Background: an optimization exercise with open tools, aiming at small area. Do not read the settings as production practice. In this exercise RTL edits were held to simulation tests only and were not proved equivalent to the original. Some runs may be left out. An edit can pass the tests and still lose a function that they never use. No activity file was given, so power comes from the tool's default toggle rates.

<file path="flow/config.mk">
export PLATFORM = sky130hd
export DESIGN_NAME = ALU_TOP
export DESIGN_NICKNAME = ALU_TOP
export VERILOG_FILES = /design/flow/design.v
export SDC_FILE = /design/flow/constraint.sdc
export NUM_CORES = 4
export LEC_CHECK = 0
export CAP_MARGIN = 20
export CORE_MARGIN = 2
export CORE_UTILIZATION = 40
export SLEW_MARGIN = 20
</file>
<file path="flow/constraint.sdc">
create_clock -name core_clock -period 33.0 [get_ports {clk}]
set_input_delay 6.6000 -clock core_clock [delete_from_list [all_inputs] [get_ports {clk}]]
set_output_delay 6.6000 -clock core_clock [all_outputs]
set_load 0.01 [all_outputs]
</file>
<file path="flow/design.v">
`timescale 1ns / 1ps
module decoder(
    input [1:0] in,
    output reg [3:0] out
    );
    always @(*) begin
        case(in)
            2'b00: out = 4'b1000;
            2'b01: out = 4'b0100;
            2'b10: out = 4'b0010;
            2'b11: out = 4'b0001;
        endcase
    end
endmodule
`timescale 1ns / 1ps
module ARITHMATIC_UNIT #(parameter width = 16)(
    input [width - 1:0] A,
    input [width - 1:0] B,
    input [1:0] ALU_FUN,
    input clk,rst,
    input Arith_Enable,
    output reg [width - 1:0] Arith_OUT,
    output reg Carry_OUT,
    output reg Arith_Flag
    );
    always@(posedge clk or negedge rst) begin
        if (!rst) begin
            Arith_OUT <= 0;
            Arith_Flag <= 0;
            Carry_OUT <= 0;        
        end
        else if (Arith_Enable) begin
            Arith_OUT <= 0;
            Carry_OUT <= 0;
            Arith_Flag <= 1;
            case (ALU_FUN)
                2'b00:
                begin
                    {Carry_OUT,Arith_OUT} <= A+B;
                end
                2'b01:
                begin
                    {Carry_OUT,Arith_OUT} <= A-B;
                end
                2'b10:
                begin
                    {Carry_OUT,Arith_OUT} <= A*B;
                end                
                2'b11:
                begin
                    {Carry_OUT,Arith_OUT} <= (B == 0) ? {1'b0, {width{1'b1}}} : A/B;
                end                
            endcase
        end
        else begin
            Arith_OUT <= 0;
            Arith_Flag <= 0;
            Carry_OUT <= 0;            
        end
    end
endmodule
`timescale 1ns / 1ps
module Logic_Unit #(parameter width = 16)(
    input [width - 1:0] A,
    input [width - 1:0] B,
    input [1:0] ALU_FUN,
    input clk,rst,
    input Logic_Enable,
    output reg [width - 1:0] Logic_OUT,
    output reg Logic_Flag
    );
 always@(posedge clk or negedge rst) begin
        if (!rst) begin
            Logic_OUT <= 0;
            Logic_Flag <= 0;
        end
        else if (Logic_Enable) begin
            Logic_OUT <= 0;
            Logic_Flag <= 1;
            case (ALU_FUN)
                2'b00:
                begin
                    Logic_OUT <= A&B;
                end
                2'b01:
                begin
                    Logic_OUT <= A|B;
                end
                2'b10:
                begin
                    Logic_OUT <= ~(A&B);
                end                
                2'b11:
                begin
                    Logic_OUT <= ~(A|B);
                end                
            endcase
        end
        else begin
            Logic_OUT <= 0;
            Logic_Flag <= 0;
        end
    end
endmodule
`timescale 1ns / 1ps
module CMP_Unit #(parameter width = 16)(
    input [width - 1:0] A,
    input [width - 1:0] B,
    input [1:0] ALU_FUN,
    input clk,rst,
    input CMP_Enable,
    output reg [width - 1:0] CMP_OUT,
    output reg CMP_Flag
    );
always@(posedge clk or negedge rst) begin
        if (!rst) begin
            CMP_OUT <= 0;
            CMP_Flag <= 0;
        end
        else if (CMP_Enable) begin
            CMP_OUT <= 0;
            CMP_Flag <= 1;
            case (ALU_FUN)
                2'b00:
                begin
                    CMP_OUT <= 0;
                end
                2'b01:
                begin
                    CMP_OUT <= (A==B);
                end
                2'b10:
                begin
                    CMP_OUT <= (A>B)? 2:0;
                end                
                2'b11:
                begin
                    CMP_OUT <= (A<B)? 3:0;
                end                
            endcase
        end
        else begin
            CMP_OUT <= 0;
            CMP_Flag <= 0;
        end
    end
endmodule
`timescale 1ns / 1ps
module Shift_Unit #(parameter width = 16)(
    input [width - 1:0] A,
    input [width - 1:0] B,
    input [1:0] ALU_FUN,
    input clk,rst,
    input Shift_Enable,
    output reg [width - 1:0] Shift_OUT,
    output reg Shift_Flag
    );
always@(posedge clk or negedge rst) begin
        if (!rst) begin
            Shift_OUT <= 0;
            Shift_Flag <= 0;
        end
        else if (Shift_Enable) begin
            Shift_OUT <= 0;
            Shift_Flag <= 1;
            case (ALU_FUN)
                2'b00:
                begin
                    Shift_OUT <= A>>1;
                end
                2'b01:
                begin
                    Shift_OUT <= A<<1;
                end
                2'b10:
                begin
                    Shift_OUT <= B>>1;
                end                
                2'b11:
                begin
                    Shift_OUT <= B<<1;
                end                
            endcase
        end
        else begin
            Shift_OUT <= 0;
            Shift_Flag <= 0;
        end
    end
endmodule
`timescale 1ns / 1ps
module ALU_TOP #(parameter width = 16)(
    input [width - 1:0] A,
    input [width - 1:0] B,
    input [3:0] ALU_FUN,
    input clk,rst,
    output  [width - 1:0] Arith_OUT,
    output  Carry_OUT,
    output  Arith_Flag,
    output  [width - 1:0] Logic_OUT,
    output  Logic_Flag,
    output  [width - 1:0] CMP_OUT,
    output  CMP_Flag,
    output  [width - 1:0] Shift_OUT,
    output  Shift_Flag
    );
wire [3:0] enables;
decoder d0 (ALU_FUN[3:2],enables);
ARITHMATIC_UNIT #(width) d1 (A,B,ALU_FUN[1:0],clk,rst,enables[3],Arith_OUT,Carry_OUT,Arith_Flag);
Logic_Unit #(width) d2 (A,B,ALU_FUN[1:0],clk,rst,enables[2],Logic_OUT,Logic_Flag);
CMP_Unit #(width) d3 (A,B,ALU_FUN[1:0],clk,rst,enables[1],CMP_OUT,CMP_Flag);
Shift_Unit #(width) d4 (A,B,ALU_FUN[1:0],clk,rst,enables[0],Shift_OUT,Shift_Flag);
endmodule
</file>
<file path="flow/run.sh">
#!/bin/bash
# synth_recipe.tcl (not shown) runs the flow's synth.tcl, then flattens the netlist and writes it again
# the make line also repeats each setting of config.mk as NAME=value (left out here)
make -C /OpenROAD-flow-scripts/flow DESIGN_CONFIG=/design/flow/config.mk WORK_HOME=/design/flow/orfs CLKGATE_MAP_FILE= SYNTH_SCRIPT=/design/flow/synth_recipe.tcl finish
</file>
run_1/layers.png
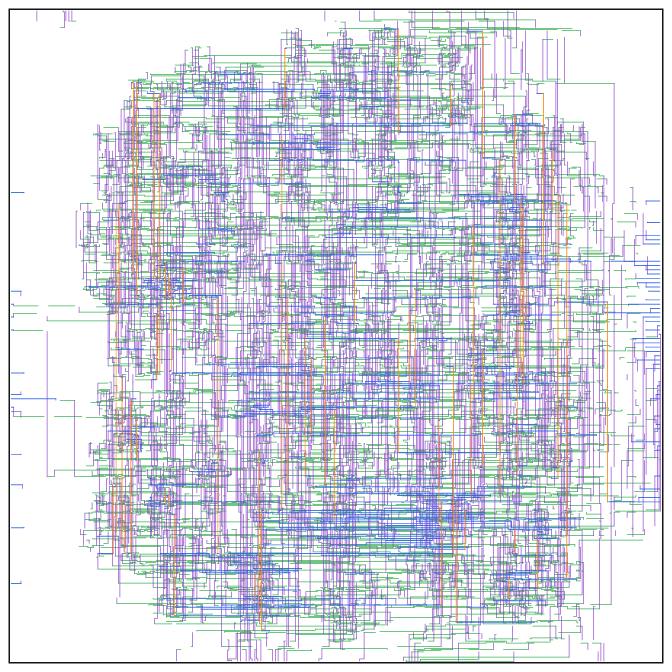
purple -> M2  # wire length 28.2 mm
orange -> M4  # wire length 2,380 um
blue -> M3  # wire length 4,870 um
green -> M1  # wire length 25.6 mm

run_1/sizing.png
Scale bar: 50 um.
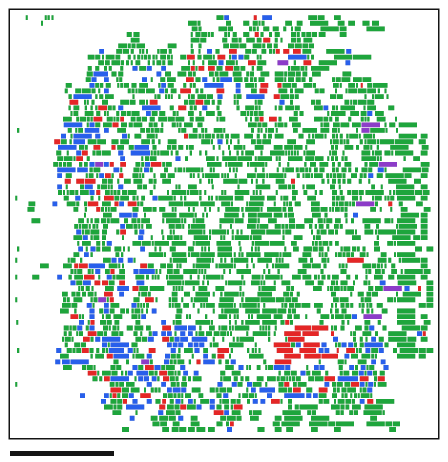
red -> x2  # cells 124
green -> x1 and smaller  # cells 1,932
purple -> x6 and larger  # cells 10
blue -> x3 and x4  # cells 229

run_1/ir_map.png
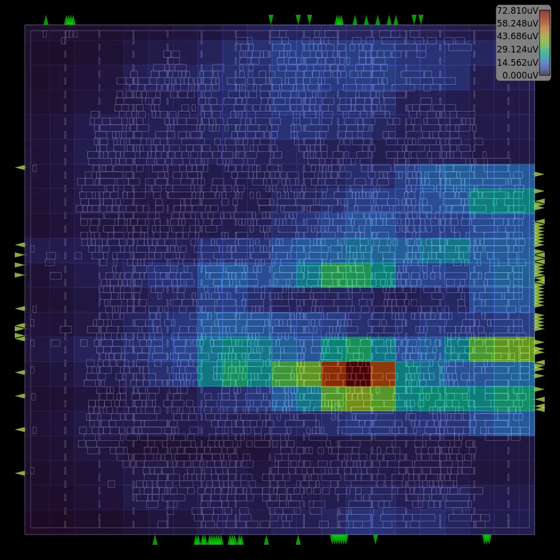
Internal: 413.4 uW
Switch Pwr: 433.1 uW
Pwr Total: 846.6 uW
PwrDens: 42.92 nW/um2

==> key figures, run 1 <==
Status
  • Status: complete, no violations

Cells and area
  • P&R area growth vs syn: 20.50%
  • Layout Cells excl Fill: 2,827
  • Reg area: 1376 um2
  • Multi-input gate area: 14,450 um2
  • ANT cells: 0
  • Final-stage net count: 2,679
  • Fillers: 3,968
  • Most frequent cells in the layout: 236 x ha_1, 218 x nand2_1, 201 x nor2_1, 196 x inv_1, 179 x buf_4
  • Commonest non-fill, non-tap cell in the layout: ha_1
  • Share of post-route cells with drive strength above 1: 15.82%

Synthesis
  • Number of synthesized flops with an enable pin: 0
  • Yosys warnings: 5
  • Syn avg cell area: ~8 um2
  • Synth top cells by count: 251 x ha_1, 221 x nand2_1, 205 x nor2_1, 197 x inv_1, 130 x a21oi_1
  • Synth area leaders: ha_1 19%, fa_1 12%, dfrtp_1 8.4%
  • #FFs+latches synth: 55
  • Yosys top cell by area: ha_1
  • Synth Instances: 2,100
  • Post-synth top flop: dfrtp_1
  • Top-area cell type share of the netlist area: 19.19%
  • Ys async rst share: 100.0%
  • Sequential fraction of the synthesis area: about 8.4%
  • Yosys cell types: 94
  • Count leader, synth: ha_1
  • Post-Syn Area: 16,370 um2

Critical path
  • Worst path depth: 123
  • CP Class: in2reg
  • Critical Path RT: 33,180 ps
  • Most used cell, CP: ha_1
  • CP Buf/Inv Count: 10
  • Arrival time worst endpoint: 32,250 ps
  • CP delay by family, top: compound AO/OA/AOI/OAI gates
  • Max FO, Critical Path: 10
  • Critical-path top delay cell: or4_4
  • Worst Setup SP: B[5]
  • CP endpoint: d1.Arith_OUT[0]$_DFF_PN0_
  • CP Launch Type: input port
  • Critical path endpoint category: register
  • CP max stage delay: 540 ps

Pwr
  • Static leakage: 0.009233 uW
  • Max IR drop VDD: 0.05264 mV

CTS
  • CTS tree: done
  • CTS Hold Buffers Added: 0
  • Clk sinks: 55
  • CTS Buf Count: 5
  • Number of buffers on the longest clock path: 2
  • Clk slew on worst S/H paths: 70 ps
  • Root Driver: clkbuf_16
  • H-Tree Depth: 2

GRT
  • Grt ovf: 0
  • Number of global-route vias before repair: 16,232
  • Initial antenna violation count: 0
  • Pin count of the biggest net entering global routing: 67
  • First-pass GRT wire length: 91,890 um
  • GRT Util Overall: about 28%

Routing
  • Drt pass-1 iters: 6
  • Post-DR wirelength/cell: 21.61 um
  • Routed Antenna Nets: 0
  • Total number of vias: 16,581
  • DRT Wirelength: between 60,000 and 70,000 um
  • Via/cell ratio: 5.865
  • Iteration-0 DRC Markers: approximately 1,300
  • Drt drc: 0

Floorplanning
  • Starting Density: 40.27%
  • Die width: roughly 210 um
  • Die area: 42,560 um2
  • Row cnt: 74
  • CORE AREA: 40,650 um2
  • Die Y: slightly above 200 um
  • Top Ports: 107

STA
  • Final setup TNS: 0 ps
  • Setup ws final: 932.4 ps
  • Final hold vios: 0
  • Max_slew headroom: 21.08%
  • Slew at the pin closest to its max-slew limit: 1183 ps
  • Worst Hold Margin: 6411 ps
  • Setup Viol. Count Final: 0
  • Slew Viols, Final: 0
  • Min Clock Period, post-route: 32,070 ps
  • Fin crit share: 97.17%
  • F_max: just over 30 MHz

Placed design
  • Placed wire-length estimate: 47,120 um
  • Buffers on Ports: 92
  • Pre-CTS setup slack: -534.9 ps
  • Placed instance count: roughly 2,800
  • RD Place Congestion: 0.9482

Job
  • Max-cap viol count: 0

Min path
  • Hold Crit Class: in2async
==> run 1: what timing repair did <==
item                                    in CTS  in global routing
pin swaps                                    3                 54
setup buffers                                7                 30
cloned                                       0                  1
gates resized for setup                      9                117
endpoints found under the setup margin       1                  2
==> run 1: state kept, by name, indices dropped and copies added, names as in the netlist <==
register / flops
d3.CMP_Flag: 1
d2.Logic_OUT: 16
d1.Carry_OUT: 1
d4.Shift_OUT: 16
d3.CMP_OUT: 2
d1.Arith_OUT: 16
d2.Logic_Flag: 1
d1.Arith_Flag: 1
d4.Shift_Flag: 1
==> run 1: cells by family (layout without fill, tap and decap cells) <==
logic type	after synthesis	in the layout	share of synthesized area, %
buffers and inverters	305	485	7.483
xor gates and xnor gates	139	139	7.437
and+or+nand+nor	692	692	19.83
adders and majority gates	347	347	30.93
muxes	56	56	4.647
DFF	55	55	8.408
AOI/OAI and AO/OA	505	506	21.25
other	1	15	0.02291
==> run 1: worst min path at each step <==
stage	slack, ps	cells after the start	endpoint
5_1_grt	6480	2	d4.Shift_OUT[4]$_DFF_PN0_
6_report	6410	2	d1.Arith_OUT[14]$_DFF_PN0_
4_1_cts	6440	2	d4.Shift_OUT[4]$_DFF_PN0_
3_5_place_dp	6770	2	d4.Shift_OUT[4]$_DFF_PN0_
3_3_place_gp	6770	2	d4.Shift_OUT[0]$_DFF_PN0_
2_1_floorplan	6300	0	d1.Arith_Flag$_DFF_PN0_
==> run 1: per-layer routing <==
metal	GRT usage, %	wire, um
met3	4.052	4874
met2	46.74	28210
met5	0	0
met1	36.89	25630
met4	11.81	2379
==> run 1: power by group <==
group | internal, uW | total (uW) | switching, uW
registers | 72.9 | 74.5 | 1.60
logic | 312 | 718 | 406
clock network | 29.0 | 54.4 | 25.4
==> run 1: layout make-up <==
| class | count | share of cell area (%) |
|---|---|---|
| clock inverter | 3 | 0.1459 |
| inverter | 202 | 3.869 |
| tap | 532 | 3.375 |
| clock buffer | 5 | 0.6343 |
| timing repair buffer | 275 | 11.77 |
| sequential | 55 | 6.977 |
| multi-input combinational | 1755 | 73.23 |
==> run 1: per-stage QoR <==
stage	utilization [%]	cell area (um2)
floorplan	-	16450
global placement	45.87	18640
finish	48.53	19730
global route	48.53	19730
CTS	46.48	18890
detailed placement	45.87	18640
--- run 2: outline of the changes from run 1 ---
flow/design.v: 213 -> 2400 lines; modules unchanged: 1
  hm_nand2: new, 3 lines
  hm_nor2: new, 3 lines
  hm_xor2: new, 3 lines
  hm_xnor2: new, 3 lines
  hm_a21oi: new, 3 lines
  hm_o21ai: new, 3 lines
  hm_inv: new, 3 lines
  hm_mux2i: new, 3 lines
  ARITHMATIC_UNIT: edited, 46 -> 43 lines
  ARITH_ARRAY: new, 2226 lines
  Logic_Unit: edited, 42 -> 20 lines
  CMP_Unit: edited, 42 -> 24 lines
  Shift_Unit: edited, 42 -> 21 lines
  ALU_TOP: edited, 22 -> 23 lines
==> module Shift_Unit as of run 2 <==
module Shift_Unit #(parameter width = 16)(
    input [width - 1:0] A,
    input [width - 1:0] B,
    input [1:0] ALU_FUN,
    input clk,rst,
    input Shift_Enable,
    output reg [width - 1:0] Shift_OUT,
    output reg Shift_Flag
    );
wire [width - 1:0] u = ALU_FUN[1] ? B : A;
always@(posedge clk or negedge rst) begin
        if (!rst) begin
            Shift_OUT <= 0;
            Shift_Flag <= 0;
        end
        else begin
            Shift_Flag <= Shift_Enable;
            Shift_OUT <= {width{Shift_Enable}} & (ALU_FUN[0] ? {u[width-2:0], 1'b0} : {1'b0, u[width-1:1]});
        end
    end
endmodule
==> module hm_o21ai as of run 2 <==
module hm_o21ai (input A1, A2, B1, output Y);
  assign Y = ~((A1 | A2) & B1);
endmodule
==> module hm_a21oi as of run 2 <==
module hm_a21oi (input A1, A2, B1, output Y);
  assign Y = ~((A1 & A2) | B1);
endmodule
==> module CMP_Unit as of run 2 <==
module CMP_Unit #(parameter width = 16)(
    input [1:0] ALU_FUN,
    input A_lt_B,
    input A_eq_B,
    input clk,rst,
    input CMP_Enable,
    output [width - 1:0] CMP_OUT,
    output reg CMP_Flag
    );
reg [1:0] cmp;
wire A_gt_B = ~A_lt_B & ~A_eq_B;
assign CMP_OUT = {{(width-2){1'b0}}, cmp};
always@(posedge clk or negedge rst) begin
        if (!rst) begin
            cmp <= 0;
            CMP_Flag <= 0;
        end
        else begin
            CMP_Flag <= CMP_Enable;
            cmp[0] <= CMP_Enable & ((ALU_FUN == 2'b01 & A_eq_B) | (ALU_FUN == 2'b11 & A_lt_B));
            cmp[1] <= CMP_Enable & ((ALU_FUN == 2'b10 & A_gt_B) | (ALU_FUN == 2'b11 & A_lt_B));
        end
    end
endmodule
==> module ARITHMATIC_UNIT as of run 2 <==
module ARITHMATIC_UNIT #(parameter width = 16)(
    input [width - 1:0] A,
    input [width - 1:0] B,
    input [3:0] ALU_FUN,
    input clk,rst,
    input Arith_Enable,
    output reg [width - 1:0] Arith_OUT,
    output reg Carry_OUT,
    output reg Arith_Flag,
    output A_lt_B,
    output A_eq_B
    );
    wire div = ALU_FUN[1] & ALU_FUN[0];
    wire mul = ALU_FUN[1] & ~ALU_FUN[0];
    wire [15:0] Q;
    wire [16:0] P;
    ARITH_ARRAY arr (.A(A), .B(B), .div(div), .mul(mul), .Q(Q), .P(P));
    wire sub = ALU_FUN[0] | ALU_FUN[3];
    wire [16:0] c;
    wire [15:0] s;
    assign c[0] = sub;
    genvar k;
    generate for (k = 0; k < 16; k = k + 1) begin : add
        wire y = B[k] ^ sub;
        assign s[k] = A[k] ^ y ^ c[k];
        assign c[k+1] = (A[k] & y) | (A[k] & c[k]) | (y & c[k]);
    end endgenerate
    wire s16 = c[16] ^ sub;
    assign A_lt_B = s16;
    assign A_eq_B = ~|s;
    always@(posedge clk or negedge rst) begin
        if (!rst) begin
            Arith_OUT <= 0;
            Arith_Flag <= 0;
            Carry_OUT <= 0;
        end
        else begin
            Arith_Flag <= Arith_Enable;
            Arith_OUT <= {width{Arith_Enable}} & (ALU_FUN[1] ? (ALU_FUN[0] ? Q : P[15:0]) : s);
            Carry_OUT <= Arith_Enable & (ALU_FUN[1] ? (~ALU_FUN[0] & P[16]) : s16);
        end
    end
endmodule
==> module hm_xnor2 as of run 2 <==
module hm_xnor2 (input A, B, output Y);
  assign Y = ~(A ^ B);
endmodule
==> module hm_xor2 as of run 2 <==
module hm_xor2 (input A, B, output X);
  assign X = A ^ B;
endmodule
==> module hm_nand2 as of run 2 <==
module hm_nand2 (input A, B, output Y);
  assign Y = ~(A & B);
endmodule
==> module hm_nor2 as of run 2 <==
module hm_nor2 (input A, B, output Y);
  assign Y = ~(A | B);
endmodule
==> module hm_inv as of run 2 <==
module hm_inv (input A, output Y);
  assign Y = ~A;
endmodule
==> module Logic_Unit as of run 2 <==
module Logic_Unit #(parameter width = 16)(
    input [width - 1:0] A,
    input [width - 1:0] B,
    input [1:0] ALU_FUN,
    input clk,rst,
    input Logic_Enable,
    output reg [width - 1:0] Logic_OUT,
    output reg Logic_Flag
    );
 always@(posedge clk or negedge rst) begin
        if (!rst) begin
            Logic_OUT <= 0;
            Logic_Flag <= 0;
        end
        else begin
            Logic_Flag <= Logic_Enable;
            Logic_OUT <= {width{Logic_Enable}} & ((ALU_FUN[0] ? (A | B) : (A & B)) ^ {width{ALU_FUN[1]}});
        end
    end
endmodule
==> module ALU_TOP as of run 2 <==
module ALU_TOP #(parameter width = 16)(
    input [width - 1:0] A,
    input [width - 1:0] B,
    input [3:0] ALU_FUN,
    input clk,rst,
    output  [width - 1:0] Arith_OUT,
    output  Carry_OUT,
    output  Arith_Flag,
    output  [width - 1:0] Logic_OUT,
    output  Logic_Flag,
    output  [width - 1:0] CMP_OUT,
    output  CMP_Flag,
    output  [width - 1:0] Shift_OUT,
    output  Shift_Flag
    );
wire [3:0] enables;
wire A_lt_B, A_eq_B;
decoder d0 (ALU_FUN[3:2],enables);
ARITHMATIC_UNIT #(width) d1 (A,B,ALU_FUN,clk,rst,enables[3],Arith_OUT,Carry_OUT,Arith_Flag,A_lt_B,A_eq_B);
Logic_Unit #(width) d2 (A,B,ALU_FUN[1:0],clk,rst,enables[2],Logic_OUT,Logic_Flag);
CMP_Unit #(width) d3 (ALU_FUN[1:0],A_lt_B,A_eq_B,clk,rst,enables[1],CMP_OUT,CMP_Flag);
Shift_Unit #(width) d4 (A,B,ALU_FUN[1:0],clk,rst,enables[0],Shift_OUT,Shift_Flag);
endmodule
==> module hm_mux2i as of run 2 <==
module hm_mux2i (input A0, A1, S, output Y);
  assign Y = ~(S ? A1 : A0);
endmodule
==> flow/flow/run.sh (new file) <==
#!/bin/bash
# Own layout flow: the standard flow (standard.sh) with two changes:
#  - synthesis uses flow/my_synth.tcl, which is synth_recipe.tcl plus one step that
#    maps the hm_* gate modules of ARITH_ARRAY onto the matching sky130 cells
#    (flow/hm_map.v) before Yosys's synth, so ABC keeps the array's carry chains;
#  - BUFFER_PORTS_ARGS (if set below) picks the port buffer cell.
# Each tool's full output goes to the ORFS logs under orfs/logs/, and the make
# output to flow_make.log in this folder.
set -euo pipefail
HERE=$(pwd)
export HM_MAP=$HERE/flow/hm_map.v
sed "s#SYNTH_SCRIPT=[^ ]*#SYNTH_SCRIPT=$HERE/flow/my_synth.tcl#" standard.sh > my_standard.sh
grep -q "SYNTH_SCRIPT=$HERE/flow/my_synth.tcl" my_standard.sh
ARGS=()
if [ -f flow/buffer_ports_args ]; then ARGS+=("BUFFER_PORTS_ARGS=$(cat flow/buffer_ports_args)"); fi
bash my_standard.sh "${ARGS[@]}" finish > flow_make.log 2>&1
==> flow/flow/buffer_ports_args (new file) <==
-buffer_cell sky130_fd_sc_hd__buf_1
==> flow/flow/hm_map.v (new file) <==
module hm_nand2 (A, B, Y);
  input A, B;
  output Y;
  sky130_fd_sc_hd__nand2_1 _TECHMAP_REPLACE_ (.A(A), .B(B), .Y(Y));
endmodule

module hm_nor2 (A, B, Y);
  input A, B;
  output Y;
  sky130_fd_sc_hd__nor2_1 _TECHMAP_REPLACE_ (.A(A), .B(B), .Y(Y));
endmodule

module hm_xor2 (A, B, X);
  input A, B;
  output X;
  sky130_fd_sc_hd__xor2_1 _TECHMAP_REPLACE_ (.A(A), .B(B), .X(X));
endmodule

module hm_xnor2 (A, B, Y);
  input A, B;
  output Y;
  sky130_fd_sc_hd__xnor2_1 _TECHMAP_REPLACE_ (.A(A), .B(B), .Y(Y));
endmodule

module hm_a21oi (A1, A2, B1, Y);
  input A1, A2, B1;
  output Y;
  sky130_fd_sc_hd__a21oi_1 _TECHMAP_REPLACE_ (.A1(A1), .A2(A2), .B1(B1), .Y(Y));
endmodule

module hm_o21ai (A1, A2, B1, Y);
  input A1, A2, B1;
  output Y;
  sky130_fd_sc_hd__o21ai_1 _TECHMAP_REPLACE_ (.A1(A1), .A2(A2), .B1(B1), .Y(Y));
endmodule

module hm_inv (A, Y);
  input A;
  output Y;
  sky130_fd_sc_hd__inv_1 _TECHMAP_REPLACE_ (.A(A), .Y(Y));
endmodule

module hm_mux2i (A0, A1, S, Y);
  input A0, A1, S;
  output Y;
  sky130_fd_sc_hd__mux2i_1 _TECHMAP_REPLACE_ (.A0(A0), .A1(A1), .S(S), .Y(Y));
endmodule
==> flow/flow/my_synth.tcl (new file) <==
# Standard synthesis (synth_recipe.tcl) with one extra step: before Yosys's synth
# command, the small gate modules hm_* of ARITH_ARRAY are replaced by the
# matching sky130 cells (flow/hm_map.v), so that ABC keeps the array's structure.
set ::hm_done 0
proc synth {args} {
  if {!$::hm_done} {
    set ::hm_done 1
    yosys techmap -map $::env(HM_MAP)
  }
  yosys synth -nofsm -noshare {*}$args
}
source $::env(SCRIPTS_DIR)/synth.tcl
# left out here: clear keep_hierarchy, flatten, clean up, hide names made inside functions, write 1_2_yosys.v
==> flow/standard.sh (new file) <==
#!/bin/bash
# synth_recipe.tcl (not shown) runs the flow's synth.tcl, then flattens the netlist and writes it again
# the make line also repeats each setting of config.mk as NAME=value (left out here)
make -C /OpenROAD-flow-scripts/flow DESIGN_CONFIG=/design/flow/config.mk WORK_HOME=/design/flow/orfs CLKGATE_MAP_FILE= SYNTH_SCRIPT=/design/flow/synth_recipe.tcl "${@:-finish}"
removed: flow/run.sh
==> key figures, run 2 <==
Floorplanning
  • Die area: 26,310 um2 (-38%)
  • Top Ports: 107 (unchanged)
  • Die width: 162.2 um (-21%)
  • Starting Density: 40.93% (+0.66 points)
  • Row cnt: 57 (-23%)

CTS
  • CTS Buf Count: 5 (unchanged)
  • Clk slew on worst S/H paths: 70 ps (about the same)
  • Root Driver: clkbuf_16
  • CTS Hold Buffers Added: 0 (unchanged)
  • Clk sinks: 55 (unchanged)
  • CTS tree: done
  • Number of buffers on the longest clock path: 2 (unchanged)

GRT
  • Global-route met1 utilization: 33.95% (-2.9 points)
  • Number of global-route vias before repair: 9,946 (-39%)
  • GR Util met2: 43.02% (-3.7 points)
  • First-pass GRT wire length: 53,430 um (-42%)

STA
  • Fin crit share: 93.73% (-3.4 points)
  • F_max: 32.33 MHz (+3.7%)
  • Slew Viols, Final: 0 (unchanged)
  • Final setup TNS: 0 ps (unchanged)
  • Setup Viol. Count Final: 0 (unchanged)
  • Slew at the pin closest to its max-slew limit: 953.6 ps (-228.9 ps)

Synthesis
  • Mux cell area share after synthesis: 4.174% (-0.47 points)
  • #FFs+latches synth: 55 (unchanged)
  • Synth area leaders: dfrtp_1 14%, xnor2_1 14%, xor2_1 13%
  • Yosys cell types: 46 (-51%)
  • Ys async rst share: 100.0% (unchanged)
  • Complex-gate fraction of the synthesized area: 14.28% (-7.0 points)
  • Post-Synth Adder-Cell Area: 6.548% (-24 points)
  • Synth Area in Simple Gates: 28.09% (+8.3 points)
  • Sequential fraction of the synthesis area: 13.75% (+5.3 points)
  • Yosys warnings: 5 (unchanged)

Status
  • Status: complete, no violations

Placed design
  • Placed wire-length estimate: 26,260 um (-44%)
  • Area after DPL: 11,110 um2 (-40%)

Critical path
  • CP Launch Type: input port
  • Most used cell, CP: a21oi_2
  • CP Class: in2reg
  • CP max stage delay: 400 ps (-140 ps)
  • Worst Setup SP: B[14]
  • Critical path endpoint category: register

Routing
  • DRT Wirelength: 34,150 um (-44%)
  • Max Used Layer: met5
  • Met2 wire len: 15,600 um (-45%)
  • Met3 WL: 2567 um (-47%)
  • Routed Antenna Nets: 0 (unchanged)
  • DRT met1 WL: 14,610 um (-43%)
  • Total number of vias: 10,759 (-35%)

Cells and area
  • P&R area growth vs syn: 20.76%
  • Final-stage net count: 1,782 (-33%)
  • Final Cell Area: 12,090 um2 (-39%)
  • Layout Cells excl Fill: 2,035 (-28%)
  • Share of post-route cells with drive strength above 1: 13.73% (-2.1 points)
  • ANT cells: 0 (unchanged)
## run 2: cell types whose count changed in the layout (fill, tap and decap cells not counted), moves of 41 or more
| cell | delta |
|---|---|
| buf_1 | +89 |
| buf_4 | -81 |
| clkdlybuf4s50_1 | -80 |
| fa_1 | -81 |
| ha_1 | -218 |
| inv_1 | -99 |
| nand2_1 | +94 |
| nor2_1 | +127 |
| nor3_1 | -50 |
| o21ai_0 | -41 |
| o21ai_1 | +64 |
| xor2_1 | +91 |
## run 2: cell families after synthesis
family,after synthesis
mux,28
xor+xnor,302
buf+inv,161
simple gates,704
compound gates,268
flops,55
fa+ha+maj,46
other cells,1
## run 2: where the power goes
group	internal (uW)	total (uW)	switching [uW]
combinational	266	666	400
clock	35.4	58.6	23.3
sequential	73.2	74.8	1.58
total	374	799	425
## run 2: layout make-up
type / instances / area, um2 / area share, %
clock buffers: 5 / 125.1 / 1.035
clock inverters: 2 / 37.54 / 0.3105
inverters: 97 / 364.1 / 3.011
multi-input cells: 1362 / 8697 / 71.93
flip-flops and latches: 55 / 1376 / 11.38
well taps: 324 / 405.4 / 3.353
repair buffers: 190 / 1085 / 8.972
## run 2: path summary, 6_finish.rpt
| kind | slack (ps) | depth (start not counted) | end |
|---|---|---|---|
| max in group asynchronous | 26150 | 2 | d1.Arith_Flag$_DFF_PN0_ |
| worst min-delay path | 6410 | 2 | d4.Shift_OUT[12]$_DFF_PN0_ |
| worst max-delay path | 2070 | 148 | d1.Carry_OUT$_DFF_PN0_ |
| min in group core_clock | 6620 | 2 | d3.CMP_Flag$_DFF_PN0_ |
## run 2: critical path, delay by kind of cell
| kind | cells | cell delay [ps] |
|---|---|---|
| XOR/XNOR | 15 | 2920 |
| AND/OR/NAND/NOR | 31 | 4030 |
| multiplexers | 6 | 1510 |
| AO/OA/AOI/OAI | 88 | 14420 |
| buffers and inverters | 8 | 1490 |
## run 2: through the flow
stage | hold slack (ps) | worst slack (ps)
4_1_cts | 6440 | 36.69
5_1_grt | 6495 | -156.8
3_5_place_dp | 6756 | -1611
2_1_floorplan | 6304 | 32.78
6_report | 6410 | 2068
3_3_place_gp | 6758 | -300.0
## run 2: repair_timing
item / 4_1_cts / 5_1_grt
setup endpoints to repair: 14 / 17
resized for setup: 18 / 104
pin swaps: 2 / 8
setup buffers: 5 / 16
hold endpoints to repair: 0 / 0
run_2/ir_map.png
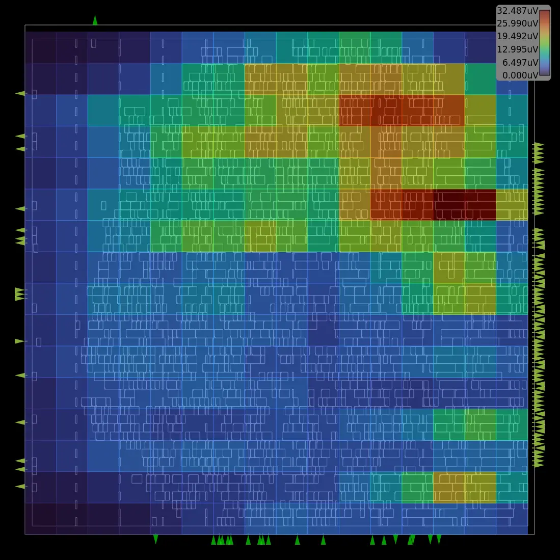
Pwr Total: 799.5 uW
Switch Pwr: 425.2 uW

run_2/sizing.png
Scale bar: 50 um.
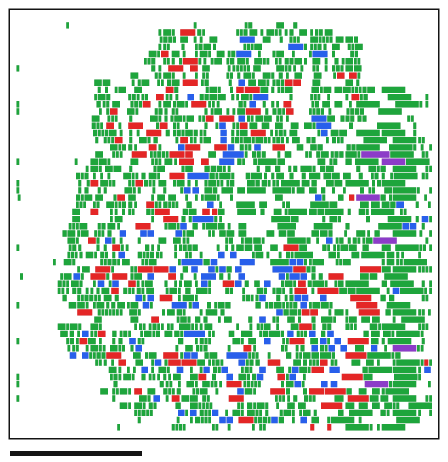
blue -> x3 and x4  # cells 120
red -> x2  # cells 109
green -> x1 and smaller  # cells 1,476
purple -> x6 and larger  # cells 6

run_2/congestion_map.png
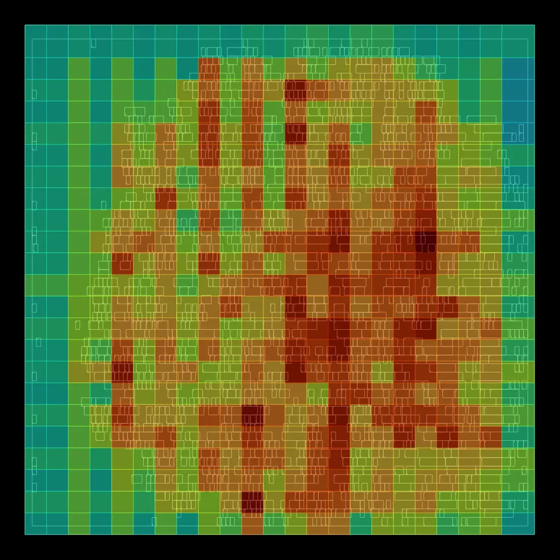
GRT Util Overall: 25.62%
post-DR wirelength/cell: 16.78 um
final core occ: 49.42%
GR met3 Demand/Resource: 2.758%
global routing's busiest layer: met2

==> inputs of run 3 (changes only) <==
removed: flow/flow/buffer_ports_args
==> key figures, run 3 <==
STA
  • F_max: 32.11 MHz (-0.67%)
  • Fin crit share: 94.37% (+0.64 points)
  • Setup Viol. Count Final: 0 (unchanged)
  • Slew Viols, Final: 0 (unchanged)
  • Slew at the pin closest to its max-slew limit: 1127 ps (+173.1 ps)
  • Final setup TNS: 0 ps (unchanged)
  • Setup ws final: 1858 ps (-209.6 ps)

GRT
  • First-pass GRT wire length: 53,950 um (+0.98%)
  • GR met3 Demand/Resource: 3.039% (+0.28 points)
  • Global routing's busiest layer: met2
  • GR Util met2: 42.69% (-0.33 points)
  • Global-route met1 utilization: 35.49% (+1.5 points)
  • Number of global-route vias before repair: 9,645 (-3.0%)
  • GRT Util Overall: 25.91% (+0.29 points)

CTS
  • CTS Buf Count: 5 (unchanged)
  • Number of buffers on the longest clock path: 2 (unchanged)
  • Root Driver: clkbuf_16
  • CTS tree: done
  • Clk slew on worst S/H paths: 80 ps (about the same)

Synthesis
  • Yosys cell types: 46 (unchanged)
  • Ys async rst share: 100.0% (unchanged)
  • #FFs+latches synth: 55 (unchanged)
  • Yosys warnings: 5 (unchanged)
  • Sequential fraction of the synthesis area: 13.75% (unchanged)

Critical path
  • CP max stage delay: 470 ps (+70 ps)
  • CP Class: in2reg
  • Critical path endpoint category: register
  • Most used cell, CP: a21oi_2
  • CP Launch Type: input port

Cells and area
  • Reg area: 1376 um2 (unchanged)
  • Final core occ: 51.48% (+2.1 points)
  • P&R area growth vs syn: 25.78%
  • Layout Cells excl Fill: 2,043 (+0.39%)
  • Share of post-route cells with drive strength above 1: 13.79% (+0.052 points)
  • Multi-input gate area: 8598 um2 (-1.1%)
  • ANT cells: 0 (unchanged)

Placed design
  • Placed wire-length estimate: 26,540 um (+1.1%)
  • Pre-CTS setup slack: -1492 ps (+119.8 ps)

Floorplanning
  • Starting Density: 40.93% (unchanged)

Routing
  • Total number of vias: 10,789 (+0.28%)
  • DRT Wirelength: 35,170 um (+3.0%)
  • Post-DR wirelength/cell: 17.21 um (+2.6%)

Status
  • Status: complete, no violations
-- run 3: worst paths after layout --
kind	start	end	slack [ps]	depth (start not counted)
max	B[14]	d1.Carry_OUT$_DFF_PN0_	1860	152
min	rst	d4.Shift_OUT[7]$_DFF_PN0_	6430	2
max in group asynchronous	rst	d1.Arith_OUT[10]$_DFF_PN0_	26090	2
min in group core_clock	ALU_FUN[0]	d1.Arith_OUT[4]$_DFF_PN0_	6910	5
-- run 3: metrics by stage --
| stage | hold slack (ps) | cell area (um2) |
|---|---|---|
| after floorplan | 6304 | 10070 |
| after global placement | 6761 | 11740 |
| after detailed placement | 6766 | 11740 |
| after CTS | 6455 | 12010 |
| after global routing | 6501 | 12590 |
| final | 6429 | 12590 |
-- run 3: worst max-delay path, delay by kind of cell --
family	cells	cell delay (ps)
xor+xnor	16	3110
buf+inv	9	1870
simple gates	30	4080
mux	5	1330
compound gates	92	14250
-- run 3: final cells by class --
| type | instances | share of cell area, % |
|---|---|---|
| Tap cell | 324 | 3.219 |
| Sequential cell | 55 | 10.93 |
| Inverter | 97 | 2.891 |
| Clock buffer | 6 | 1.103 |
| Multi-Input combinational cell | 1362 | 68.28 |
| Timing Repair Buffer | 197 | 13.45 |
| Clock inverter | 2 | 0.1292 |
-- run 3: where the power goes --
group | switching [uW] | internal [uW]
logic | 389 | 273
clock network | 24.6 | 30.4
registers | 1.78 | 73.1
-- run 3: repair_timing --
item | in CTS | in global routing
setup buffers | 4 | 14
pin swaps | 1 | 17
endpoints found under the hold margin | 0 | 0
resized for setup | 20 | 88
endpoints found under the setup margin | 10 | 17
hold buffers | 0 | 0
-- run 3: cell families (layout without fill, tap and decap cells) --
kind of cell             Yosys count  count (layout)  share of synthesized area [%]
AO/OA/AOI/OAI                    268             268                          14.28
multiplexers                      28              28                          4.174
adder cells (fa/ha/maj)           46              46                          6.548
buffers and inverters            161             302                          6.698
other                              1              14                        0.03745
flip-flops                        55              55                          13.75
AND/OR/NAND/NOR                  704             704                          28.09
XOR/XNOR                         302             302                          26.42
-- run 3: per-layer routing --
layer | up-vias | wire length, um
li1 | 5292 | -
met1 | 4979 | 15320
met2 | 447 | 15910
met3 | 71 | 2544
met4 | 0 | 1384
met5 | - | 0
run_3/sizing.png
Scale bar: 50 um.
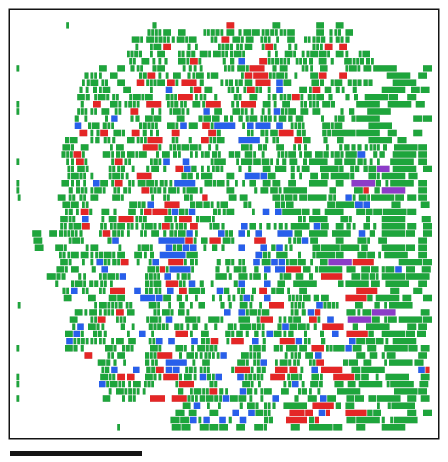
blue -> x3 and x4  # cells 120
purple -> x6 and larger  # cells 6
green -> x1 and smaller  # cells 1,482
red -> x2  # cells 111

run_3/m3.png
Scale bar: 50 um.
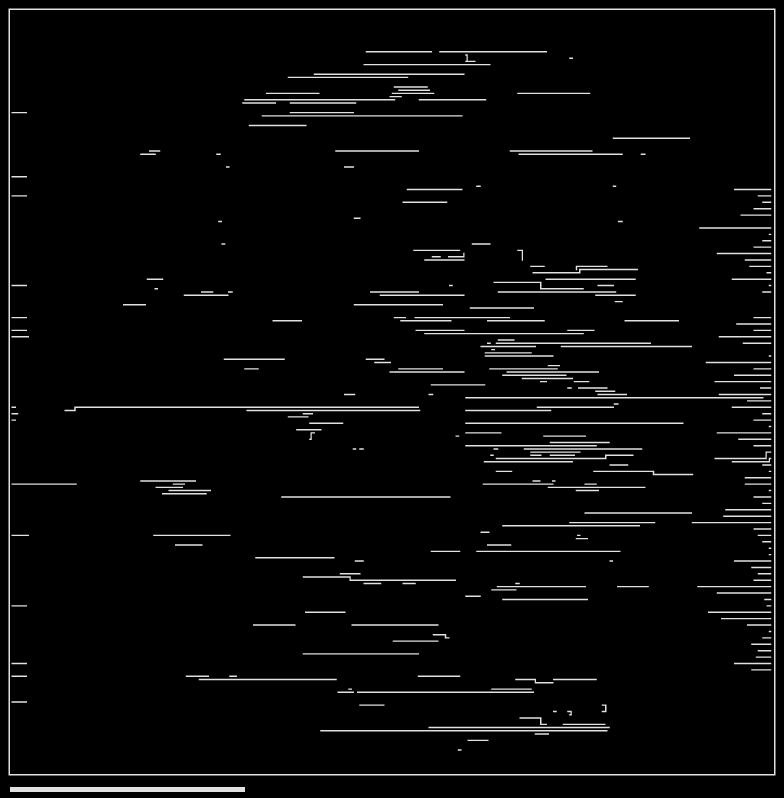
share of all routed wire = 7.2%
wire length on this layer = 2,540 um
longest straight run = 72.9 um
main direction = horizontal

run_3/ir_map.png
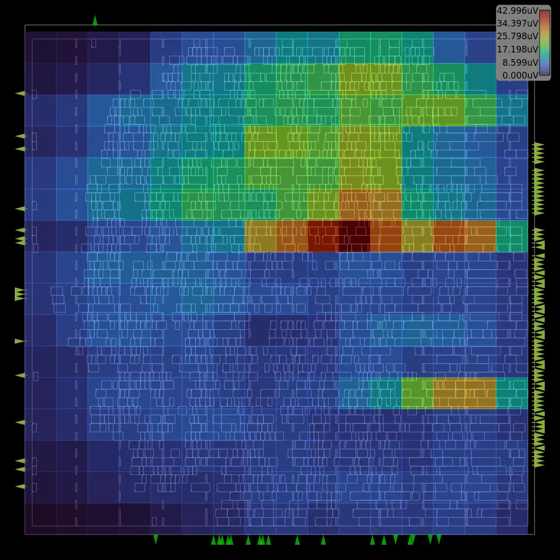
Switch Pwr: 415.8 uW
Internal: 377.0 uW
Pwr Total: 792.7 uW

==> inputs of run 4 (changes only) <==
==> flow/flow/buffer_ports_args (new file) <==
-buffer_cell sky130_fd_sc_hd__buf_1
--- a/flow/config.mk
+++ b/flow/config.mk
@@ -8,4 +8,5 @@
 export CAP_MARGIN = 20
 export CORE_MARGIN = 2
 export CORE_UTILIZATION = 40
+export GPL_TIMING_DRIVEN = 0
 export SLEW_MARGIN = 20
==> key figures, run 4 <==
CTS
  • Number of buffers on the longest clock path: 2 (unchanged)
  • Root Driver: clkbuf_16
  • CTS Buf Count: 5 (unchanged)
  • Clk slew on worst S/H paths: 70 ps (about the same)
  • CTS tree: done

Synthesis
  • Complex-gate fraction of the synthesized area: 14.28% (unchanged)
  • Post-Synth Adder-Cell Area: 6.548% (unchanged)
  • Largest family of logic cells by synthesized area: simple AND/OR/NAND/NOR gates
  • Yosys warnings: 5 (unchanged)
  • Syn avg cell area: between 6 and 7 um2
  • XOR/XNOR Fraction of Synth Area: 26.42% (unchanged)
  • Synth Area in Simple Gates: 28.09% (unchanged)
  • Ys async rst share: 100.0% (unchanged)
  • Sequential fraction of the synthesis area: 13.75% (unchanged)
  • Post-synth top flop: dfrtp_1
  • #FFs+latches synth: 55 (unchanged)
  • Yosys top cell by area: dfrtp_1
  • Yosys cell types: 46 (unchanged)
  • Mux cell area share after synthesis: 4.174% (unchanged)

Cells and area
  • Final core occ: 51.66% (+0.18 points)
  • ANT cells: 0 (unchanged)
  • Share of post-route cells with drive strength above 1: 15.72% (+1.9 points)

STA
  • F_max: 31.41 MHz (-2.2%)
  • Setup Viol. Count Final: 0 (unchanged)
  • Slew at the pin closest to its max-slew limit: 869.1 ps (-257.6 ps)
  • Worst Hold Margin: 6266 ps (-162.9 ps)
  • Fin crit share: 96.47% (+2.1 points)
  • Slew Viols, Final: 0 (unchanged)

Routing
  • Met3 WL: 2144 um (-16%)
  • Max Used Layer: met5
  • DRT met1 WL: 15,090 um (-1.5%)
  • DRT Wirelength: 34,640 um (-1.5%)
  • Total number of vias: 10,879 (+0.83%)
  • Met2 wire len: 16,160 um (+1.5%)

Placed design
  • RD Place Congestion: 0.9562
  • Placed wire-length estimate: 26,060 um (-1.8%)

GRT
  • Number of global-route vias before repair: 9,826 (+1.9%)
  • Global routing's busiest layer: met2
  • GRT Util Overall: 25.38% (-0.52 points)
  • GR met3 Demand/Resource: 1.685% (-1.4 points)
  • GR Util met2: 43.31% (+0.62 points)
  • First-pass GRT wire length: 53,160 um (-1.5%)

Critical path
  • CP Buf/Inv Count: 15 (+6)
  • Critical path endpoint category: register
  • CP delay by family, top: compound AO/OA/AOI/OAI gates
  • CP max stage delay: 320 ps (-150 ps)
  • Max FO, Critical Path: 10
  • Most used cell, CP: a21oi_4
  • CP Launch Type: input port
  • CP Class: in2reg

Floorplanning
  • Starting Density: 40.93% (unchanged)

Pwr
  • Static leakage: 0.005451 uW

Status
  • Status: complete, no violations
==> run 4: cell count changes in the layout (fill, tap and decap cells not counted), sizes merged <==
cell           previous run  this run
buf                     108       175
inv                      97        98
clkdlybuf4s50            89         0
clkbuf                    6        45
==> run 4: how the worst max path moves through the flow <==
stage                     start                      to  slack, ps  depth (start not counted)
after CTS                 B[15]  d1.Carry_OUT$_DFF_PN0_         10                        150
after detailed placement  B[15]  d1.Carry_OUT$_DFF_PN0_      -8220                        150
after global placement    B[15]  d1.Carry_OUT$_DFF_PN0_      -7910                        148
final                     B[15]  d1.Carry_OUT$_DFF_PN0_       1170                        150
after global routing      B[15]  d1.Carry_OUT$_DFF_PN0_       -340                        150
after floorplan           B[15]  d1.Carry_OUT$_DFF_PN0_         30                        149
==> run 4: layout make-up <==
class / instances / area [um2]
Fill cell: 2433 / 11820
Multi-Input combinational cell: 1362 / 9163
Sequential cell: 55 / 1376
Timing Repair Buffer: 151 / 872.1
Tap cell: 324 / 405.4
Inverter: 97 / 367.9
Buffer: 64 / 306.5
Clock buffer: 5 / 125.1
Clock inverter: 3 / 22.52
==> run 4: per-stage QoR <==
| step | setup slack, ps | cells | instance area, um2 | TNS (ps) |
|---|---|---|---|---|
| 2_1_floorplan | 32.78 | 1578 | 10070 | 0 |
| 3_3_place_gp | -7913 | 1981 | 10770 | -109460 |
| 6_report | 1166 | 2061 | 12640 | 0 |
| 5_1_grt | -343.3 | 2061 | 12640 | -343.3 |
| 3_5_place_dp | -8215 | 1985 | 10840 | -114030 |
| 4_1_cts | 10.95 | 2017 | 11720 | 0 |
==> run 4: logic make-up after synthesis <==
group | after synthesis
and+or+nand+nor | 704
xor gates and xnor gates | 302
AOI/OAI and AO/OA | 268
buffers and inverters | 161
DFF | 55
adders and majority gates | 46
muxes | 28
other | 1
==> run 4: power by group <==
| group | internal [uW] | total (uW) | leakage [uW] | switching (uW) |
|---|---|---|---|---|
| sequential | 73.2 | 74.8 | 0.000740 | 1.62 |
| combinational | 289 | 721 | 0.00464 | 433 |
| clock | 28.5 | 51.5 | 0.0000746 | 23.0 |
| total | 390 | 848 | 0.00545 | 458 |
==> run 4: repair_timing <==
action	in CTS	in global routing
endpoints found under the setup margin	17	17
hold buffers	0	0
setup buffers	24	44
pin swaps	16	42
hold endpoints to repair	0	0
gates resized for setup	110	89
run_4/congestion_map.png
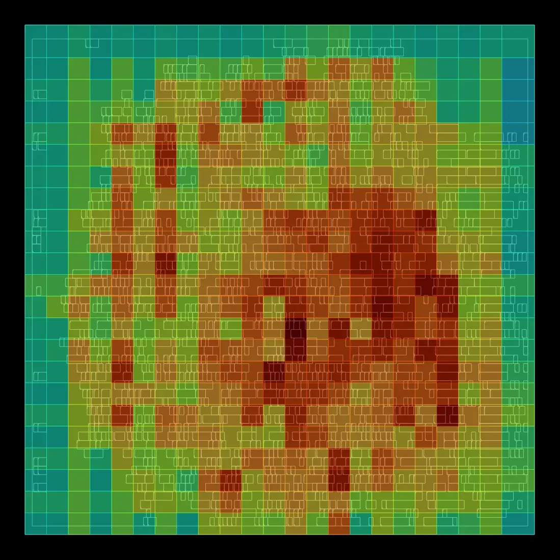
global-route met1 utilization: 34.16%
post-DR wirelength/cell: 16.81 um

run_4/layers.png
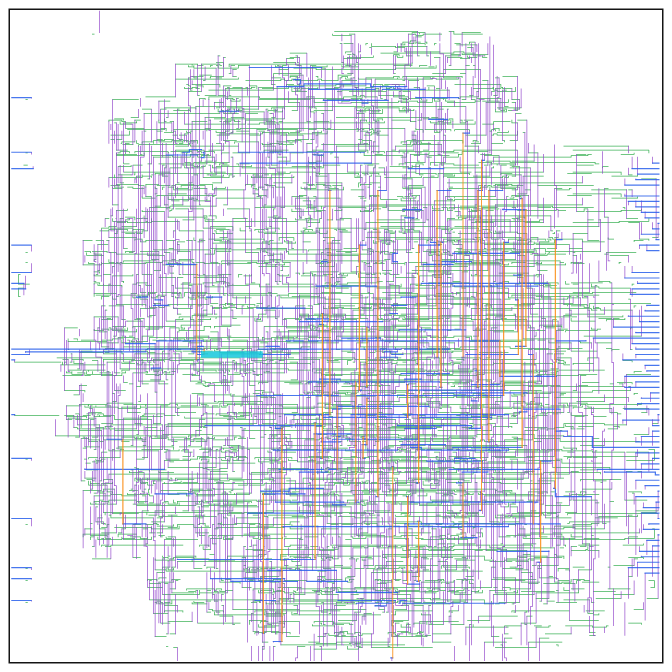
blue -> M3  # wire length 2,140 um
purple -> M2  # wire length 16,200 um
cyan -> M5  # wire length 13.8 um
green -> M1  # wire length 15,100 um
orange -> M4  # wire length 1,230 um

run_4/ir_map.png
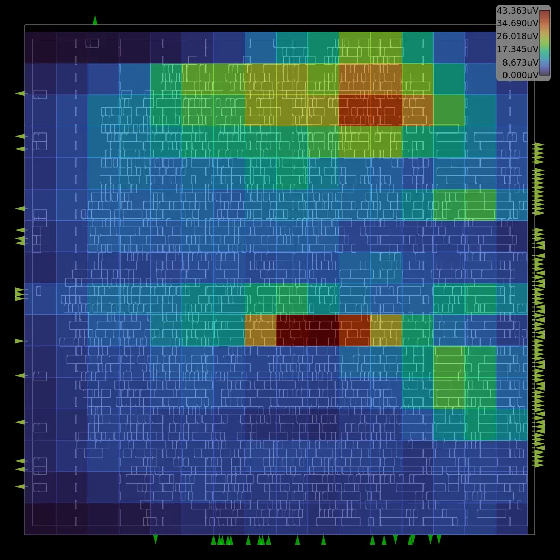
Pwr Total: 847.8 uW
Internal: 390.3 uW
Switch Pwr: 457.5 uW
PwrDens: 67.08 nW/um2

==> inputs of run 5 (changes only) <==
--- a/flow/config.mk
+++ b/flow/config.mk
@@ -7,6 +7,6 @@
 export LEC_CHECK = 0
 export CAP_MARGIN = 20
 export CORE_MARGIN = 2
-export CORE_UTILIZATION = 40
+export CORE_UTILIZATION = 60
 export GPL_TIMING_DRIVEN = 0
 export SLEW_MARGIN = 20
==> key figures, run 5 <==
Status
  • Status: complete, no violations

Pwr
  • Comb pwr share: 84.8% (-0.3 points)
  • Clk network pwr share: 6.3% (+0.2 points)
  • Combinational cell power: 713 uW (-1%)
  • Part of the power in registers: 8.9% (about the same)
  • PwrDens: 67.31 nW/um2 (+0.35%)
  • Clock group: 53.4 uW (+4%)

Cells and area
  • Share of post-route cells with drive strength above 1: 15.91% (+0.20 points)
  • Final Cell Area: 12,490 um2 (-1.2%)
  • Layout Cells excl Fill: 1,967 (-4.6%)

CTS
  • Clk slew on worst S/H paths: 70 ps (about the same)
  • CTS Buf Count: 5 (unchanged)
  • Number of buffers on the longest clock path: 2 (unchanged)

STA
  • Setup Viol. Count Final: 0 (unchanged)
  • Fin crit share: 97.19% (+0.72 points)
  • Slew at the pin closest to its max-slew limit: 975.2 ps (+106.2 ps)
  • Slew Viols, Final: 0 (unchanged)
  • F_max: 31.18 MHz (-0.74%)

Placed design
  • Area after DPL: 10,720 um2 (-1.1%)
  • Placed instance count: 1,882 (-5.2%)
  • Placed wire-length estimate: 24,770 um (-5.0%)
  • RD Place Congestion: 0.9835 (+2.9%)

Synthesis
  • Synth Area in Simple Gates: 28.09% (unchanged)
  • Yosys top cell by area: dfrtp_1
  • Ys async rst share: 100.0% (unchanged)
  • Yosys warnings: 5 (unchanged)
  • Yosys cell types: 46 (unchanged)
  • #FFs+latches synth: 55 (unchanged)
  • Sequential fraction of the synthesis area: 13.75% (unchanged)
  • Complex-gate fraction of the synthesized area: 14.28% (unchanged)
  • Largest family of logic cells by synthesized area: simple AND/OR/NAND/NOR gates
  • Post-Synth Adder-Cell Area: 6.548% (unchanged)
  • Post-synth top flop: dfrtp_1
  • Mux cell area share after synthesis: 4.174% (unchanged)

Routing
  • Total number of vias: 11,368 (+4.5%)
  • DRT Wirelength: 34,200 um (-1.3%)

Critical path
  • Critical path endpoint category: register
  • Worst Setup SP: B[15]
  • CP Launch Type: input port
  • Most used cell, CP: a21oi_2
  • Max FO, Critical Path: 8 (-2)
  • CP Class: in2reg
==> run 5: cell counts after synthesis <==
No cell type changed its count.
==> run 5: worst paths after layout <==
check / endpoint / slack (ps) / depth (start not counted)
min: d2.Logic_OUT[11]$_DFF_PN0_ / 6250 / 1
min in group core_clock: d3.CMP_Flag$_DFF_PN0_ / 6600 / 2
max: d1.Carry_OUT$_DFF_PN0_ / 930 / 149
max in group asynchronous: d1.Arith_OUT[13]$_DFF_PN0_ / 26210 / 2
==> run 5: area by class of cell <==
cell class | count | area, um2
Multi-Input combinational cell | 1362 | 9046
Clock buffer | 5 | 125.1
Buffer | 64 | 306.5
Tap cell | 220 | 275.3
Fill cell | 1361 | 3976
Inverter | 97 | 367.9
Sequential cell | 55 | 1376
Timing Repair Buffer | 161 | 963.4
Clock inverter | 3 | 28.78
==> run 5: logic make-up (layout without fill, tap and decap cells) <==
kind of cell / count (synthesis) / after routing
AOI/OAI and AO/OA: 268 / 268
muxes: 28 / 28
buffers and inverters: 161 / 330
and+or+nand+nor: 704 / 704
xor gates and xnor gates: 302 / 302
DFF: 55 / 55
other: 1 / 14
adders and majority gates: 46 / 46
==> run 5: what timing repair did <==
item | 4_1_cts | 5_1_grt
setup buffers | 22 | 55
resized for setup | 102 | 81
hold buffers | 0 | 0
setup endpoints to repair | 17 | 17
gates cloned | 0 | 0
pin swaps | 13 | 56
==> run 5: layer usage <==
metal / up-vias / share of wire, % / track usage (%)
li1: 5316 / - / -
met1: 5284 / 40 / 48.23
met2: 613 / 45 / 60.42
met3: 155 / 9.3 / 5.327
met4: 0 / 5.4 / 15.43
met5: - / 0 / 0
==> run 5: through the flow <==
step	total power, uW	util, %	setup WS (ps)	TNS, ps
after global placement	646.5	64.64	-7361	-101010
after CTS	756.2	70.01	37.28	0
final	840.7	75.85	927.3	0
after floorplan	536.4	-	32.78	0
after global routing	901.9	75.85	-428.0	-428.0
after detailed placement	657.3	65.09	-7718	-106640
==> run 5: critical path, delay by kind of cell <==
family	cells	cell delay, ps
xor gates and xnor gates	15	3110
buffers and inverters	8	1360
AOI/OAI and AO/OA	90	15000
and+or+nand+nor	30	4230
muxes	6	1880
run_5/sizing.png
Scale bar: 50 um.
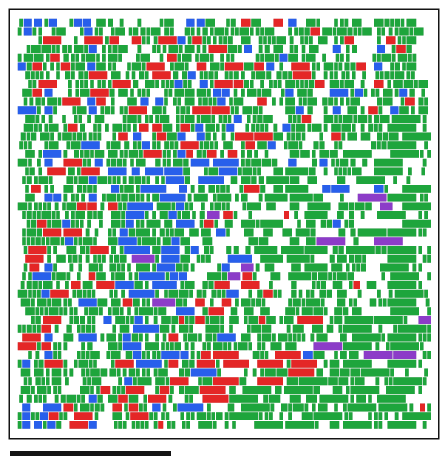
purple -> x6 and larger  # cells 13
blue -> x3 and x4  # cells 136
red -> x2  # cells 129
green -> x1 and smaller  # cells 1,469

run_5/layers.png
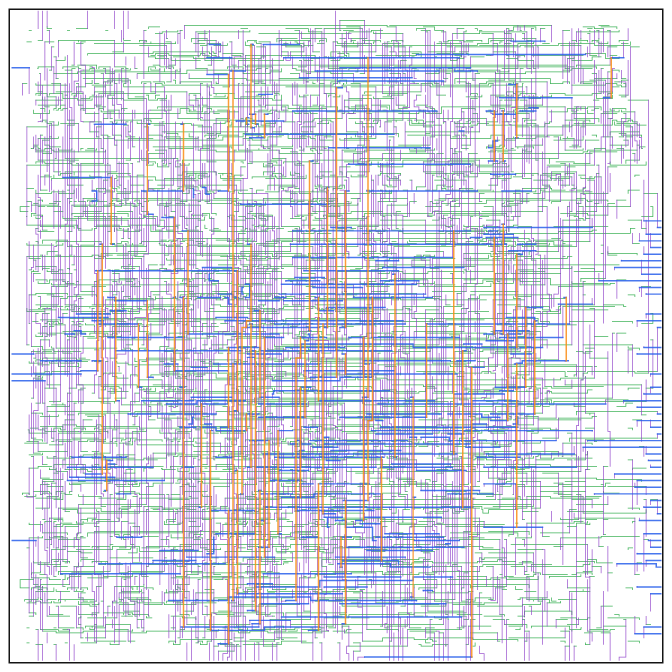
orange -> M4  # wire length 1,840 um
purple -> M2  # wire length 15,400 um
blue -> M3  # wire length 3,190 um
green -> M1  # wire length 13,800 um

run_5/ir_map.png
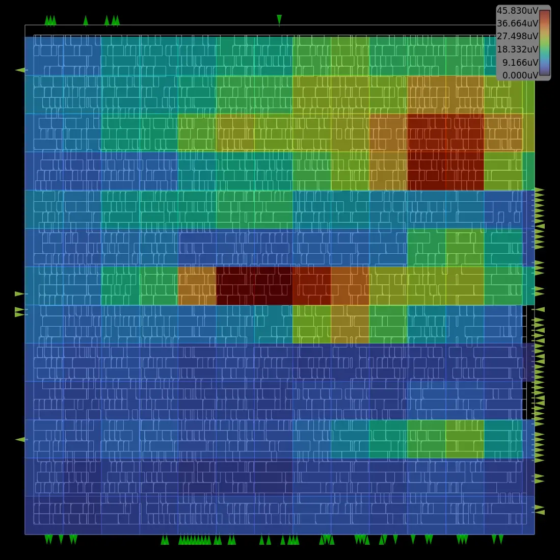
Internal: 391.2 uW
Switch Pwr: 449.6 uW

==> inputs of run 6 (changes only) <==
--- a/flow/config.mk
+++ b/flow/config.mk
@@ -7,6 +7,6 @@
 export LEC_CHECK = 0
 export CAP_MARGIN = 20
 export CORE_MARGIN = 2
-export CORE_UTILIZATION = 60
-export GPL_TIMING_DRIVEN = 0
+export CORE_UTILIZATION = 40
+export SETUP_SLACK_MARGIN = -1.0
 export SLEW_MARGIN = 20
==> key figures, run 6 <==
Status
  • Status: complete, no violations

Job
  • Max-cap viol count: 0

CTS
  • CTS Hold Buffers Added: 0 (unchanged)
  • Clk slew on worst S/H paths: 70 ps (about the same)
  • CTS Buf Count: 5 (unchanged)
  • Post-CTS setup buffer count: 0 (-100%)
  • Number of buffers on the longest clock path: 2 (unchanged)
  • Cts repair resizes: 9 (-91%)
  • Root Driver: clkbuf_16
  • H-Tree Depth: 2

Floorplanning
  • Die width: 162.2 um
  • Row cnt: 57
  • Starting Density: approximately two fifths
  • Die area: 26,310 um2
  • Die Y: 162.2 um

Critical path
  • CP Class: in2reg
  • Critical Path RT: 33,140 ps
  • Arrival time worst endpoint: around 32,000 ps
  • Critical path endpoint category: register
  • Most used cell, CP: a21oi_2
  • Max FO, Critical Path: 14 (+6)
  • CP Launch Type: input port

Synthesis
  • Count leader, synth: nor2_1
  • Sequential fraction of the synthesis area: 13.75% (unchanged)
  • Yosys top cell by area: dfrtp_1
  • Ys async rst share: 100.0% (unchanged)
  • Yosys warnings: 5 (unchanged)
  • Synth area leaders: dfrtp_1 14%, xnor2_1 14%, xor2_1 13%
  • Yosys cell types: 46 (unchanged)
  • Synth Instances: 1,565
  • Post-synth top flop: dfrtp_1
  • Number of synthesized flops with an enable pin: 0
  • #FFs+latches synth: 55 (unchanged)
  • Post-Syn Area: 10,010 um2

Cells and area
  • P&R area growth vs syn: 16.50%
  • Layout Cells excl Fill: 2,013 (+2.3%)
  • Most frequent cells in the layout: 328 x nor2_1, 312 x nand2_1, 146 x xnor2_1, 138 x xor2_1, 97 x inv_1
  • Share of post-route cells with drive strength above 1: 10.95% (-5.0 points)
  • Commonest non-fill, non-tap cell in the layout: nor2_1
  • Final-stage net count: 1,760
  • Fillers: 2,486 (+83%)
  • ANT cells: 0

STA
  • Slew Viols, Final: 0 (unchanged)
  • Fin crit share: 96.17% (-1.0 points)
  • Final setup TNS: 0 ps (unchanged)
  • Max_slew headroom: 32.57%
  • Slew at the pin closest to its max-slew limit: 1005 ps (+29.47 ps)
  • F_max: 31.51 MHz (+1.1%)
  • Setup Viol. Count Final: 0 (unchanged)

GRT
  • Grt ovf: 0
  • Number of global-route vias before repair: about 10,000
  • First-pass GRT wire length: about 54,000 um

Routing
  • Iteration-0 DRC Markers: between 800 and 900
  • Drt pass-1 iters: 6
  • DRT Wirelength: 34,130 um (-0.20%)
  • Routed Antenna Nets: 0
  • Total number of vias: 10,716 (-5.7%)
  • Via/cell ratio: approximately 5.3
  • Drt drc: 0

Pwr
  • Max IR drop VDD: 0.04520 mV

Placed design
  • RD Place Congestion: 0.9392 (-4.5%)
  • Placed wire-length estimate: 26,390 um (+6.6%)
  • Placed instance count: 2,003 (+6.4%)
run 6: cell type report:
type	instances	area, um2	share of cell area, %
multi-input combinational	1362	8436	72.32
sequential	55	1376	11.80
timing repair buffer	168	919.6	7.885
tap	324	405.4	3.476
inverter	97	364.1	3.122
clock buffer	5	125.1	1.073
clock inverter	2	37.54	0.3218
run 6: report_power, final:
group          internal (uW)  leakage, uW  total, uW  switching [uW]
sequential              73.2     0.000740       74.6            1.44
combinational            243      0.00432        625             381
clock                   35.3    0.0000759       57.6            22.2
run 6: how the worst max path moves through the flow:
stage / startpoint / slack [ps] / cells after the start / end
after global routing: B[14] / -1240 / 153 / d1.Carry_OUT$_DFF_PN0_
after CTS: B[14] / -920 / 154 / d1.Carry_OUT$_DFF_PN0_
after floorplan: B[15] / -610 / 149 / d1.Carry_OUT$_DFF_PN0_
after detailed placement: B[14] / -1480 / 153 / d1.Carry_OUT$_DFF_PN0_
final: B[14] / 1260 / 152 / d1.Carry_OUT$_DFF_PN0_
after global placement: B[14] / -280 / 150 / d1.Carry_OUT$_DFF_PN0_
run 6: logic make-up (layout without fill, tap and decap cells):
family / Yosys count / count (layout) / synth area share [%]
xor gates and xnor gates: 302 / 302 / 26.42
muxes: 28 / 28 / 4.174
buffers and inverters: 161 / 272 / 6.698
other: 1 / 14 / 0.03745
and+or+nand+nor: 704 / 704 / 28.09
AOI/OAI and AO/OA: 268 / 268 / 14.28
adders and majority gates: 46 / 46 / 6.548
DFF: 55 / 55 / 13.75
run 6: layer usage:
layer / GRT usage [%] / up-vias / share of wire [%]
li1: - / 5219 / -
met1: 34.22 / 4959 / 44
met2: 42.79 / 446 / 45
met3: 2.426 / 90 / 6.9
met4: 9.533 / 2 / 4.1
met5: 0 / - / 0.038
run 6: critical path, delay by kind of cell:
family                    cells  cell delay, ps
muxes                         7            2020
xor gates and xnor gates     14            2890
buffers and inverters         9            1610
AOI/OAI and AO/OA            93           14750
and+or+nand+nor              29            3970
run 6: metrics by stage:
| step | hold WS, ps | worst slack, ps | instance area [um2] |
|---|---|---|---|
| 6_report | 6426 | 1263 | 11660 |
| 5_1_grt | 6502 | -1244 | 11660 |
| 3_3_place_gp | 6758 | -283.1 | 11060 |
| 2_1_floorplan | 6304 | -611.6 | 10060 |
| 4_1_cts | 6442 | -922.3 | 11270 |
| 3_5_place_dp | 6757 | -1482 | 11060 |
run_6/congestion_map.png
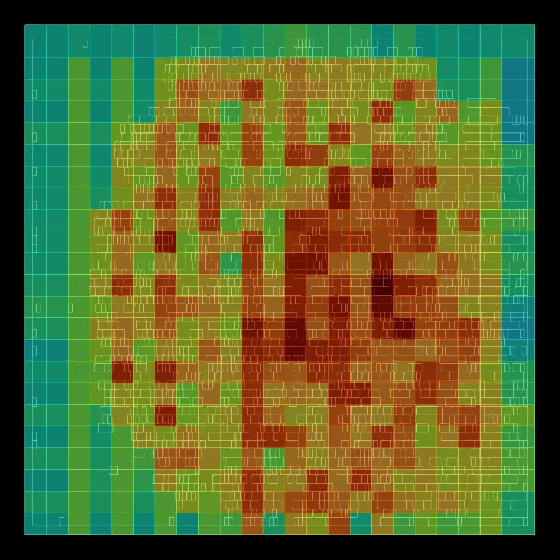
global-route met1 utilization: 34.22%
final core occ: 47.68%
post-DR wirelength/cell: 16.96 um
GR Util met2: 42.79%
GRT Util Overall: 25.56%

run_6/layers.png
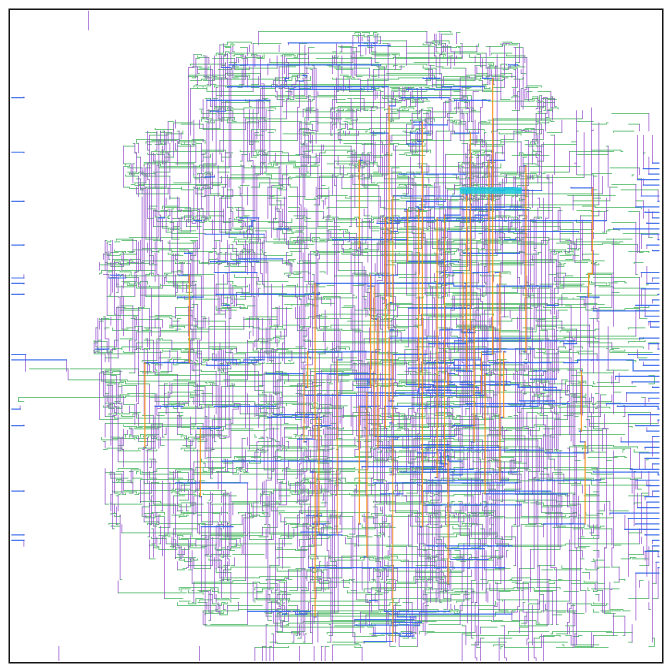
purple -> M2  # wire length 15,400 um
orange -> M4  # wire length 1,410 um
green -> M1  # wire length 15,000 um
cyan -> M5  # wire length 13.8 um
blue -> M3  # wire length 2,360 um

run_6/ir_map.png
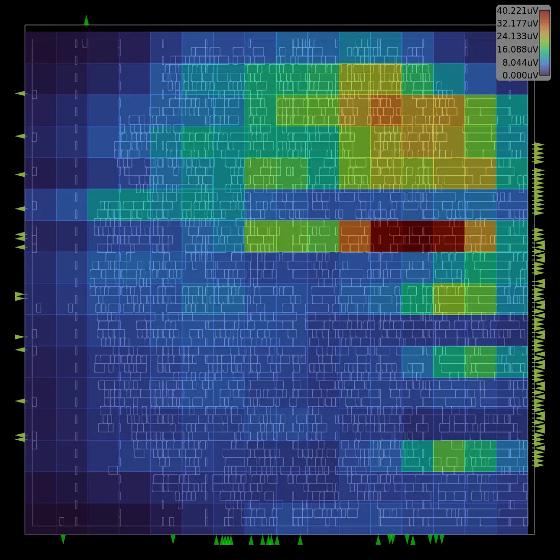
Switch Pwr: 404.9 uW
Internal: 351.9 uW
PwrDens: 64.89 nW/um2
Pwr Total: 756.8 uW

==> inputs of run 7 (changes only) <==
--- a/flow/config.mk
+++ b/flow/config.mk
@@ -8,5 +8,5 @@
 export CAP_MARGIN = 20
 export CORE_MARGIN = 2
 export CORE_UTILIZATION = 40
-export SETUP_SLACK_MARGIN = -1.0
+export PLACE_DENSITY = 0.75
 export SLEW_MARGIN = 20
==> key figures, run 7 <==
Floorplanning
  • Starting Density: 40.93% (unchanged)
  • Row cnt: 57 (unchanged)
  • Die Y: 162.2 um (unchanged)

Synthesis
  • #FFs+latches synth: 55 (unchanged)
  • Synth Instances: 1,565 (unchanged)
  • Yosys cell types: 46 (unchanged)
  • Yosys warnings: 5 (unchanged)
  • Number of synthesized flops with an enable pin: 0 (unchanged)
  • Post-Syn Area: 10,010 um2 (unchanged)
  • Sequential fraction of the synthesis area: 13.75% (unchanged)
  • Ys async rst share: 100.0% (unchanged)
  • Post-synth top flop: dfrtp_1
  • Count leader, synth: nor2_1

CTS
  • Root Driver: clkbuf_16
  • Clk slew on worst S/H paths: 70 ps (about the same)
  • H-Tree Depth: 2 (unchanged)
  • CTS Buf Count: 5 (unchanged)
  • Number of buffers on the longest clock path: 2 (unchanged)

Critical path
  • Max FO, Critical Path: 12 (-2)
  • CP Launch Type: input port
  • Critical Path RT: 33,160 ps (+20 ps)
  • Critical path endpoint category: register
  • CP Class: in2reg
  • Most used cell, CP: a21oi_2

GRT
  • GRT Util Overall: 24.04% (-1.5 points)
  • First-pass GRT wire length: 50,540 um (-5.5%)
  • Grt ovf: 0 (unchanged)

STA
  • F_max: 31.85 MHz (+1.1%)
  • Final setup TNS: 0 ps (unchanged)
  • Slew at the pin closest to its max-slew limit: 1208 ps (+203.0 ps)
  • Slew Viols, Final: 0 (unchanged)
  • Setup ws final: 1599 ps (+335.8 ps)
  • Fin crit share: 95.15% (-1.0 points)
  • Setup Viol. Count Final: 0 (unchanged)

Routing
  • Total number of vias: 10,989 (+2.5%)
  • Via/cell ratio: 5.445 (+2.3%)
  • Drt pass-1 iters: 5 (-1)
  • Drt drc: 0 (unchanged)
  • DRT Wirelength: 33,260 um (-2.5%)
  • Routed Antenna Nets: 0 (unchanged)

Cells and area
  • Final-stage net count: 1,763 (+0.17%)
  • Commonest non-fill, non-tap cell in the layout: nor2_1
  • Most frequent cells in the layout: 328 x nor2_1, 312 x nand2_1, 141 x xnor2_1, 134 x xor2_1, 97 x inv_1
  • P&R area growth vs syn: 18.51%

Status
  • Status: complete, no violations

Pwr
  • Max IR drop VDD: 0.06025 mV (+33%)

Job
  • Max-cap viol count: 0 (unchanged)

Placed design
  • Placed instance count: 2,000 (-0.15%)
-- run 7: cell counts after synthesis --
No cell type changed its count.
-- run 7: through the flow --
stage | area (um2) | hold slack [ps]
after floorplan | 10070 | 6304
after global placement | 11050 | 6750
after detailed placement | 11050 | 6752
after CTS | 11330 | 6434
final | 11870 | 6403
after global routing | 11860 | 6477
-- run 7: layer usage --
metal	global-route usage [%]	routed length, um	vias up
met3	2.783	2907	122
met2	39.54	14990	572
met5	0	0	-
met1	31.13	13520	5053
li1	-	-	5242
met4	12.35	1857	0
-- run 7: cell families (layout without fill, tap and decap cells) --
kind of cell    count (synthesis)  count (layout)  share of synthesized area, %
fa+ha+maj                      46              46                         6.548
compound gates                268             268                         14.28
other cells                     1              15                       0.03745
flops                          55              55                         13.75
buf+inv                       161             276                         6.698
xor+xnor                      302             302                         26.42
simple gates                  704             704                         28.09
mux                            28              28                         4.174
-- run 7: layout make-up --
type                    instances  area (um2)
diodes                          1       2.502
clock buffers                   5       125.1
clock inverters                 3       27.53
fillers                      2347       12600
inverters                      97       364.1
multi-input cells            1362        8622
flip-flops and latches         55        1376
well taps                     324       405.4
repair buffers                171       942.2
-- run 7: path summary, 6_finish.rpt --
kind                             from                 endpoint  slack (ps)  depth (start not counted)
min in group core_clock    ALU_FUN[2]    d3.CMP_Flag$_DFF_PN0_        6630                          2
worst min-delay path              rst    d3.CMP_Flag$_DFF_PN0_        6400                          2
worst max-delay path            B[14]   d1.Carry_OUT$_DFF_PN0_        1600                        155
max in group asynchronous         rst  d2.Logic_Flag$_DFF_PN0_       26160                          2
-- run 7: where the power goes --
group / total [uW] / switching (uW) / internal, uW
sequential: 75.0 / 1.85 / 73.1
combinational: 652 / 395 / 257
clock: 53.8 / 24.8 / 28.9
-- run 7: repair_timing --
item,4_1_cts,5_1_grt
pin swaps,2,5
setup buffers,5,4
resized for setup,20,90
setup endpoints to repair,9,17
hold buffers,0,0
-- run 7: worst max-delay path, delay by kind of cell --
family	cells	cell delay, ps
buffers and inverters	11	1980
muxes	4	1210
and+or+nand+nor	31	4100
AOI/OAI and AO/OA	92	14170
xor gates and xnor gates	17	3400
run_7/ir_map.png
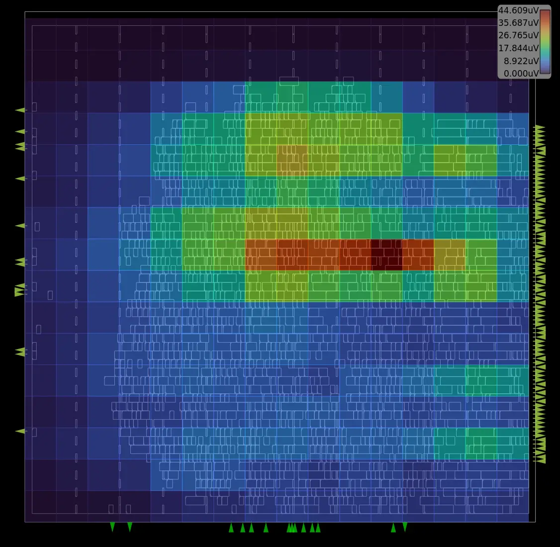
Pwr Total: 781.1 uW
Switch Pwr: 421.7 uW
Internal: 359.5 uW
PwrDens: 65.84 nW/um2

run_7/m3.png
Scale bar: 50 um.
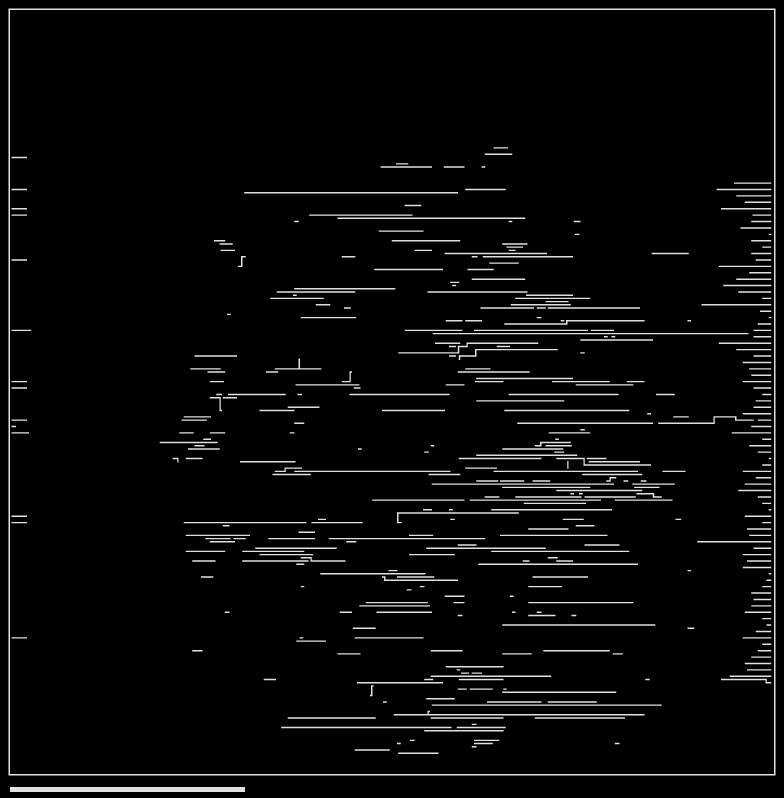
main direction = horizontal
longest straight run = 66.7 um
share of all routed wire = 8.7%

run_7/class_map.png
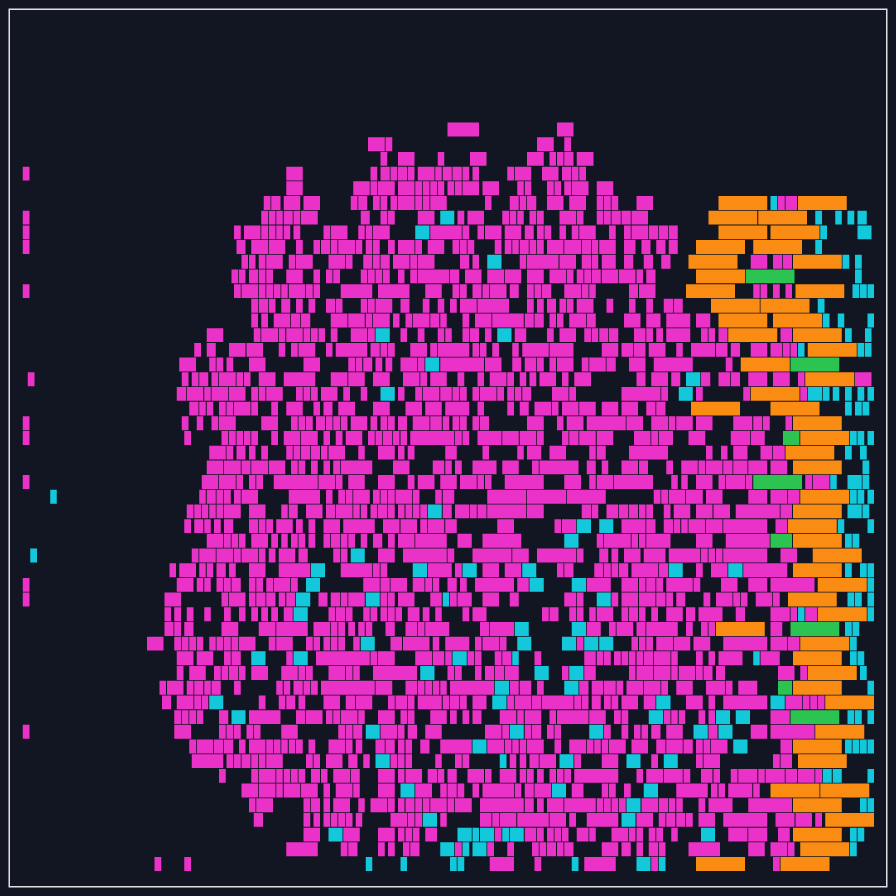
cyan -> remaining buffers and delay cells  # cells 171, share of their area 8.2%
magenta -> remaining logic cells  # cells 1,459, share of their area 78%
orange -> registers  # cells 55, share of their area 12%
green -> clock drivers and dummy loads  # cells 8, share of their area 1.3%

==> inputs of run 8 (changes only) <==
--- a/flow/config.mk
+++ b/flow/config.mk
@@ -9,4 +9,5 @@
 export CORE_MARGIN = 2
 export CORE_UTILIZATION = 40
 export PLACE_DENSITY = 0.75
+export SETUP_SLACK_MARGIN = -1.0
 export SLEW_MARGIN = 20
==> key figures, run 8 <==
Critical path
  • Critical Path RT: 33,150 ps (about the same)
  • Most used cell, CP: o21ai_1
  • Critical path endpoint category: register
  • Max FO, Critical Path: 14 (+2)
  • CP Class: in2reg

Pwr
  • Switching Share: 54.39% (+0.41 points)
  • Pwr Total: 754.1 uW (-3.5%)
  • Part of the power in registers: 9.9% (+0.3 points)
  • Clk network pwr share: 7.1% (+0.2 points)
  • Max IR drop VDD: 0.05996 mV (-0.47%)
  • Internal: 343.9 uW (-4.3%)
  • Switch Pwr: 410.2 uW (-2.7%)

Cells and area
  • Most frequent cells in the layout: 328 x nor2_1, 312 x nand2_1, 147 x xnor2_1, 136 x xor2_1, 97 x inv_1
  • ANT cells: 0 (-1)
  • Final Cell Area: 11,560 um2 (-2.6%)
  • Final-stage net count: 1,752 (-0.62%)
  • P&R area growth vs syn: 15.47%

STA
  • Final setup TNS: 0 ps (unchanged)
  • Slew Viols, Final: 0 (unchanged)
  • Slew at the pin closest to its max-slew limit: 1029 ps (-178.3 ps)
  • Setup Viol. Count Final: 0 (unchanged)
  • Fin crit share: 96.55% (+1.4 points)

Routing
  • Iteration-0 DRC Markers: 986
  • Drt pass-1 iters: 7 (+2)
  • Max Used Layer: met4
  • Via/cell ratio: 5.409 (-0.67%)
  • DRT met1 WL: 13,230 um (-2.1%)
  • Routed Antenna Nets: 0 (unchanged)
  • DRT Wirelength: 32,950 um (-0.93%)
  • Met3 WL: 3062 um (+5.3%)

Synthesis
  • Post-Syn Area: 10,010 um2 (unchanged)
  • Yosys top cell by area: dfrtp_1
  • #FFs+latches synth: 55 (unchanged)
  • Ys async rst share: 100.0% (unchanged)
  • Sequential fraction of the synthesis area: 13.75% (unchanged)
  • Yosys cell types: 46 (unchanged)
  • Post-synth top flop: dfrtp_1
  • Number of synthesized flops with an enable pin: 0 (unchanged)
  • Count leader, synth: nor2_1
  • Synth Instances: 1,565 (unchanged)

Floorplanning
  • Die Y: 162.2 um (unchanged)
  • Starting Density: 40.93% (unchanged)
  • Row cnt: 57 (unchanged)

GRT
  • Global routing's busiest layer: met2
  • GR met3 Demand/Resource: 2.630% (-0.15 points)
  • Global-route met1 utilization: 31.31% (+0.18 points)
  • GRT Util Overall: 24.32% (+0.28 points)
  • GR Util met2: 40.43% (+0.89 points)
  • First-pass GRT wire length: 51,180 um (+1.3%)

CTS
  • CTS Buf Count: 5 (unchanged)
  • H-Tree Depth: 2 (unchanged)
  • CTS Hold Buffers Added: 0 (unchanged)
  • Root Driver: clkbuf_16

Placed design
  • Area after DPL: 11,020 um2 (-0.27%)

Job
  • Max-cap viol count: 0 (unchanged)

Status
  • Status: complete, no violations
-- run 8: cell counts after synthesis --
No cell type changed its count.
-- run 8: worst paths after layout --
path                             from                         to  slack [ps]  cells past startpoint
worst min-delay path              rst  d1.Arith_OUT[4]$_DFF_PN0_        6400                      2
min in group core_clock    ALU_FUN[2]      d3.CMP_Flag$_DFF_PN0_        6630                      2
max in group asynchronous         rst  d4.Shift_OUT[7]$_DFF_PN0_       26170                      2
worst max-delay path            B[14]     d1.Carry_OUT$_DFF_PN0_        1140                    154
-- run 8: cells by family (layout without fill, tap and decap cells) --
| family | Yosys count | count (layout) | share of synthesized area [%] |
|---|---|---|---|
| simple gates | 704 | 704 | 28.09 |
| buf+inv | 161 | 265 | 6.698 |
| flops | 55 | 55 | 13.75 |
| compound gates | 268 | 268 | 14.28 |
| other cells | 1 | 14 | 0.03745 |
| mux | 28 | 28 | 4.174 |
| fa+ha+maj | 46 | 46 | 6.548 |
| xor+xnor | 302 | 302 | 26.42 |
-- run 8: what timing repair did --
item,4_1_cts,5_1_grt
resized for setup,0,77
buffers inserted,0,1
endpoints found under the setup margin,0,17
-- run 8: worst max-delay path, delay by kind of cell --
family,cells,cell delay [ps]
AOI/OAI and AO/OA,93,15130
xor gates and xnor gates,17,3450
buffers and inverters,9,1630
muxes,4,1070
and+or+nand+nor,31,4140
-- run 8: power by group through the flow --
stage | combinational [uW] | sequential (uW) | clock [uW]
finish | 626 | 75.0 | 53.5
global route | 685 | 75.4 | 57.3
CTS | 590 | 75.1 | 53.7
detailed placement | 588 | 76.2 | 0
global placement | 575 | 76.2 | 0
floorplan | 456 | 79.2 | 0
-- run 8: layout make-up --
type	instances	area [um2]	area share (%)
clock inverters	3	27.53	0.2381
flip-flops and latches	55	1376	11.90
repair buffers	160	859.6	7.435
clock buffers	5	125.1	1.082
multi-input cells	1362	8403	72.68
well taps	324	405.4	3.506
inverters	97	364.1	3.149
-- run 8: stage by stage --
stage / hold WS, ps / worst slack (ps) / utilization [%] / std cells
CTS: 6430 / -975.7 / 45.67 / 2005
global route: 6476 / -1381 / 47.26 / 2006
global placement: 6746 / 157.7 / 45.04 / 1997
detailed placement: 6743 / -1115 / 45.04 / 1997
floorplan: 6304 / -611.6 / - / 1578
finish: 6404 / 1140 / 47.26 / 2006
run_8/layers.png
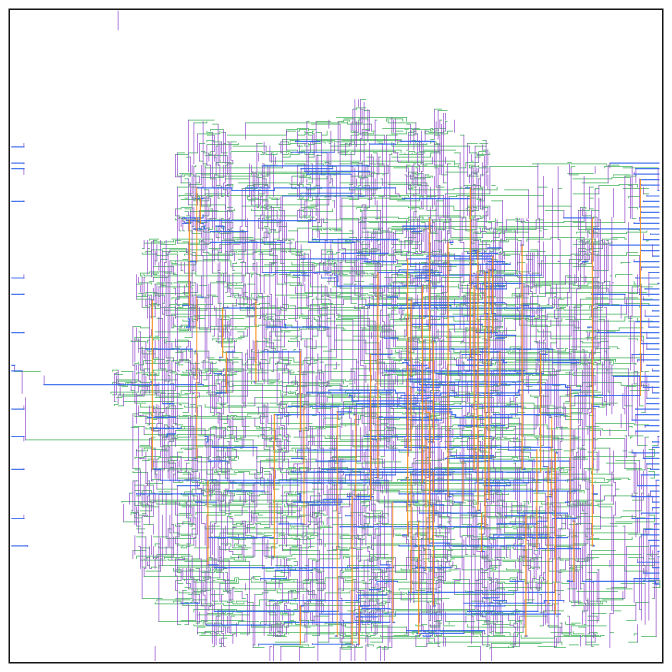
orange -> M4  # wire length 1,690 um
blue -> M3  # wire length 3,060 um
purple -> M2  # wire length 15,000 um
green -> M1  # wire length 13,200 um

run_8/class_map.png
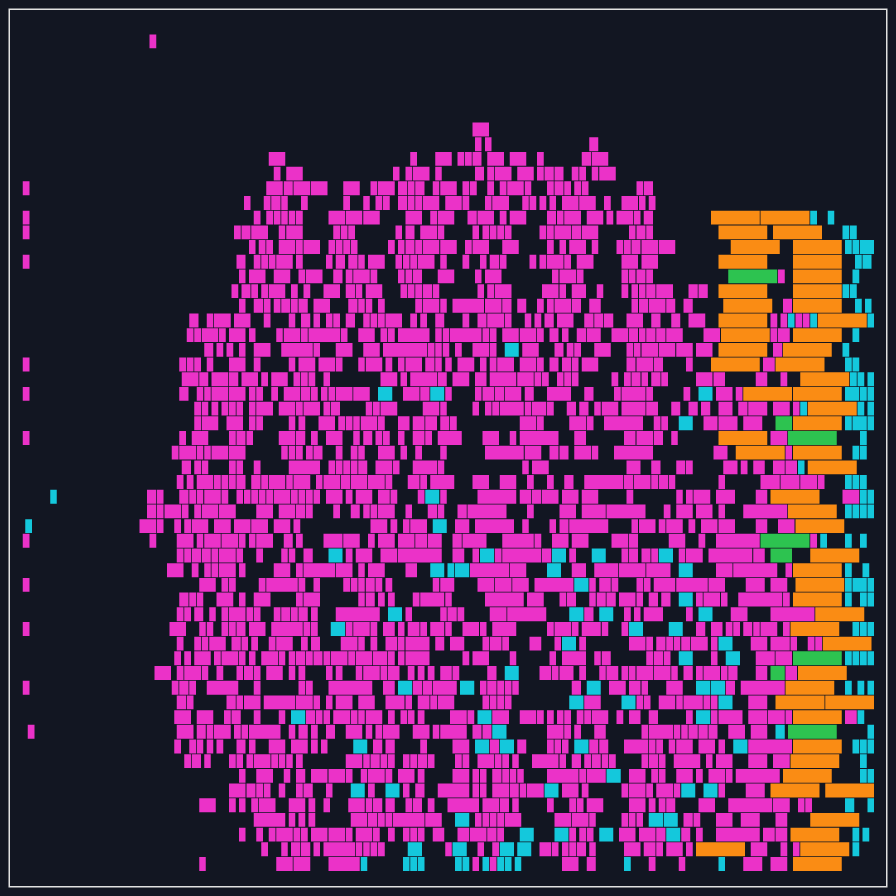
magenta -> remaining logic cells  # cells 1,459, share of their area 79%
orange -> registers  # cells 55, share of their area 12%
cyan -> remaining buffers and delay cells  # cells 160, share of their area 7.7%
green -> clock drivers and dummy loads  # cells 8, share of their area 1.4%

run_8/sizing.png
Scale bar: 50 um.
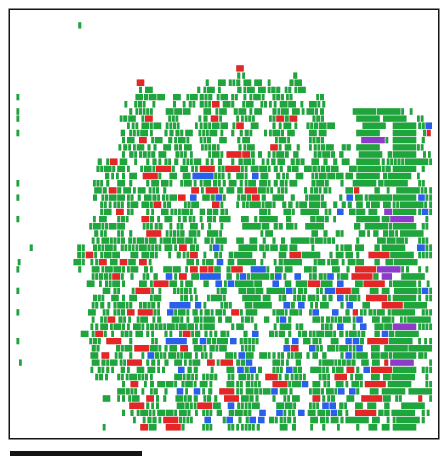
purple -> x6 and larger  # cells 7
blue -> x3 and x4  # cells 76
green -> x1 and smaller  # cells 1,510
red -> x2  # cells 89

## Run 9: large edit since run 8, in outline
flow/design.v: 2400 -> 2493 lines; modules unchanged: 13
  ARITHMATIC_UNIT: edited, 43 -> 35 lines
  ARITH_ARRAY: edited, 2226 -> 2327 lines
==> module ARITHMATIC_UNIT as of run 9 <==
module ARITHMATIC_UNIT #(parameter width = 16)(
    input [width - 1:0] A,
    input [width - 1:0] B,
    input [3:0] ALU_FUN,
    input clk,rst,
    input Arith_Enable,
    output reg [width - 1:0] Arith_OUT,
    output reg Carry_OUT,
    output reg Arith_Flag,
    output A_lt_B,
    output A_eq_B
    );
    wire div = ALU_FUN[1] & ALU_FUN[0];
    wire mul = ALU_FUN[1] & ~ALU_FUN[0];
    wire as0 = ~ALU_FUN[1] | ALU_FUN[3];
    wire mul0 = mul & ~ALU_FUN[3];
    wire sub = ALU_FUN[0] | ALU_FUN[3];
    wire [15:0] Q;
    wire [16:0] P;
    ARITH_ARRAY arr (.A(A), .B(B), .div(div), .mul(mul), .as0(as0), .mul0(mul0), .sub(sub), .Q(Q), .P(P));
    assign A_lt_B = P[16];
    assign A_eq_B = ~|P[15:0];
    always@(posedge clk or negedge rst) begin
        if (!rst) begin
            Arith_OUT <= 0;
            Arith_Flag <= 0;
            Carry_OUT <= 0;
        end
        else begin
            Arith_Flag <= Arith_Enable;
            Arith_OUT <= {width{Arith_Enable}} & (div ? Q : P[15:0]);
            Carry_OUT <= Arith_Enable & ~div & P[16];
        end
    end
endmodule
--- a/flow/config.mk
+++ b/flow/config.mk
@@ -10,4 +10,4 @@
 export CORE_UTILIZATION = 40
 export PLACE_DENSITY = 0.75
-export SETUP_SLACK_MARGIN = -1.0
+export SETUP_SLACK_MARGIN = -0.5
 export SLEW_MARGIN = 20
==> key figures, run 9 <==
Critical path
  • CP max stage delay: 490 ps
  • Max FO, Critical Path: 9 (-5)
  • CP Class: in2reg
  • Arrival time worst endpoint: 31,670 ps
  • Worst Setup SP: B[6]
  • Most used cell, CP: a21oi_1
  • Critical-path top delay cell: or3_1
  • Critical Path RT: 33,220 ps (+70 ps)
  • Critical path endpoint category: register
  • CP endpoint: d3.cmp[1]$_DFF_PN0_
  • CP Launch Type: input port

CTS
  • Clk slew on worst S/H paths: 70 ps
  • CTS Buf Count: 5 (unchanged)
  • CTS tree: done
  • Root Driver: clkbuf_16
  • CTS Hold Buffers Added: 0 (unchanged)
  • Number of buffers on the longest clock path: 2
  • Clk sinks: 55
  • H-Tree Depth: 2 (unchanged)

Synthesis
  • #FFs+latches synth: 55 (unchanged)
  • Synth area leaders: dfrtp_1 14%, xor2_1 14%, xnor2_1 14%
  • Synth Instances: 1,529 (-2.3%)
  • Sequential fraction of the synthesis area: 14.48% (+0.73 points)
  • Ys async rst share: 100.0% (unchanged)
  • Count leader, synth: nand2_1
  • Synth top cells by count: 322 x nand2_1, 319 x nor2_1, 153 x xor2_1, 148 x xnor2_1, 130 x a21oi_1
  • Syn avg cell area: 6.218 um2
  • Post-Syn Area: 9508 um2 (-5.0%)
  • Yosys cell types: 42 (-8.7%)
  • Post-synth top flop: dfrtp_1
  • Number of synthesized flops with an enable pin: 0 (unchanged)
  • Yosys top cell by area: dfrtp_1
  • Yosys warnings: 5
  • Top-area cell type share of the netlist area: 14.48%

GRT
  • Grt ovf: 0
  • Global routing's busiest layer: met2
  • GR Util met2: 42.13% (+1.7 points)
  • Number of global-route vias before repair: 9,946
  • GR met3 Demand/Resource: 3.093% (+0.46 points)
  • GRT Util Overall: 24.94% (+0.62 points)
  • Pin count of the biggest net entering global routing: 56
  • Global-route met1 utilization: 31.10% (-0.21 points)
  • First-pass GRT wire length: 49,800 um (-2.7%)
  • Initial antenna violation count: 0

Pwr
  • PwrDens: between 60 and 70 nW/um2
  • Max IR drop VDD: 0.04780 mV (-20%)
  • Static leakage: 0.005239 uW

Routing
  • Drt pass-1 iters: 6 (-1)
  • Via/cell ratio: 5.424 (+0.27%)
  • Drt drc: 0
  • Iteration-0 DRC Markers: 1,136 (+15%)
  • DRT met1 WL: 13,000 um (-1.7%)
  • Met2 wire len: 14,670 um
  • Total number of vias: 10,962
  • Post-DR wirelength/cell: 16.20 um
  • Routed Antenna Nets: 0 (unchanged)
  • DRT Wirelength: 32,730 um (-0.67%)
  • Max Used Layer: met4
  • Met3 WL: 3243 um (+5.9%)

STA
  • Slew at the pin closest to its max-slew limit: 1083 ps (+53.17 ps)
  • Min Clock Period, post-route: 31,450 ps
  • F_max: 31.79 MHz
  • Setup Viol. Count Final: 0 (unchanged)
  • Final setup TNS: 0 ps (unchanged)
  • Max_slew headroom: ~28%
  • Final hold vios: 0
  • Slew Viols, Final: 0 (unchanged)
  • Fin crit share: 95.31% (-1.2 points)

Cells and area
  • Fillers: 2,276
  • Largest registers: d1.Arith_OUT: 16 flops, d2.Logic_OUT: 16 flops, d4.Shift_OUT: 16 flops
  • Share of post-route cells with drive strength above 1: 12.51%
  • Layout Cells excl Fill: 2,021 (+0.75%)
  • Commonest non-fill, non-tap cell in the layout: nand2_1
  • Multi-input gate area: 7931 um2 (-5.6%)
  • Final-stage net count: 1,741 (-0.63%)
  • Most frequent cells in the layout: 321 x nand2_1, 318 x nor2_1, 138 x xor2_1, 136 x xnor2_1, 115 x buf_4
  • P&R area growth vs syn: 20.38%
  • Reg area: 1376 um2 (unchanged)
  • ANT cells: 0 (unchanged)

Floorplanning
  • Die width: 158.2 um
  • Die area: 25,020 um2
  • CORE AREA: 23,400 um2
  • Starting Density: 40.63% (-0.30 points)
  • Top Ports: 107
  • Row cnt: 56 (-1.8%)
  • Die Y: 158.2 um (-2.5%)

Placed design
  • Buffers on Ports: a little over 90
  • RD Place Congestion: 1.022
  • Placed instance count: 2,000 (+0.15%)
  • Placed wire-length estimate: 25,020 um

Min path
  • Hold Crit Class: in2async

Status
  • Status: complete, no violations

Job
  • Max-cap viol count: 0 (unchanged)
run 9: changes by cell type after synthesis, sizes merged, moves of 5 or more:
cell / change
a211oi: +12
ha: -18
nor2: -9
a21oi: +15
fa: -14
xor2: +7
xnor2: -8
a31oi: -12
clkbuf: -13
nand2: +10
and3: +5
run 9: cell families after synthesis:
logic type      after synthesis  synth area share (%)
buf+inv                     151                 6.698
mux                          30                 4.685
compound gates              278                 15.52
xor+xnor                    301                 27.73
fa+ha+maj                    12                 1.369
flops                        55                 14.48
simple gates                701                 29.49
other cells                   1               0.03944
run 9: worst max-delay path, delay by kind of cell:
kind / cells / cell delay (ps)
AOI/OAI and AO/OA: 90 / 14260
xor gates and xnor gates: 17 / 3810
and+or+nand+nor: 36 / 5170
buffers and inverters: 9 / 1500
muxes: 1 / 270
run 9: layout make-up:
type | instances | area share, %
flip-flops and latches | 55 | 12.02
inverters | 97 | 3.181
well taps | 319 | 3.487
clock inverters | 2 | 0.3279
multi-input cells | 1336 | 69.29
clock buffers | 5 | 1.093
repair buffers | 207 | 10.59
run 9: how the worst min path moves through the flow:
stage                                      endpoint  slack (ps)
after global placement      d1.Arith_Flag$_DFF_PN0_        6760
after global routing      d2.Logic_OUT[3]$_DFF_PN0_        6510
after detailed placement    d1.Arith_Flag$_DFF_PN0_        6770
after CTS                 d1.Arith_OUT[1]$_DFF_PN0_        6460
after floorplan             d1.Arith_Flag$_DFF_PN0_        6300
final                     d2.Logic_OUT[3]$_DFF_PN0_        6430
run 9: repair_timing:
item	in CTS	in global routing
setup buffers	0	14
resized for setup	2	68
pin swaps	0	6
endpoints found under the hold margin	0	0
endpoints found under the setup margin	1	19
run 9: power breakdown:
group          total (uW)  internal, uW  switching (uW)
sequential           76.1          74.2            1.90
combinational         624           246             378
clock                59.8          35.4            24.4
total                 760           356             404
run 9: stage by stage:
step           utilization (%)  area [um2]  hold slack [ps]  setup slack (ps)  power (uW)
2_1_floorplan                -        9564             6304            -394.0       513.1
3_3_place_gp             46.16       10800             6763             309.5       643.5
3_5_place_dp             46.16       10800             6772            -741.4       648.1
4_1_cts                  46.92       10980             6460            -386.5       712.1
5_1_grt                  48.91       11450             6507            -843.7       815.5
6_report                 48.91       11450             6433              1548       759.5
run_9/layers.png
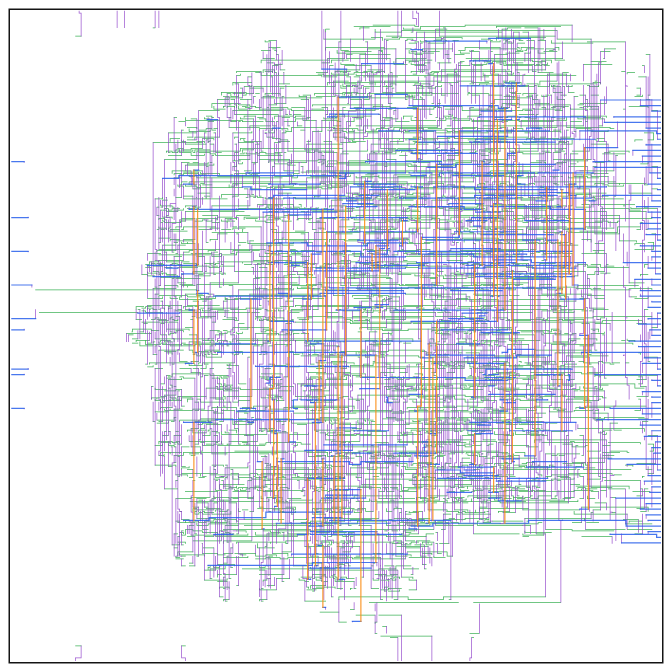
purple -> M2  # wire length 14,700 um
green -> M1  # wire length 13,000 um
orange -> M4  # wire length 1,810 um
blue -> M3  # wire length 3,240 um

run_9/m3.png
Scale bar: 50 um.
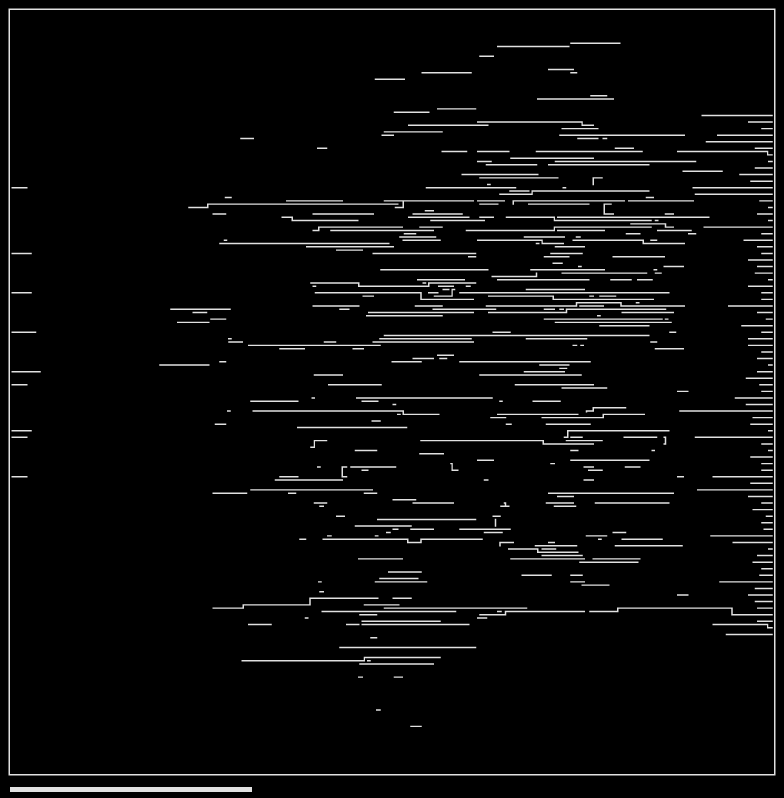
nets with wire on the layer = 243
longest straight run = 54.7 um

run_9/class_map.png
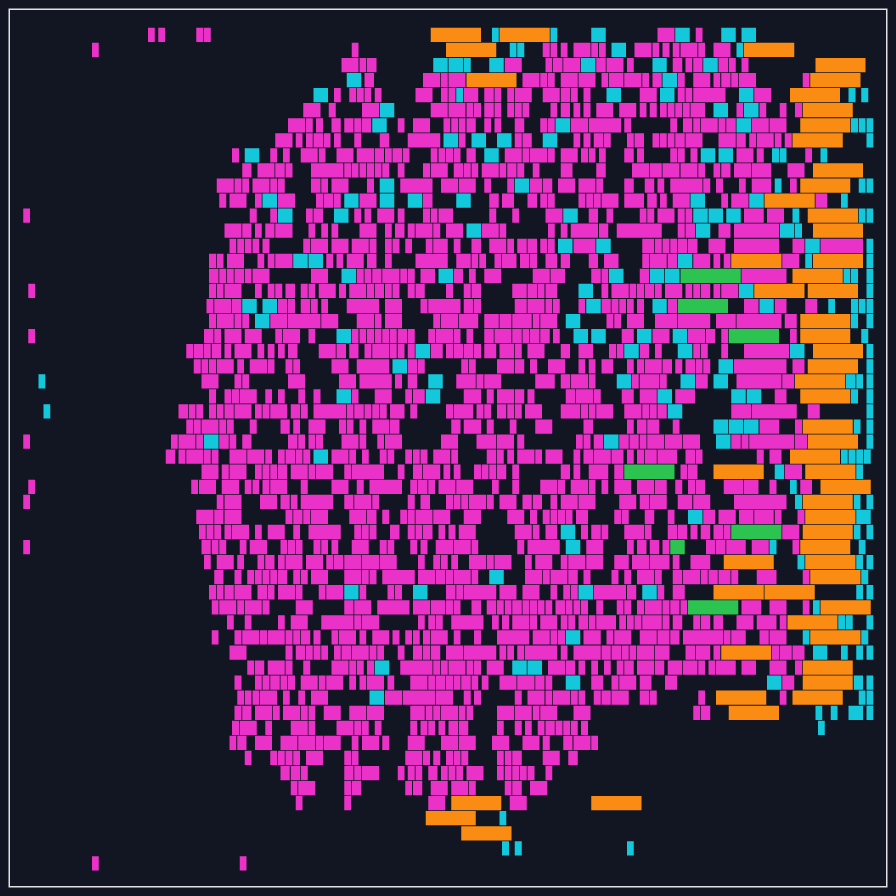
green -> clock drivers and dummy loads  # cells 7, share of their area 1.5%
magenta -> remaining logic cells  # cells 1,433, share of their area 75%
cyan -> remaining buffers and delay cells  # cells 207, share of their area 11%
orange -> registers  # cells 55, share of their area 12%

## Run 10: large edit since run 9, in outline
flow/design.v: 2493 -> 2523 lines; modules unchanged: 14
  ARITH_ARRAY: edited, 2327 -> 2357 lines
==> key figures, run 10 <==
Status
  • Status: complete, no violations

CTS
  • Clk slew on worst S/H paths: 80 ps (about the same)
  • Root Driver: clkbuf_16
  • CTS tree: done
  • CTS Buf Count: 5 (unchanged)
  • Clk sinks: 55 (unchanged)
  • Number of buffers on the longest clock path: 2 (unchanged)
  • H-Tree Depth: 2 (unchanged)

Synthesis
  • Post-synth top flop: dfrtp_1
  • Ys async rst share: 100.0% (unchanged)
  • Number of synthesized flops with an enable pin: 0 (unchanged)
  • #FFs+latches synth: 55 (unchanged)
  • Top-area cell type share of the netlist area: 14.41% (-0.064 points)
  • Count leader, synth: nand2_1
  • Yosys top cell by area: dfrtp_1
  • Synth top cells by count: 330 x nand2_1, 316 x nor2_1, 153 x xor2_1, 148 x xnor2_1, 132 x a21oi_1
  • Post-Syn Area: 9550 um2 (+0.45%)
  • Synth Instances: 1,545 (+1.0%)
  • Syn avg cell area: 6.181 um2 (-0.59%)
  • Synth area leaders: dfrtp_1 14%, xor2_1 14%, xnor2_1 14%
  • Yosys warnings: 5 (unchanged)
  • Yosys cell types: 40 (-4.8%)
  • Sequential fraction of the synthesis area: 14.41% (-0.064 points)

Critical path
  • Most used cell, CP: o21ai_1
  • Critical path endpoint category: register
  • Max FO, Critical Path: 13 (+4)
  • Arrival time worst endpoint: 31,680 ps (about the same)
  • CP Launch Type: input port
  • Critical Path RT: 33,220 ps (about the same)
  • CP Class: in2reg
  • Critical-path top delay cell: or4_1
  • CP max stage delay: 510 ps (+20 ps)

Pwr
  • Static leakage: 0.005127 uW (-2.1%)
  • Max IR drop VDD: 0.03136 mV (-34%)

Cells and area
  • Largest registers: d1.Arith_OUT: 16 flops, d2.Logic_OUT: 16 flops, d4.Shift_OUT: 16 flops
  • Most frequent cells in the layout: 329 x nand2_1, 315 x nor2_1, 147 x xor2_1, 133 x xnor2_1, 110 x a21oi_1
  • Commonest non-fill, non-tap cell in the layout: nand2_1
  • Final core occ: 47.91% (-1.0 points)
  • Share of post-route cells with drive strength above 1: 10.90% (-1.6 points)
  • P&R area growth vs syn: 17.75%
  • ANT cells: 0 (unchanged)
  • Final-stage net count: 1,727 (-0.80%)

Routing
  • Routed Antenna Nets: 0 (unchanged)
  • Via/cell ratio: 5.417 (-0.13%)
  • Total number of vias: 10,872 (-0.82%)
  • DRT Wirelength: 32,400 um (-1.0%)
  • Drt pass-1 iters: 5 (-1)
  • Iteration-0 DRC Markers: 1,069 (-5.9%)
  • Drt drc: 0 (unchanged)

STA
  • Final hold vios: 0 (unchanged)
  • F_max: 31.79 MHz (about the same)
  • Max_slew headroom: 34.57% (+6.7 points)
  • Min Clock Period, post-route: 31,460 ps (+7.160 ps)
  • Slew Viols, Final: 0 (unchanged)
  • Final setup TNS: 0 ps (unchanged)
  • Slew at the pin closest to its max-slew limit: 971.1 ps (-111.4 ps)
  • Worst Hold Margin: 6427 ps (-5.400 ps)
  • Setup Viol. Count Final: 0 (unchanged)
  • Fin crit share: 95.33% (about the same)

GRT
  • Initial antenna violation count: 0 (unchanged)
  • Pin count of the biggest net entering global routing: 59 (+5.4%)
  • First-pass GRT wire length: 49,070 um (-1.5%)
  • Number of global-route vias before repair: 9,658 (-2.9%)
  • Grt ovf: 0 (unchanged)

Floorplanning
  • Starting Density: 40.69% (+0.060 points)
  • Die area: 25,130 um2 (+0.44%)
  • Die Y: 158.5 um (+0.22%)
  • Die width: 158.5 um (+0.22%)
  • CORE AREA: 23,470 um2 (+0.30%)
  • Top Ports: 107 (unchanged)
  • Row cnt: 56 (unchanged)

Min path
  • Hold Crit Class: in2async

Placed design
  • Placed wire-length estimate: 24,550 um (-1.9%)
  • RD Place Congestion: 1.025 (+0.27%)
  • Buffers on Ports: 92 (unchanged)

Job
  • Max-cap viol count: 0 (unchanged)
run 10: area by class of cell:
type / count / area, um2
Fill cell: 2334 / 12230
Multi-Input combinational cell: 1347 / 7934
Sequential cell: 55 / 1376
Timing Repair Buffer: 178 / 994.7
Tap cell: 319 / 399.1
Inverter: 101 / 379.1
Clock buffer: 5 / 125.1
Clock inverter: 2 / 37.54
run 10: worst paths after layout:
path                                         endpoint  slack (ps)  startpoint  depth (start not counted)
worst min-delay path        d1.Arith_OUT[2]$_DFF_PN0_        6430         rst                          2
min in group core_clock         d3.CMP_Flag$_DFF_PN0_        6620  ALU_FUN[2]                          2
max in group asynchronous  d2.Logic_OUT[12]$_DFF_PN0_       26100         rst                          2
worst max-delay path              d3.cmp[0]$_DFF_PN0_        1540        B[4]                        151
run 10: what timing repair did:
item	in CTS	in global routing
hold buffers	0	0
resized for setup	6	63
setup endpoints to repair	9	19
setup buffers	2	4
pin swaps	1	4
run 10: worst max-delay path: cells and delay by family:
family / cells / cell delay, ps
AOI/OAI and AO/OA: 91 / 14750
xor gates and xnor gates: 17 / 3730
buffers and inverters: 5 / 820
muxes: 2 / 470
and+or+nand+nor: 36 / 5210
run 10: cell families (layout without fill, tap and decap cells):
logic type               count (synthesis)  in the layout  synth area share [%]
AND/OR/NAND/NOR                        707            707                 29.49
multiplexers                            30             30                 4.585
flip-flops                              55             55                 14.41
buffers and inverters                  156            286                 6.825
AO/OA/AOI/OAI                          283            283                 15.68
XOR/XNOR                               301            301                 27.60
adder cells (fa/ha/maj)                 12             12                 1.363
other                                    1             14               0.03927
run 10: metrics by stage:
step                total power, uW  setup WS, ps  cell area [um2]  cells
floorplan                     514.9        -367.8             9603   1558
global placement              648.0        -314.4            10680   1994
detailed placement            651.3         -1533            10680   1994
CTS                           721.0        -429.6            10890   2003
global route                  804.4        -749.3            11250   2007
finish                        750.8          1541            11250   2007
run 10: metal layers:
metal / GRT usage (%) / wire length (um)
met1: 31.69 / 12970
met2: 41.01 / 14580
met3: 2.531 / 3098
met4: 12.61 / 1748
met5: 0 / 0
run 10: power by group:
part	leakage [uW]	internal [uW]	switching (uW)
combinational	0.00431	235	378
clock	0.0000759	35.5	25.2
sequential	0.000740	74.2	2.08
run_10/sizing.png
Scale bar: 50 um.
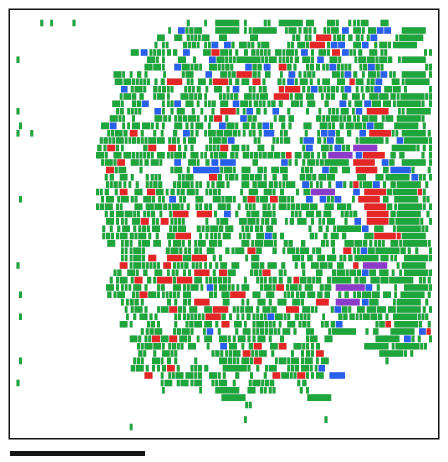
green -> x1 and smaller  # cells 1,504
blue -> x3 and x4  # cells 93
purple -> x6 and larger  # cells 6
red -> x2  # cells 85

run_10/congestion_map.png
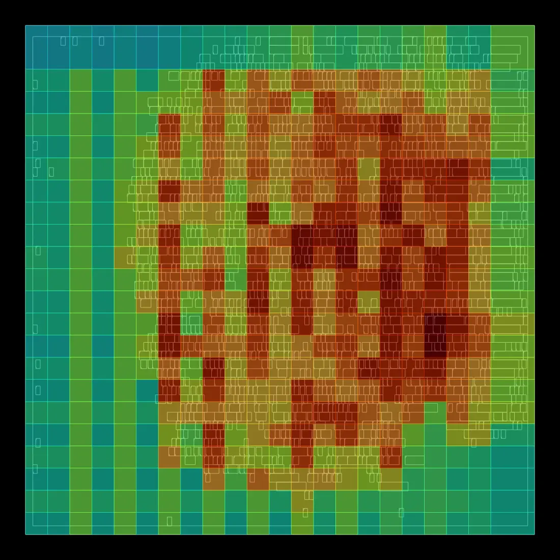
post-DR wirelength/cell: 16.14 um
GR met3 Demand/Resource: 2.531%
GRT Util Overall: 24.67%
global-route met1 utilization: 31.69%

run_10/ir_map.png
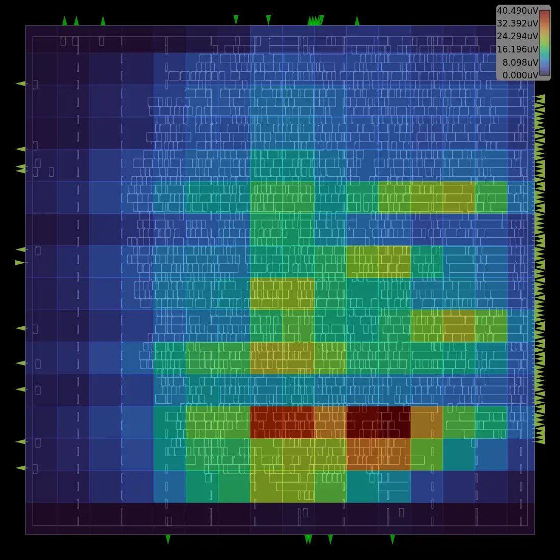
Pwr Total: 750.8 uW
PwrDens: 66.76 nW/um2
Internal: 345.2 uW

==> inputs of run 11 (changes only) <==
--- a/flow/config.mk
+++ b/flow/config.mk
@@ -8,6 +8,7 @@
 export CAP_MARGIN = 20
 export CORE_MARGIN = 2
 export CORE_UTILIZATION = 40
+export GPL_TIMING_DRIVEN = 0
 export PLACE_DENSITY = 0.75
 export SETUP_SLACK_MARGIN = -0.5
 export SLEW_MARGIN = 20
==> key figures, run 11 <==
STA
  • Slew at the pin closest to its max-slew limit: 1121 ps (+150.0 ps)
  • Final hold vios: 0 (unchanged)
  • F_max: 31.28 MHz (-1.6%)
  • Setup Viol. Count Final: 0 (unchanged)
  • Final setup TNS: 0 ps (unchanged)
  • Setup ws final: 1036 ps (-505.7 ps)
  • Max_slew headroom: 24.47% (-10 points)
  • Slew Viols, Final: 0 (unchanged)

Critical path
  • CP Launch Type: input port
  • CP max stage delay: 690 ps (+180 ps)
  • Worst Setup SP: B[0]

Pwr
  • Switch Pwr: 420.4 uW (+3.6%)
  • Switching Share: 54.24% (+0.22 points)
  • Part of the power in registers: 9.8% (-0.4 points)

CTS
  • CTS tree: done
  • CTS Buf Count: 5 (unchanged)

Synthesis
  • Synth area leaders: dfrtp_1 14%, xor2_1 14%, xnor2_1 14%
  • Ys async rst share: 100.0% (unchanged)
  • Syn avg cell area: 6.181 um2 (unchanged)
  • Number of synthesized flops with an enable pin: 0 (unchanged)
  • Top-area cell type share of the netlist area: 14.41% (unchanged)
  • Sequential fraction of the synthesis area: 14.41% (unchanged)

Placed design
  • Placed instance count: 1,971 (-1.2%)
  • Pre-CTS setup slack: -8388 ps (-6855 ps)

Floorplanning
  • Die area: 25,130 um2 (unchanged)
  • Row cnt: 56 (unchanged)
  • Die Y: 158.5 um (unchanged)
  • CORE AREA: 23,470 um2 (unchanged)
  • Starting Density: 40.69% (unchanged)

Cells and area
  • Share of post-route cells with drive strength above 1: 13.75% (+2.9 points)
  • Fillers: 2,274 (-2.6%)
  • Multi-input gate area: 8283 um2 (+4.4%)
  • ANT cells: 0 (unchanged)
  • Final Cell Area: 11,660 um2 (+3.7%)
  • P&R area growth vs syn: 22.10%

Routing
  • Drt drc: 0 (unchanged)
  • DRT Wirelength: 33,300 um (+2.8%)
  • Iteration-0 DRC Markers: 1,230 (+15%)

GRT
  • Grt ovf: 0 (unchanged)

Status
  • Status: complete, no violations

Min path
  • Hold Crit Class: in2async
## run 11: changes by cell type in the layout (fill, tap and decap cells not counted), sizes merged
cell and delta:
inv -1, clkbuf +26, clkdlybuf4s15 +1, clkinvlp +1
buf -6
## run 11: cell type report
| class | instances | area share (%) |
|---|---|---|
| repair buffers | 146 | 6.727 |
| clock buffers | 5 | 1.073 |
| flip-flops and latches | 55 | 11.80 |
| inverters | 101 | 3.283 |
| clock inverters | 2 | 0.3219 |
| plain buffers | 53 | 2.339 |
| multi-input cells | 1347 | 71.03 |
| well taps | 319 | 3.423 |
## run 11: per-layer routing
layer / global-route usage [%] / part of all wire (%) / wire length, um / up-vias
li1: - / - / - / 5228
met1: 32.23 / 39 / 12840 / 5049
met2: 42.46 / 46 / 15200 / 661
met3: 3.293 / 11 / 3615 / 124
met4: 11.88 / 4.9 / 1640 / 0
met5: 0 / 0 / 0 / -
## run 11: power by group through the flow
stage / sequential, uW / combinational [uW] / clock [uW]
5_1_grt: 77.0 / 690 / 63.8
3_5_place_dp: 77.6 / 552 / 0
2_1_floorplan: 81.3 / 434 / 0
6_report: 76.2 / 639 / 59.9
3_3_place_gp: 77.6 / 540 / 0
4_1_cts: 76.3 / 582 / 60.9
## run 11: repair_timing
action	CTS	global route
setup endpoints to repair	19	19
buffers inserted	20	32
resized for setup	70	71
hold buffers	0	0
pin swaps	10	34
## run 11: cell families (layout without fill, tap and decap cells)
family	after synthesis	after routing	synth area share (%)
other	1	14	0.03927
buffers and inverters	156	307	6.825
and+or+nand+nor	707	707	29.49
AOI/OAI and AO/OA	283	283	15.68
adders and majority gates	12	12	1.363
xor gates and xnor gates	301	301	27.60
muxes	30	30	4.585
DFF	55	55	14.41
## run 11: worst min-delay path by stage
stage / from / end
2_1_floorplan: rst / d1.Arith_Flag$_DFF_PN0_
3_3_place_gp: ALU_FUN[2] / d3.CMP_Flag$_DFF_PN0_
3_5_place_dp: rst / d1.Arith_Flag$_DFF_PN0_
4_1_cts: rst / d1.Carry_OUT$_DFF_PN0_
5_1_grt: rst / d1.Arith_OUT[1]$_DFF_PN0_
6_report: rst / d4.Shift_OUT[2]$_DFF_PN0_
run_11/class_map.png
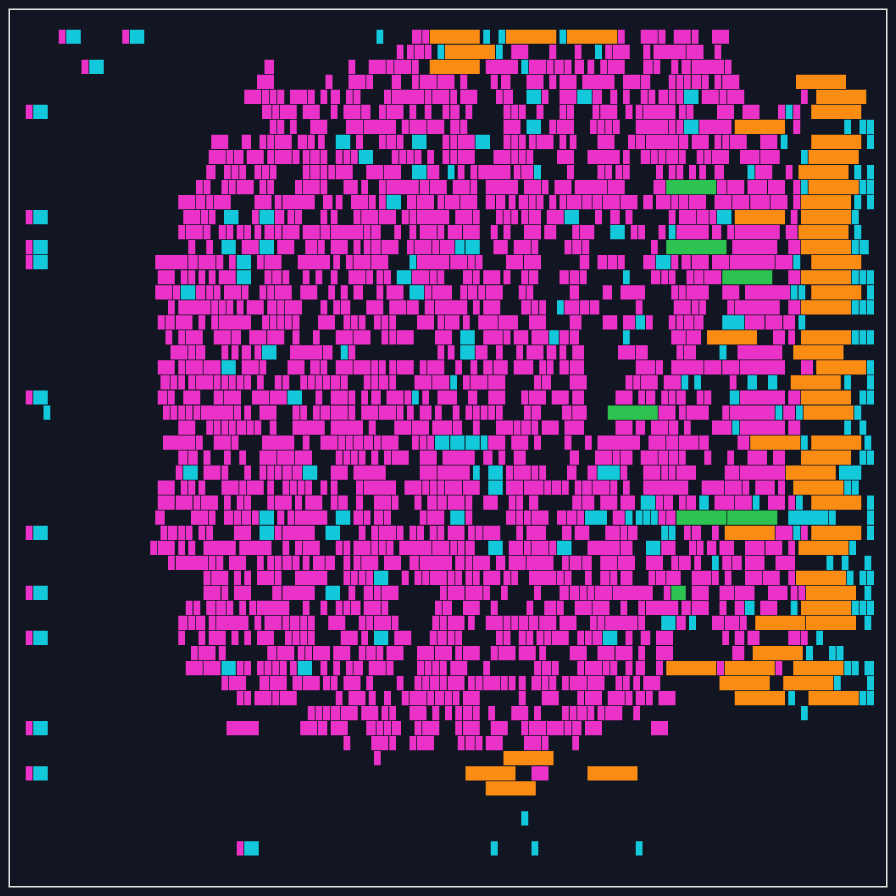
cyan -> remaining buffers and delay cells  # cells 199, share of their area 9.4%
green -> clock drivers and dummy loads  # cells 7, share of their area 1.4%
magenta -> remaining logic cells  # cells 1,448, share of their area 77%
orange -> registers  # cells 55, share of their area 12%

run_11/layers.png
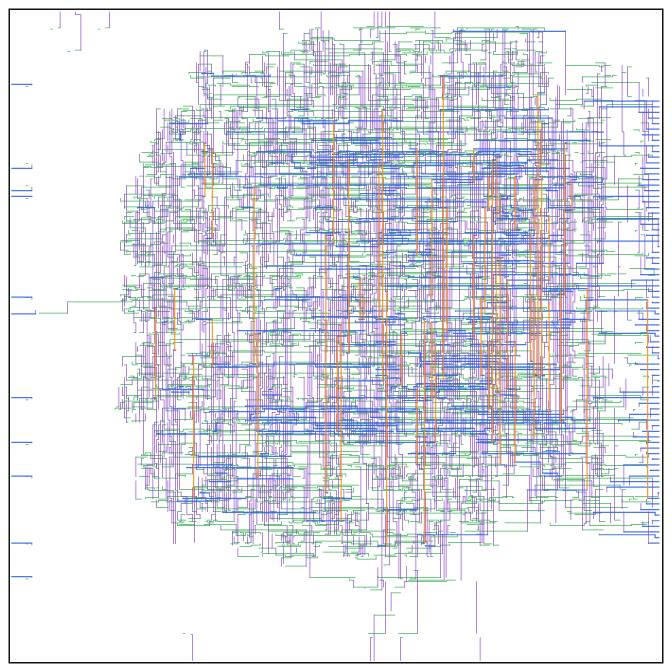
blue -> M3  # wire length 3,620 um
purple -> M2  # wire length 15,200 um
green -> M1  # wire length 12,800 um
orange -> M4  # wire length 1,640 um

run_11/ir_map.png
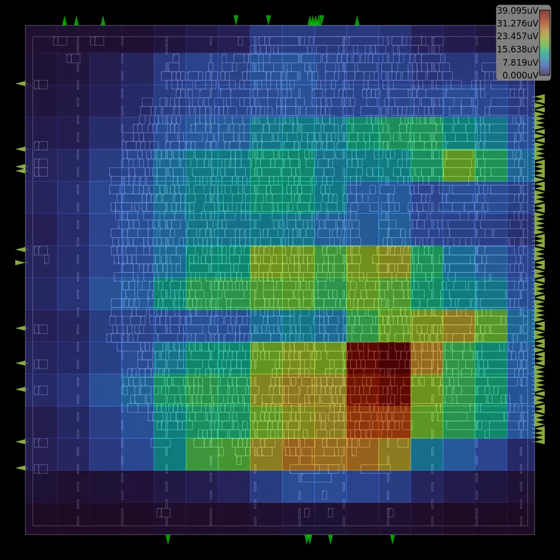
Pwr Total: 775.0 uW
Internal: 354.6 uW


==> gallery <==
Placement by cell class.
(a)
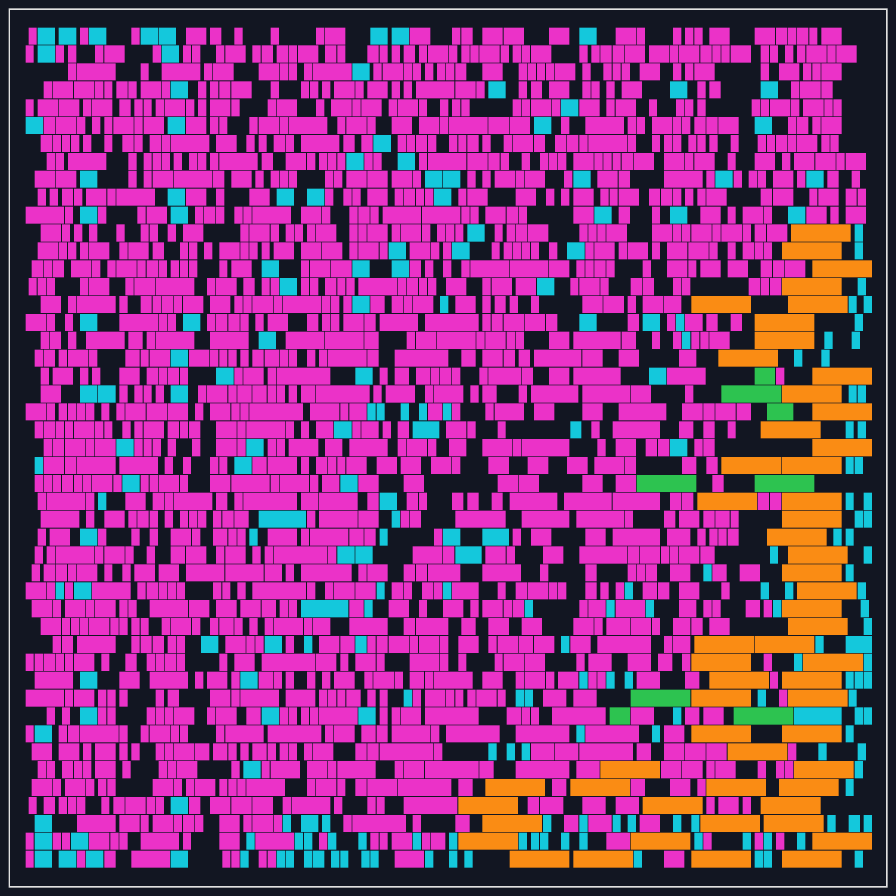
(b)
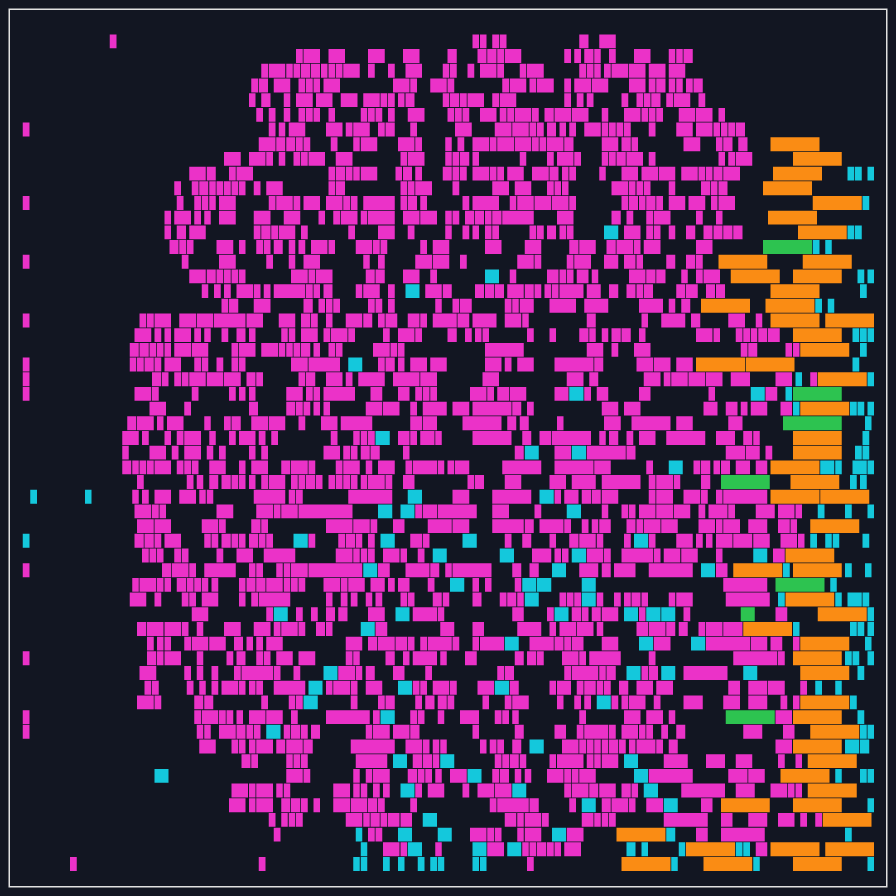
(c)
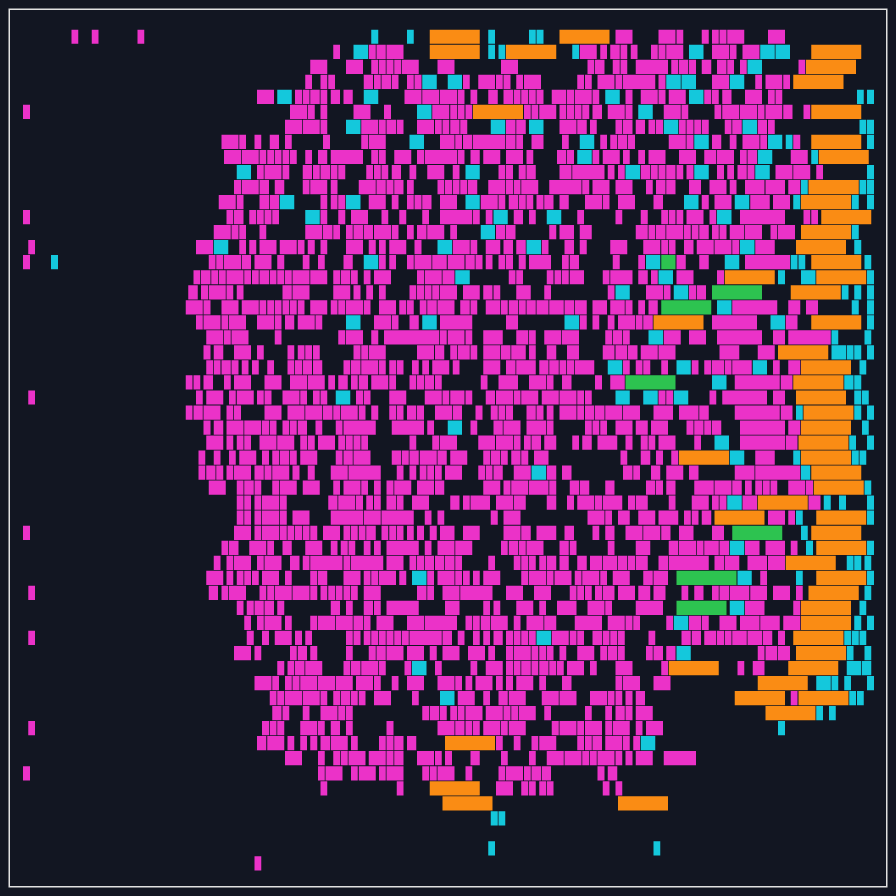
(d)
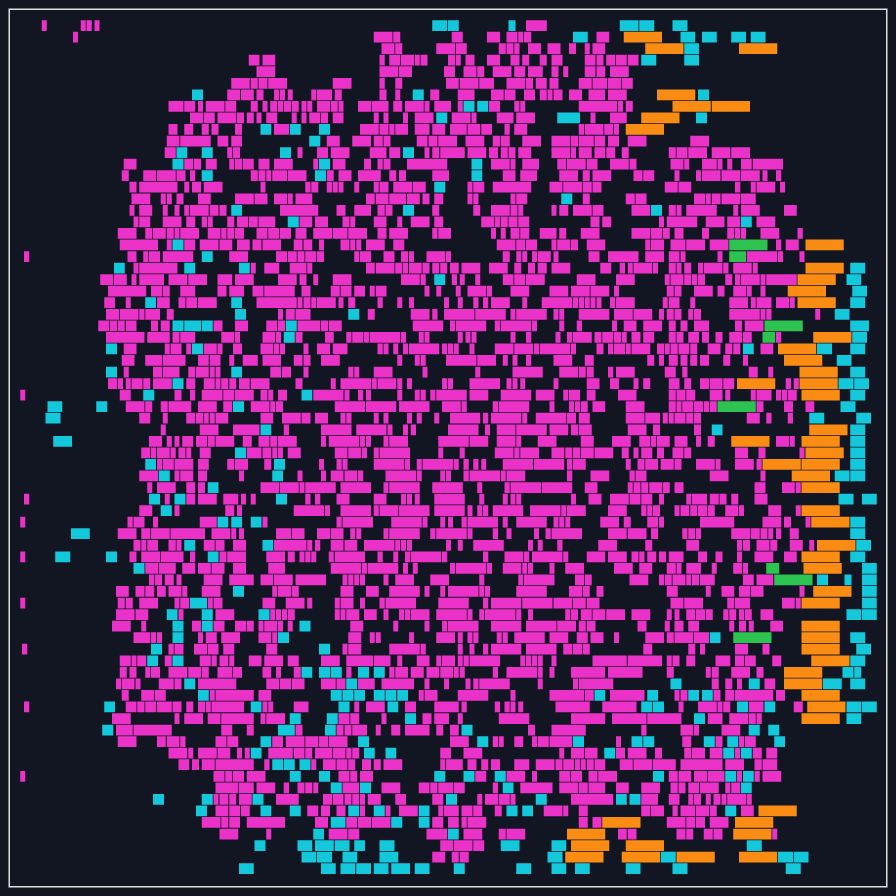
(a) comes from run 5.
(b) comes from run 6.
(d) comes from run 1.
(c) comes from run 10.
The one with the highest utilization is (a).
The one with the most cells is (d).

==> port drivers added, routing unchanged <==
Ports are ideal in the flow. The routed layouts listed here were re-timed in OpenROAD.
Step 1 sets driving cells, clkbuf_16 on the clock port and buf_2 on the other inputs (assumed; they add their load-dependent delay and slew).
Step 2 also shifts input and output timing later by t, the mid clock arrival at the registers, as if the neighbouring blocks saw the same clock.
a / b / c = ideal ports / drivers / drivers and shift; a / b = the first two.
| run | shift t [ns] | slack for setup (ns) | worst setup path at the end |
|---|---|---|---|
| run 1 | 0.337 | 0.932 / 0.943 / 0.606 | input to register |
| run 2 | 0.322 | 2.068 / 2.072 / 1.750 | input to register |
| run 3 | 0.322 | 1.858 / 1.857 / 1.535 | input to register |
| run 4 | 0.318 | 1.166 / 1.170 / 0.852 | input to register |
| run 5 | 0.328 | 0.927 / 0.940 / 0.613 | input to register |
| run 6 | 0.315 | 1.263 / 1.256 / 0.942 | input to register |
| run 7 | 0.329 | 1.599 / 1.612 / 1.283 | input to register |
| run 8 | 0.329 | 1.140 / 1.154 / 0.825 | input to register |
| run 9 | 0.332 | 1.548 / 1.568 / 1.236 | input to register |
| run 10 | 0.332 | 1.541 / 1.560 / 1.228 | input to register |
| run 11 | 0.336 | 1.036 / 1.039 / 0.703 | input to register |
After both steps setup and hold are still met in every run listed. The setup slack of run 11, which loses most, moves by +0.003 ns with the drivers and by -0.333 ns with both steps.
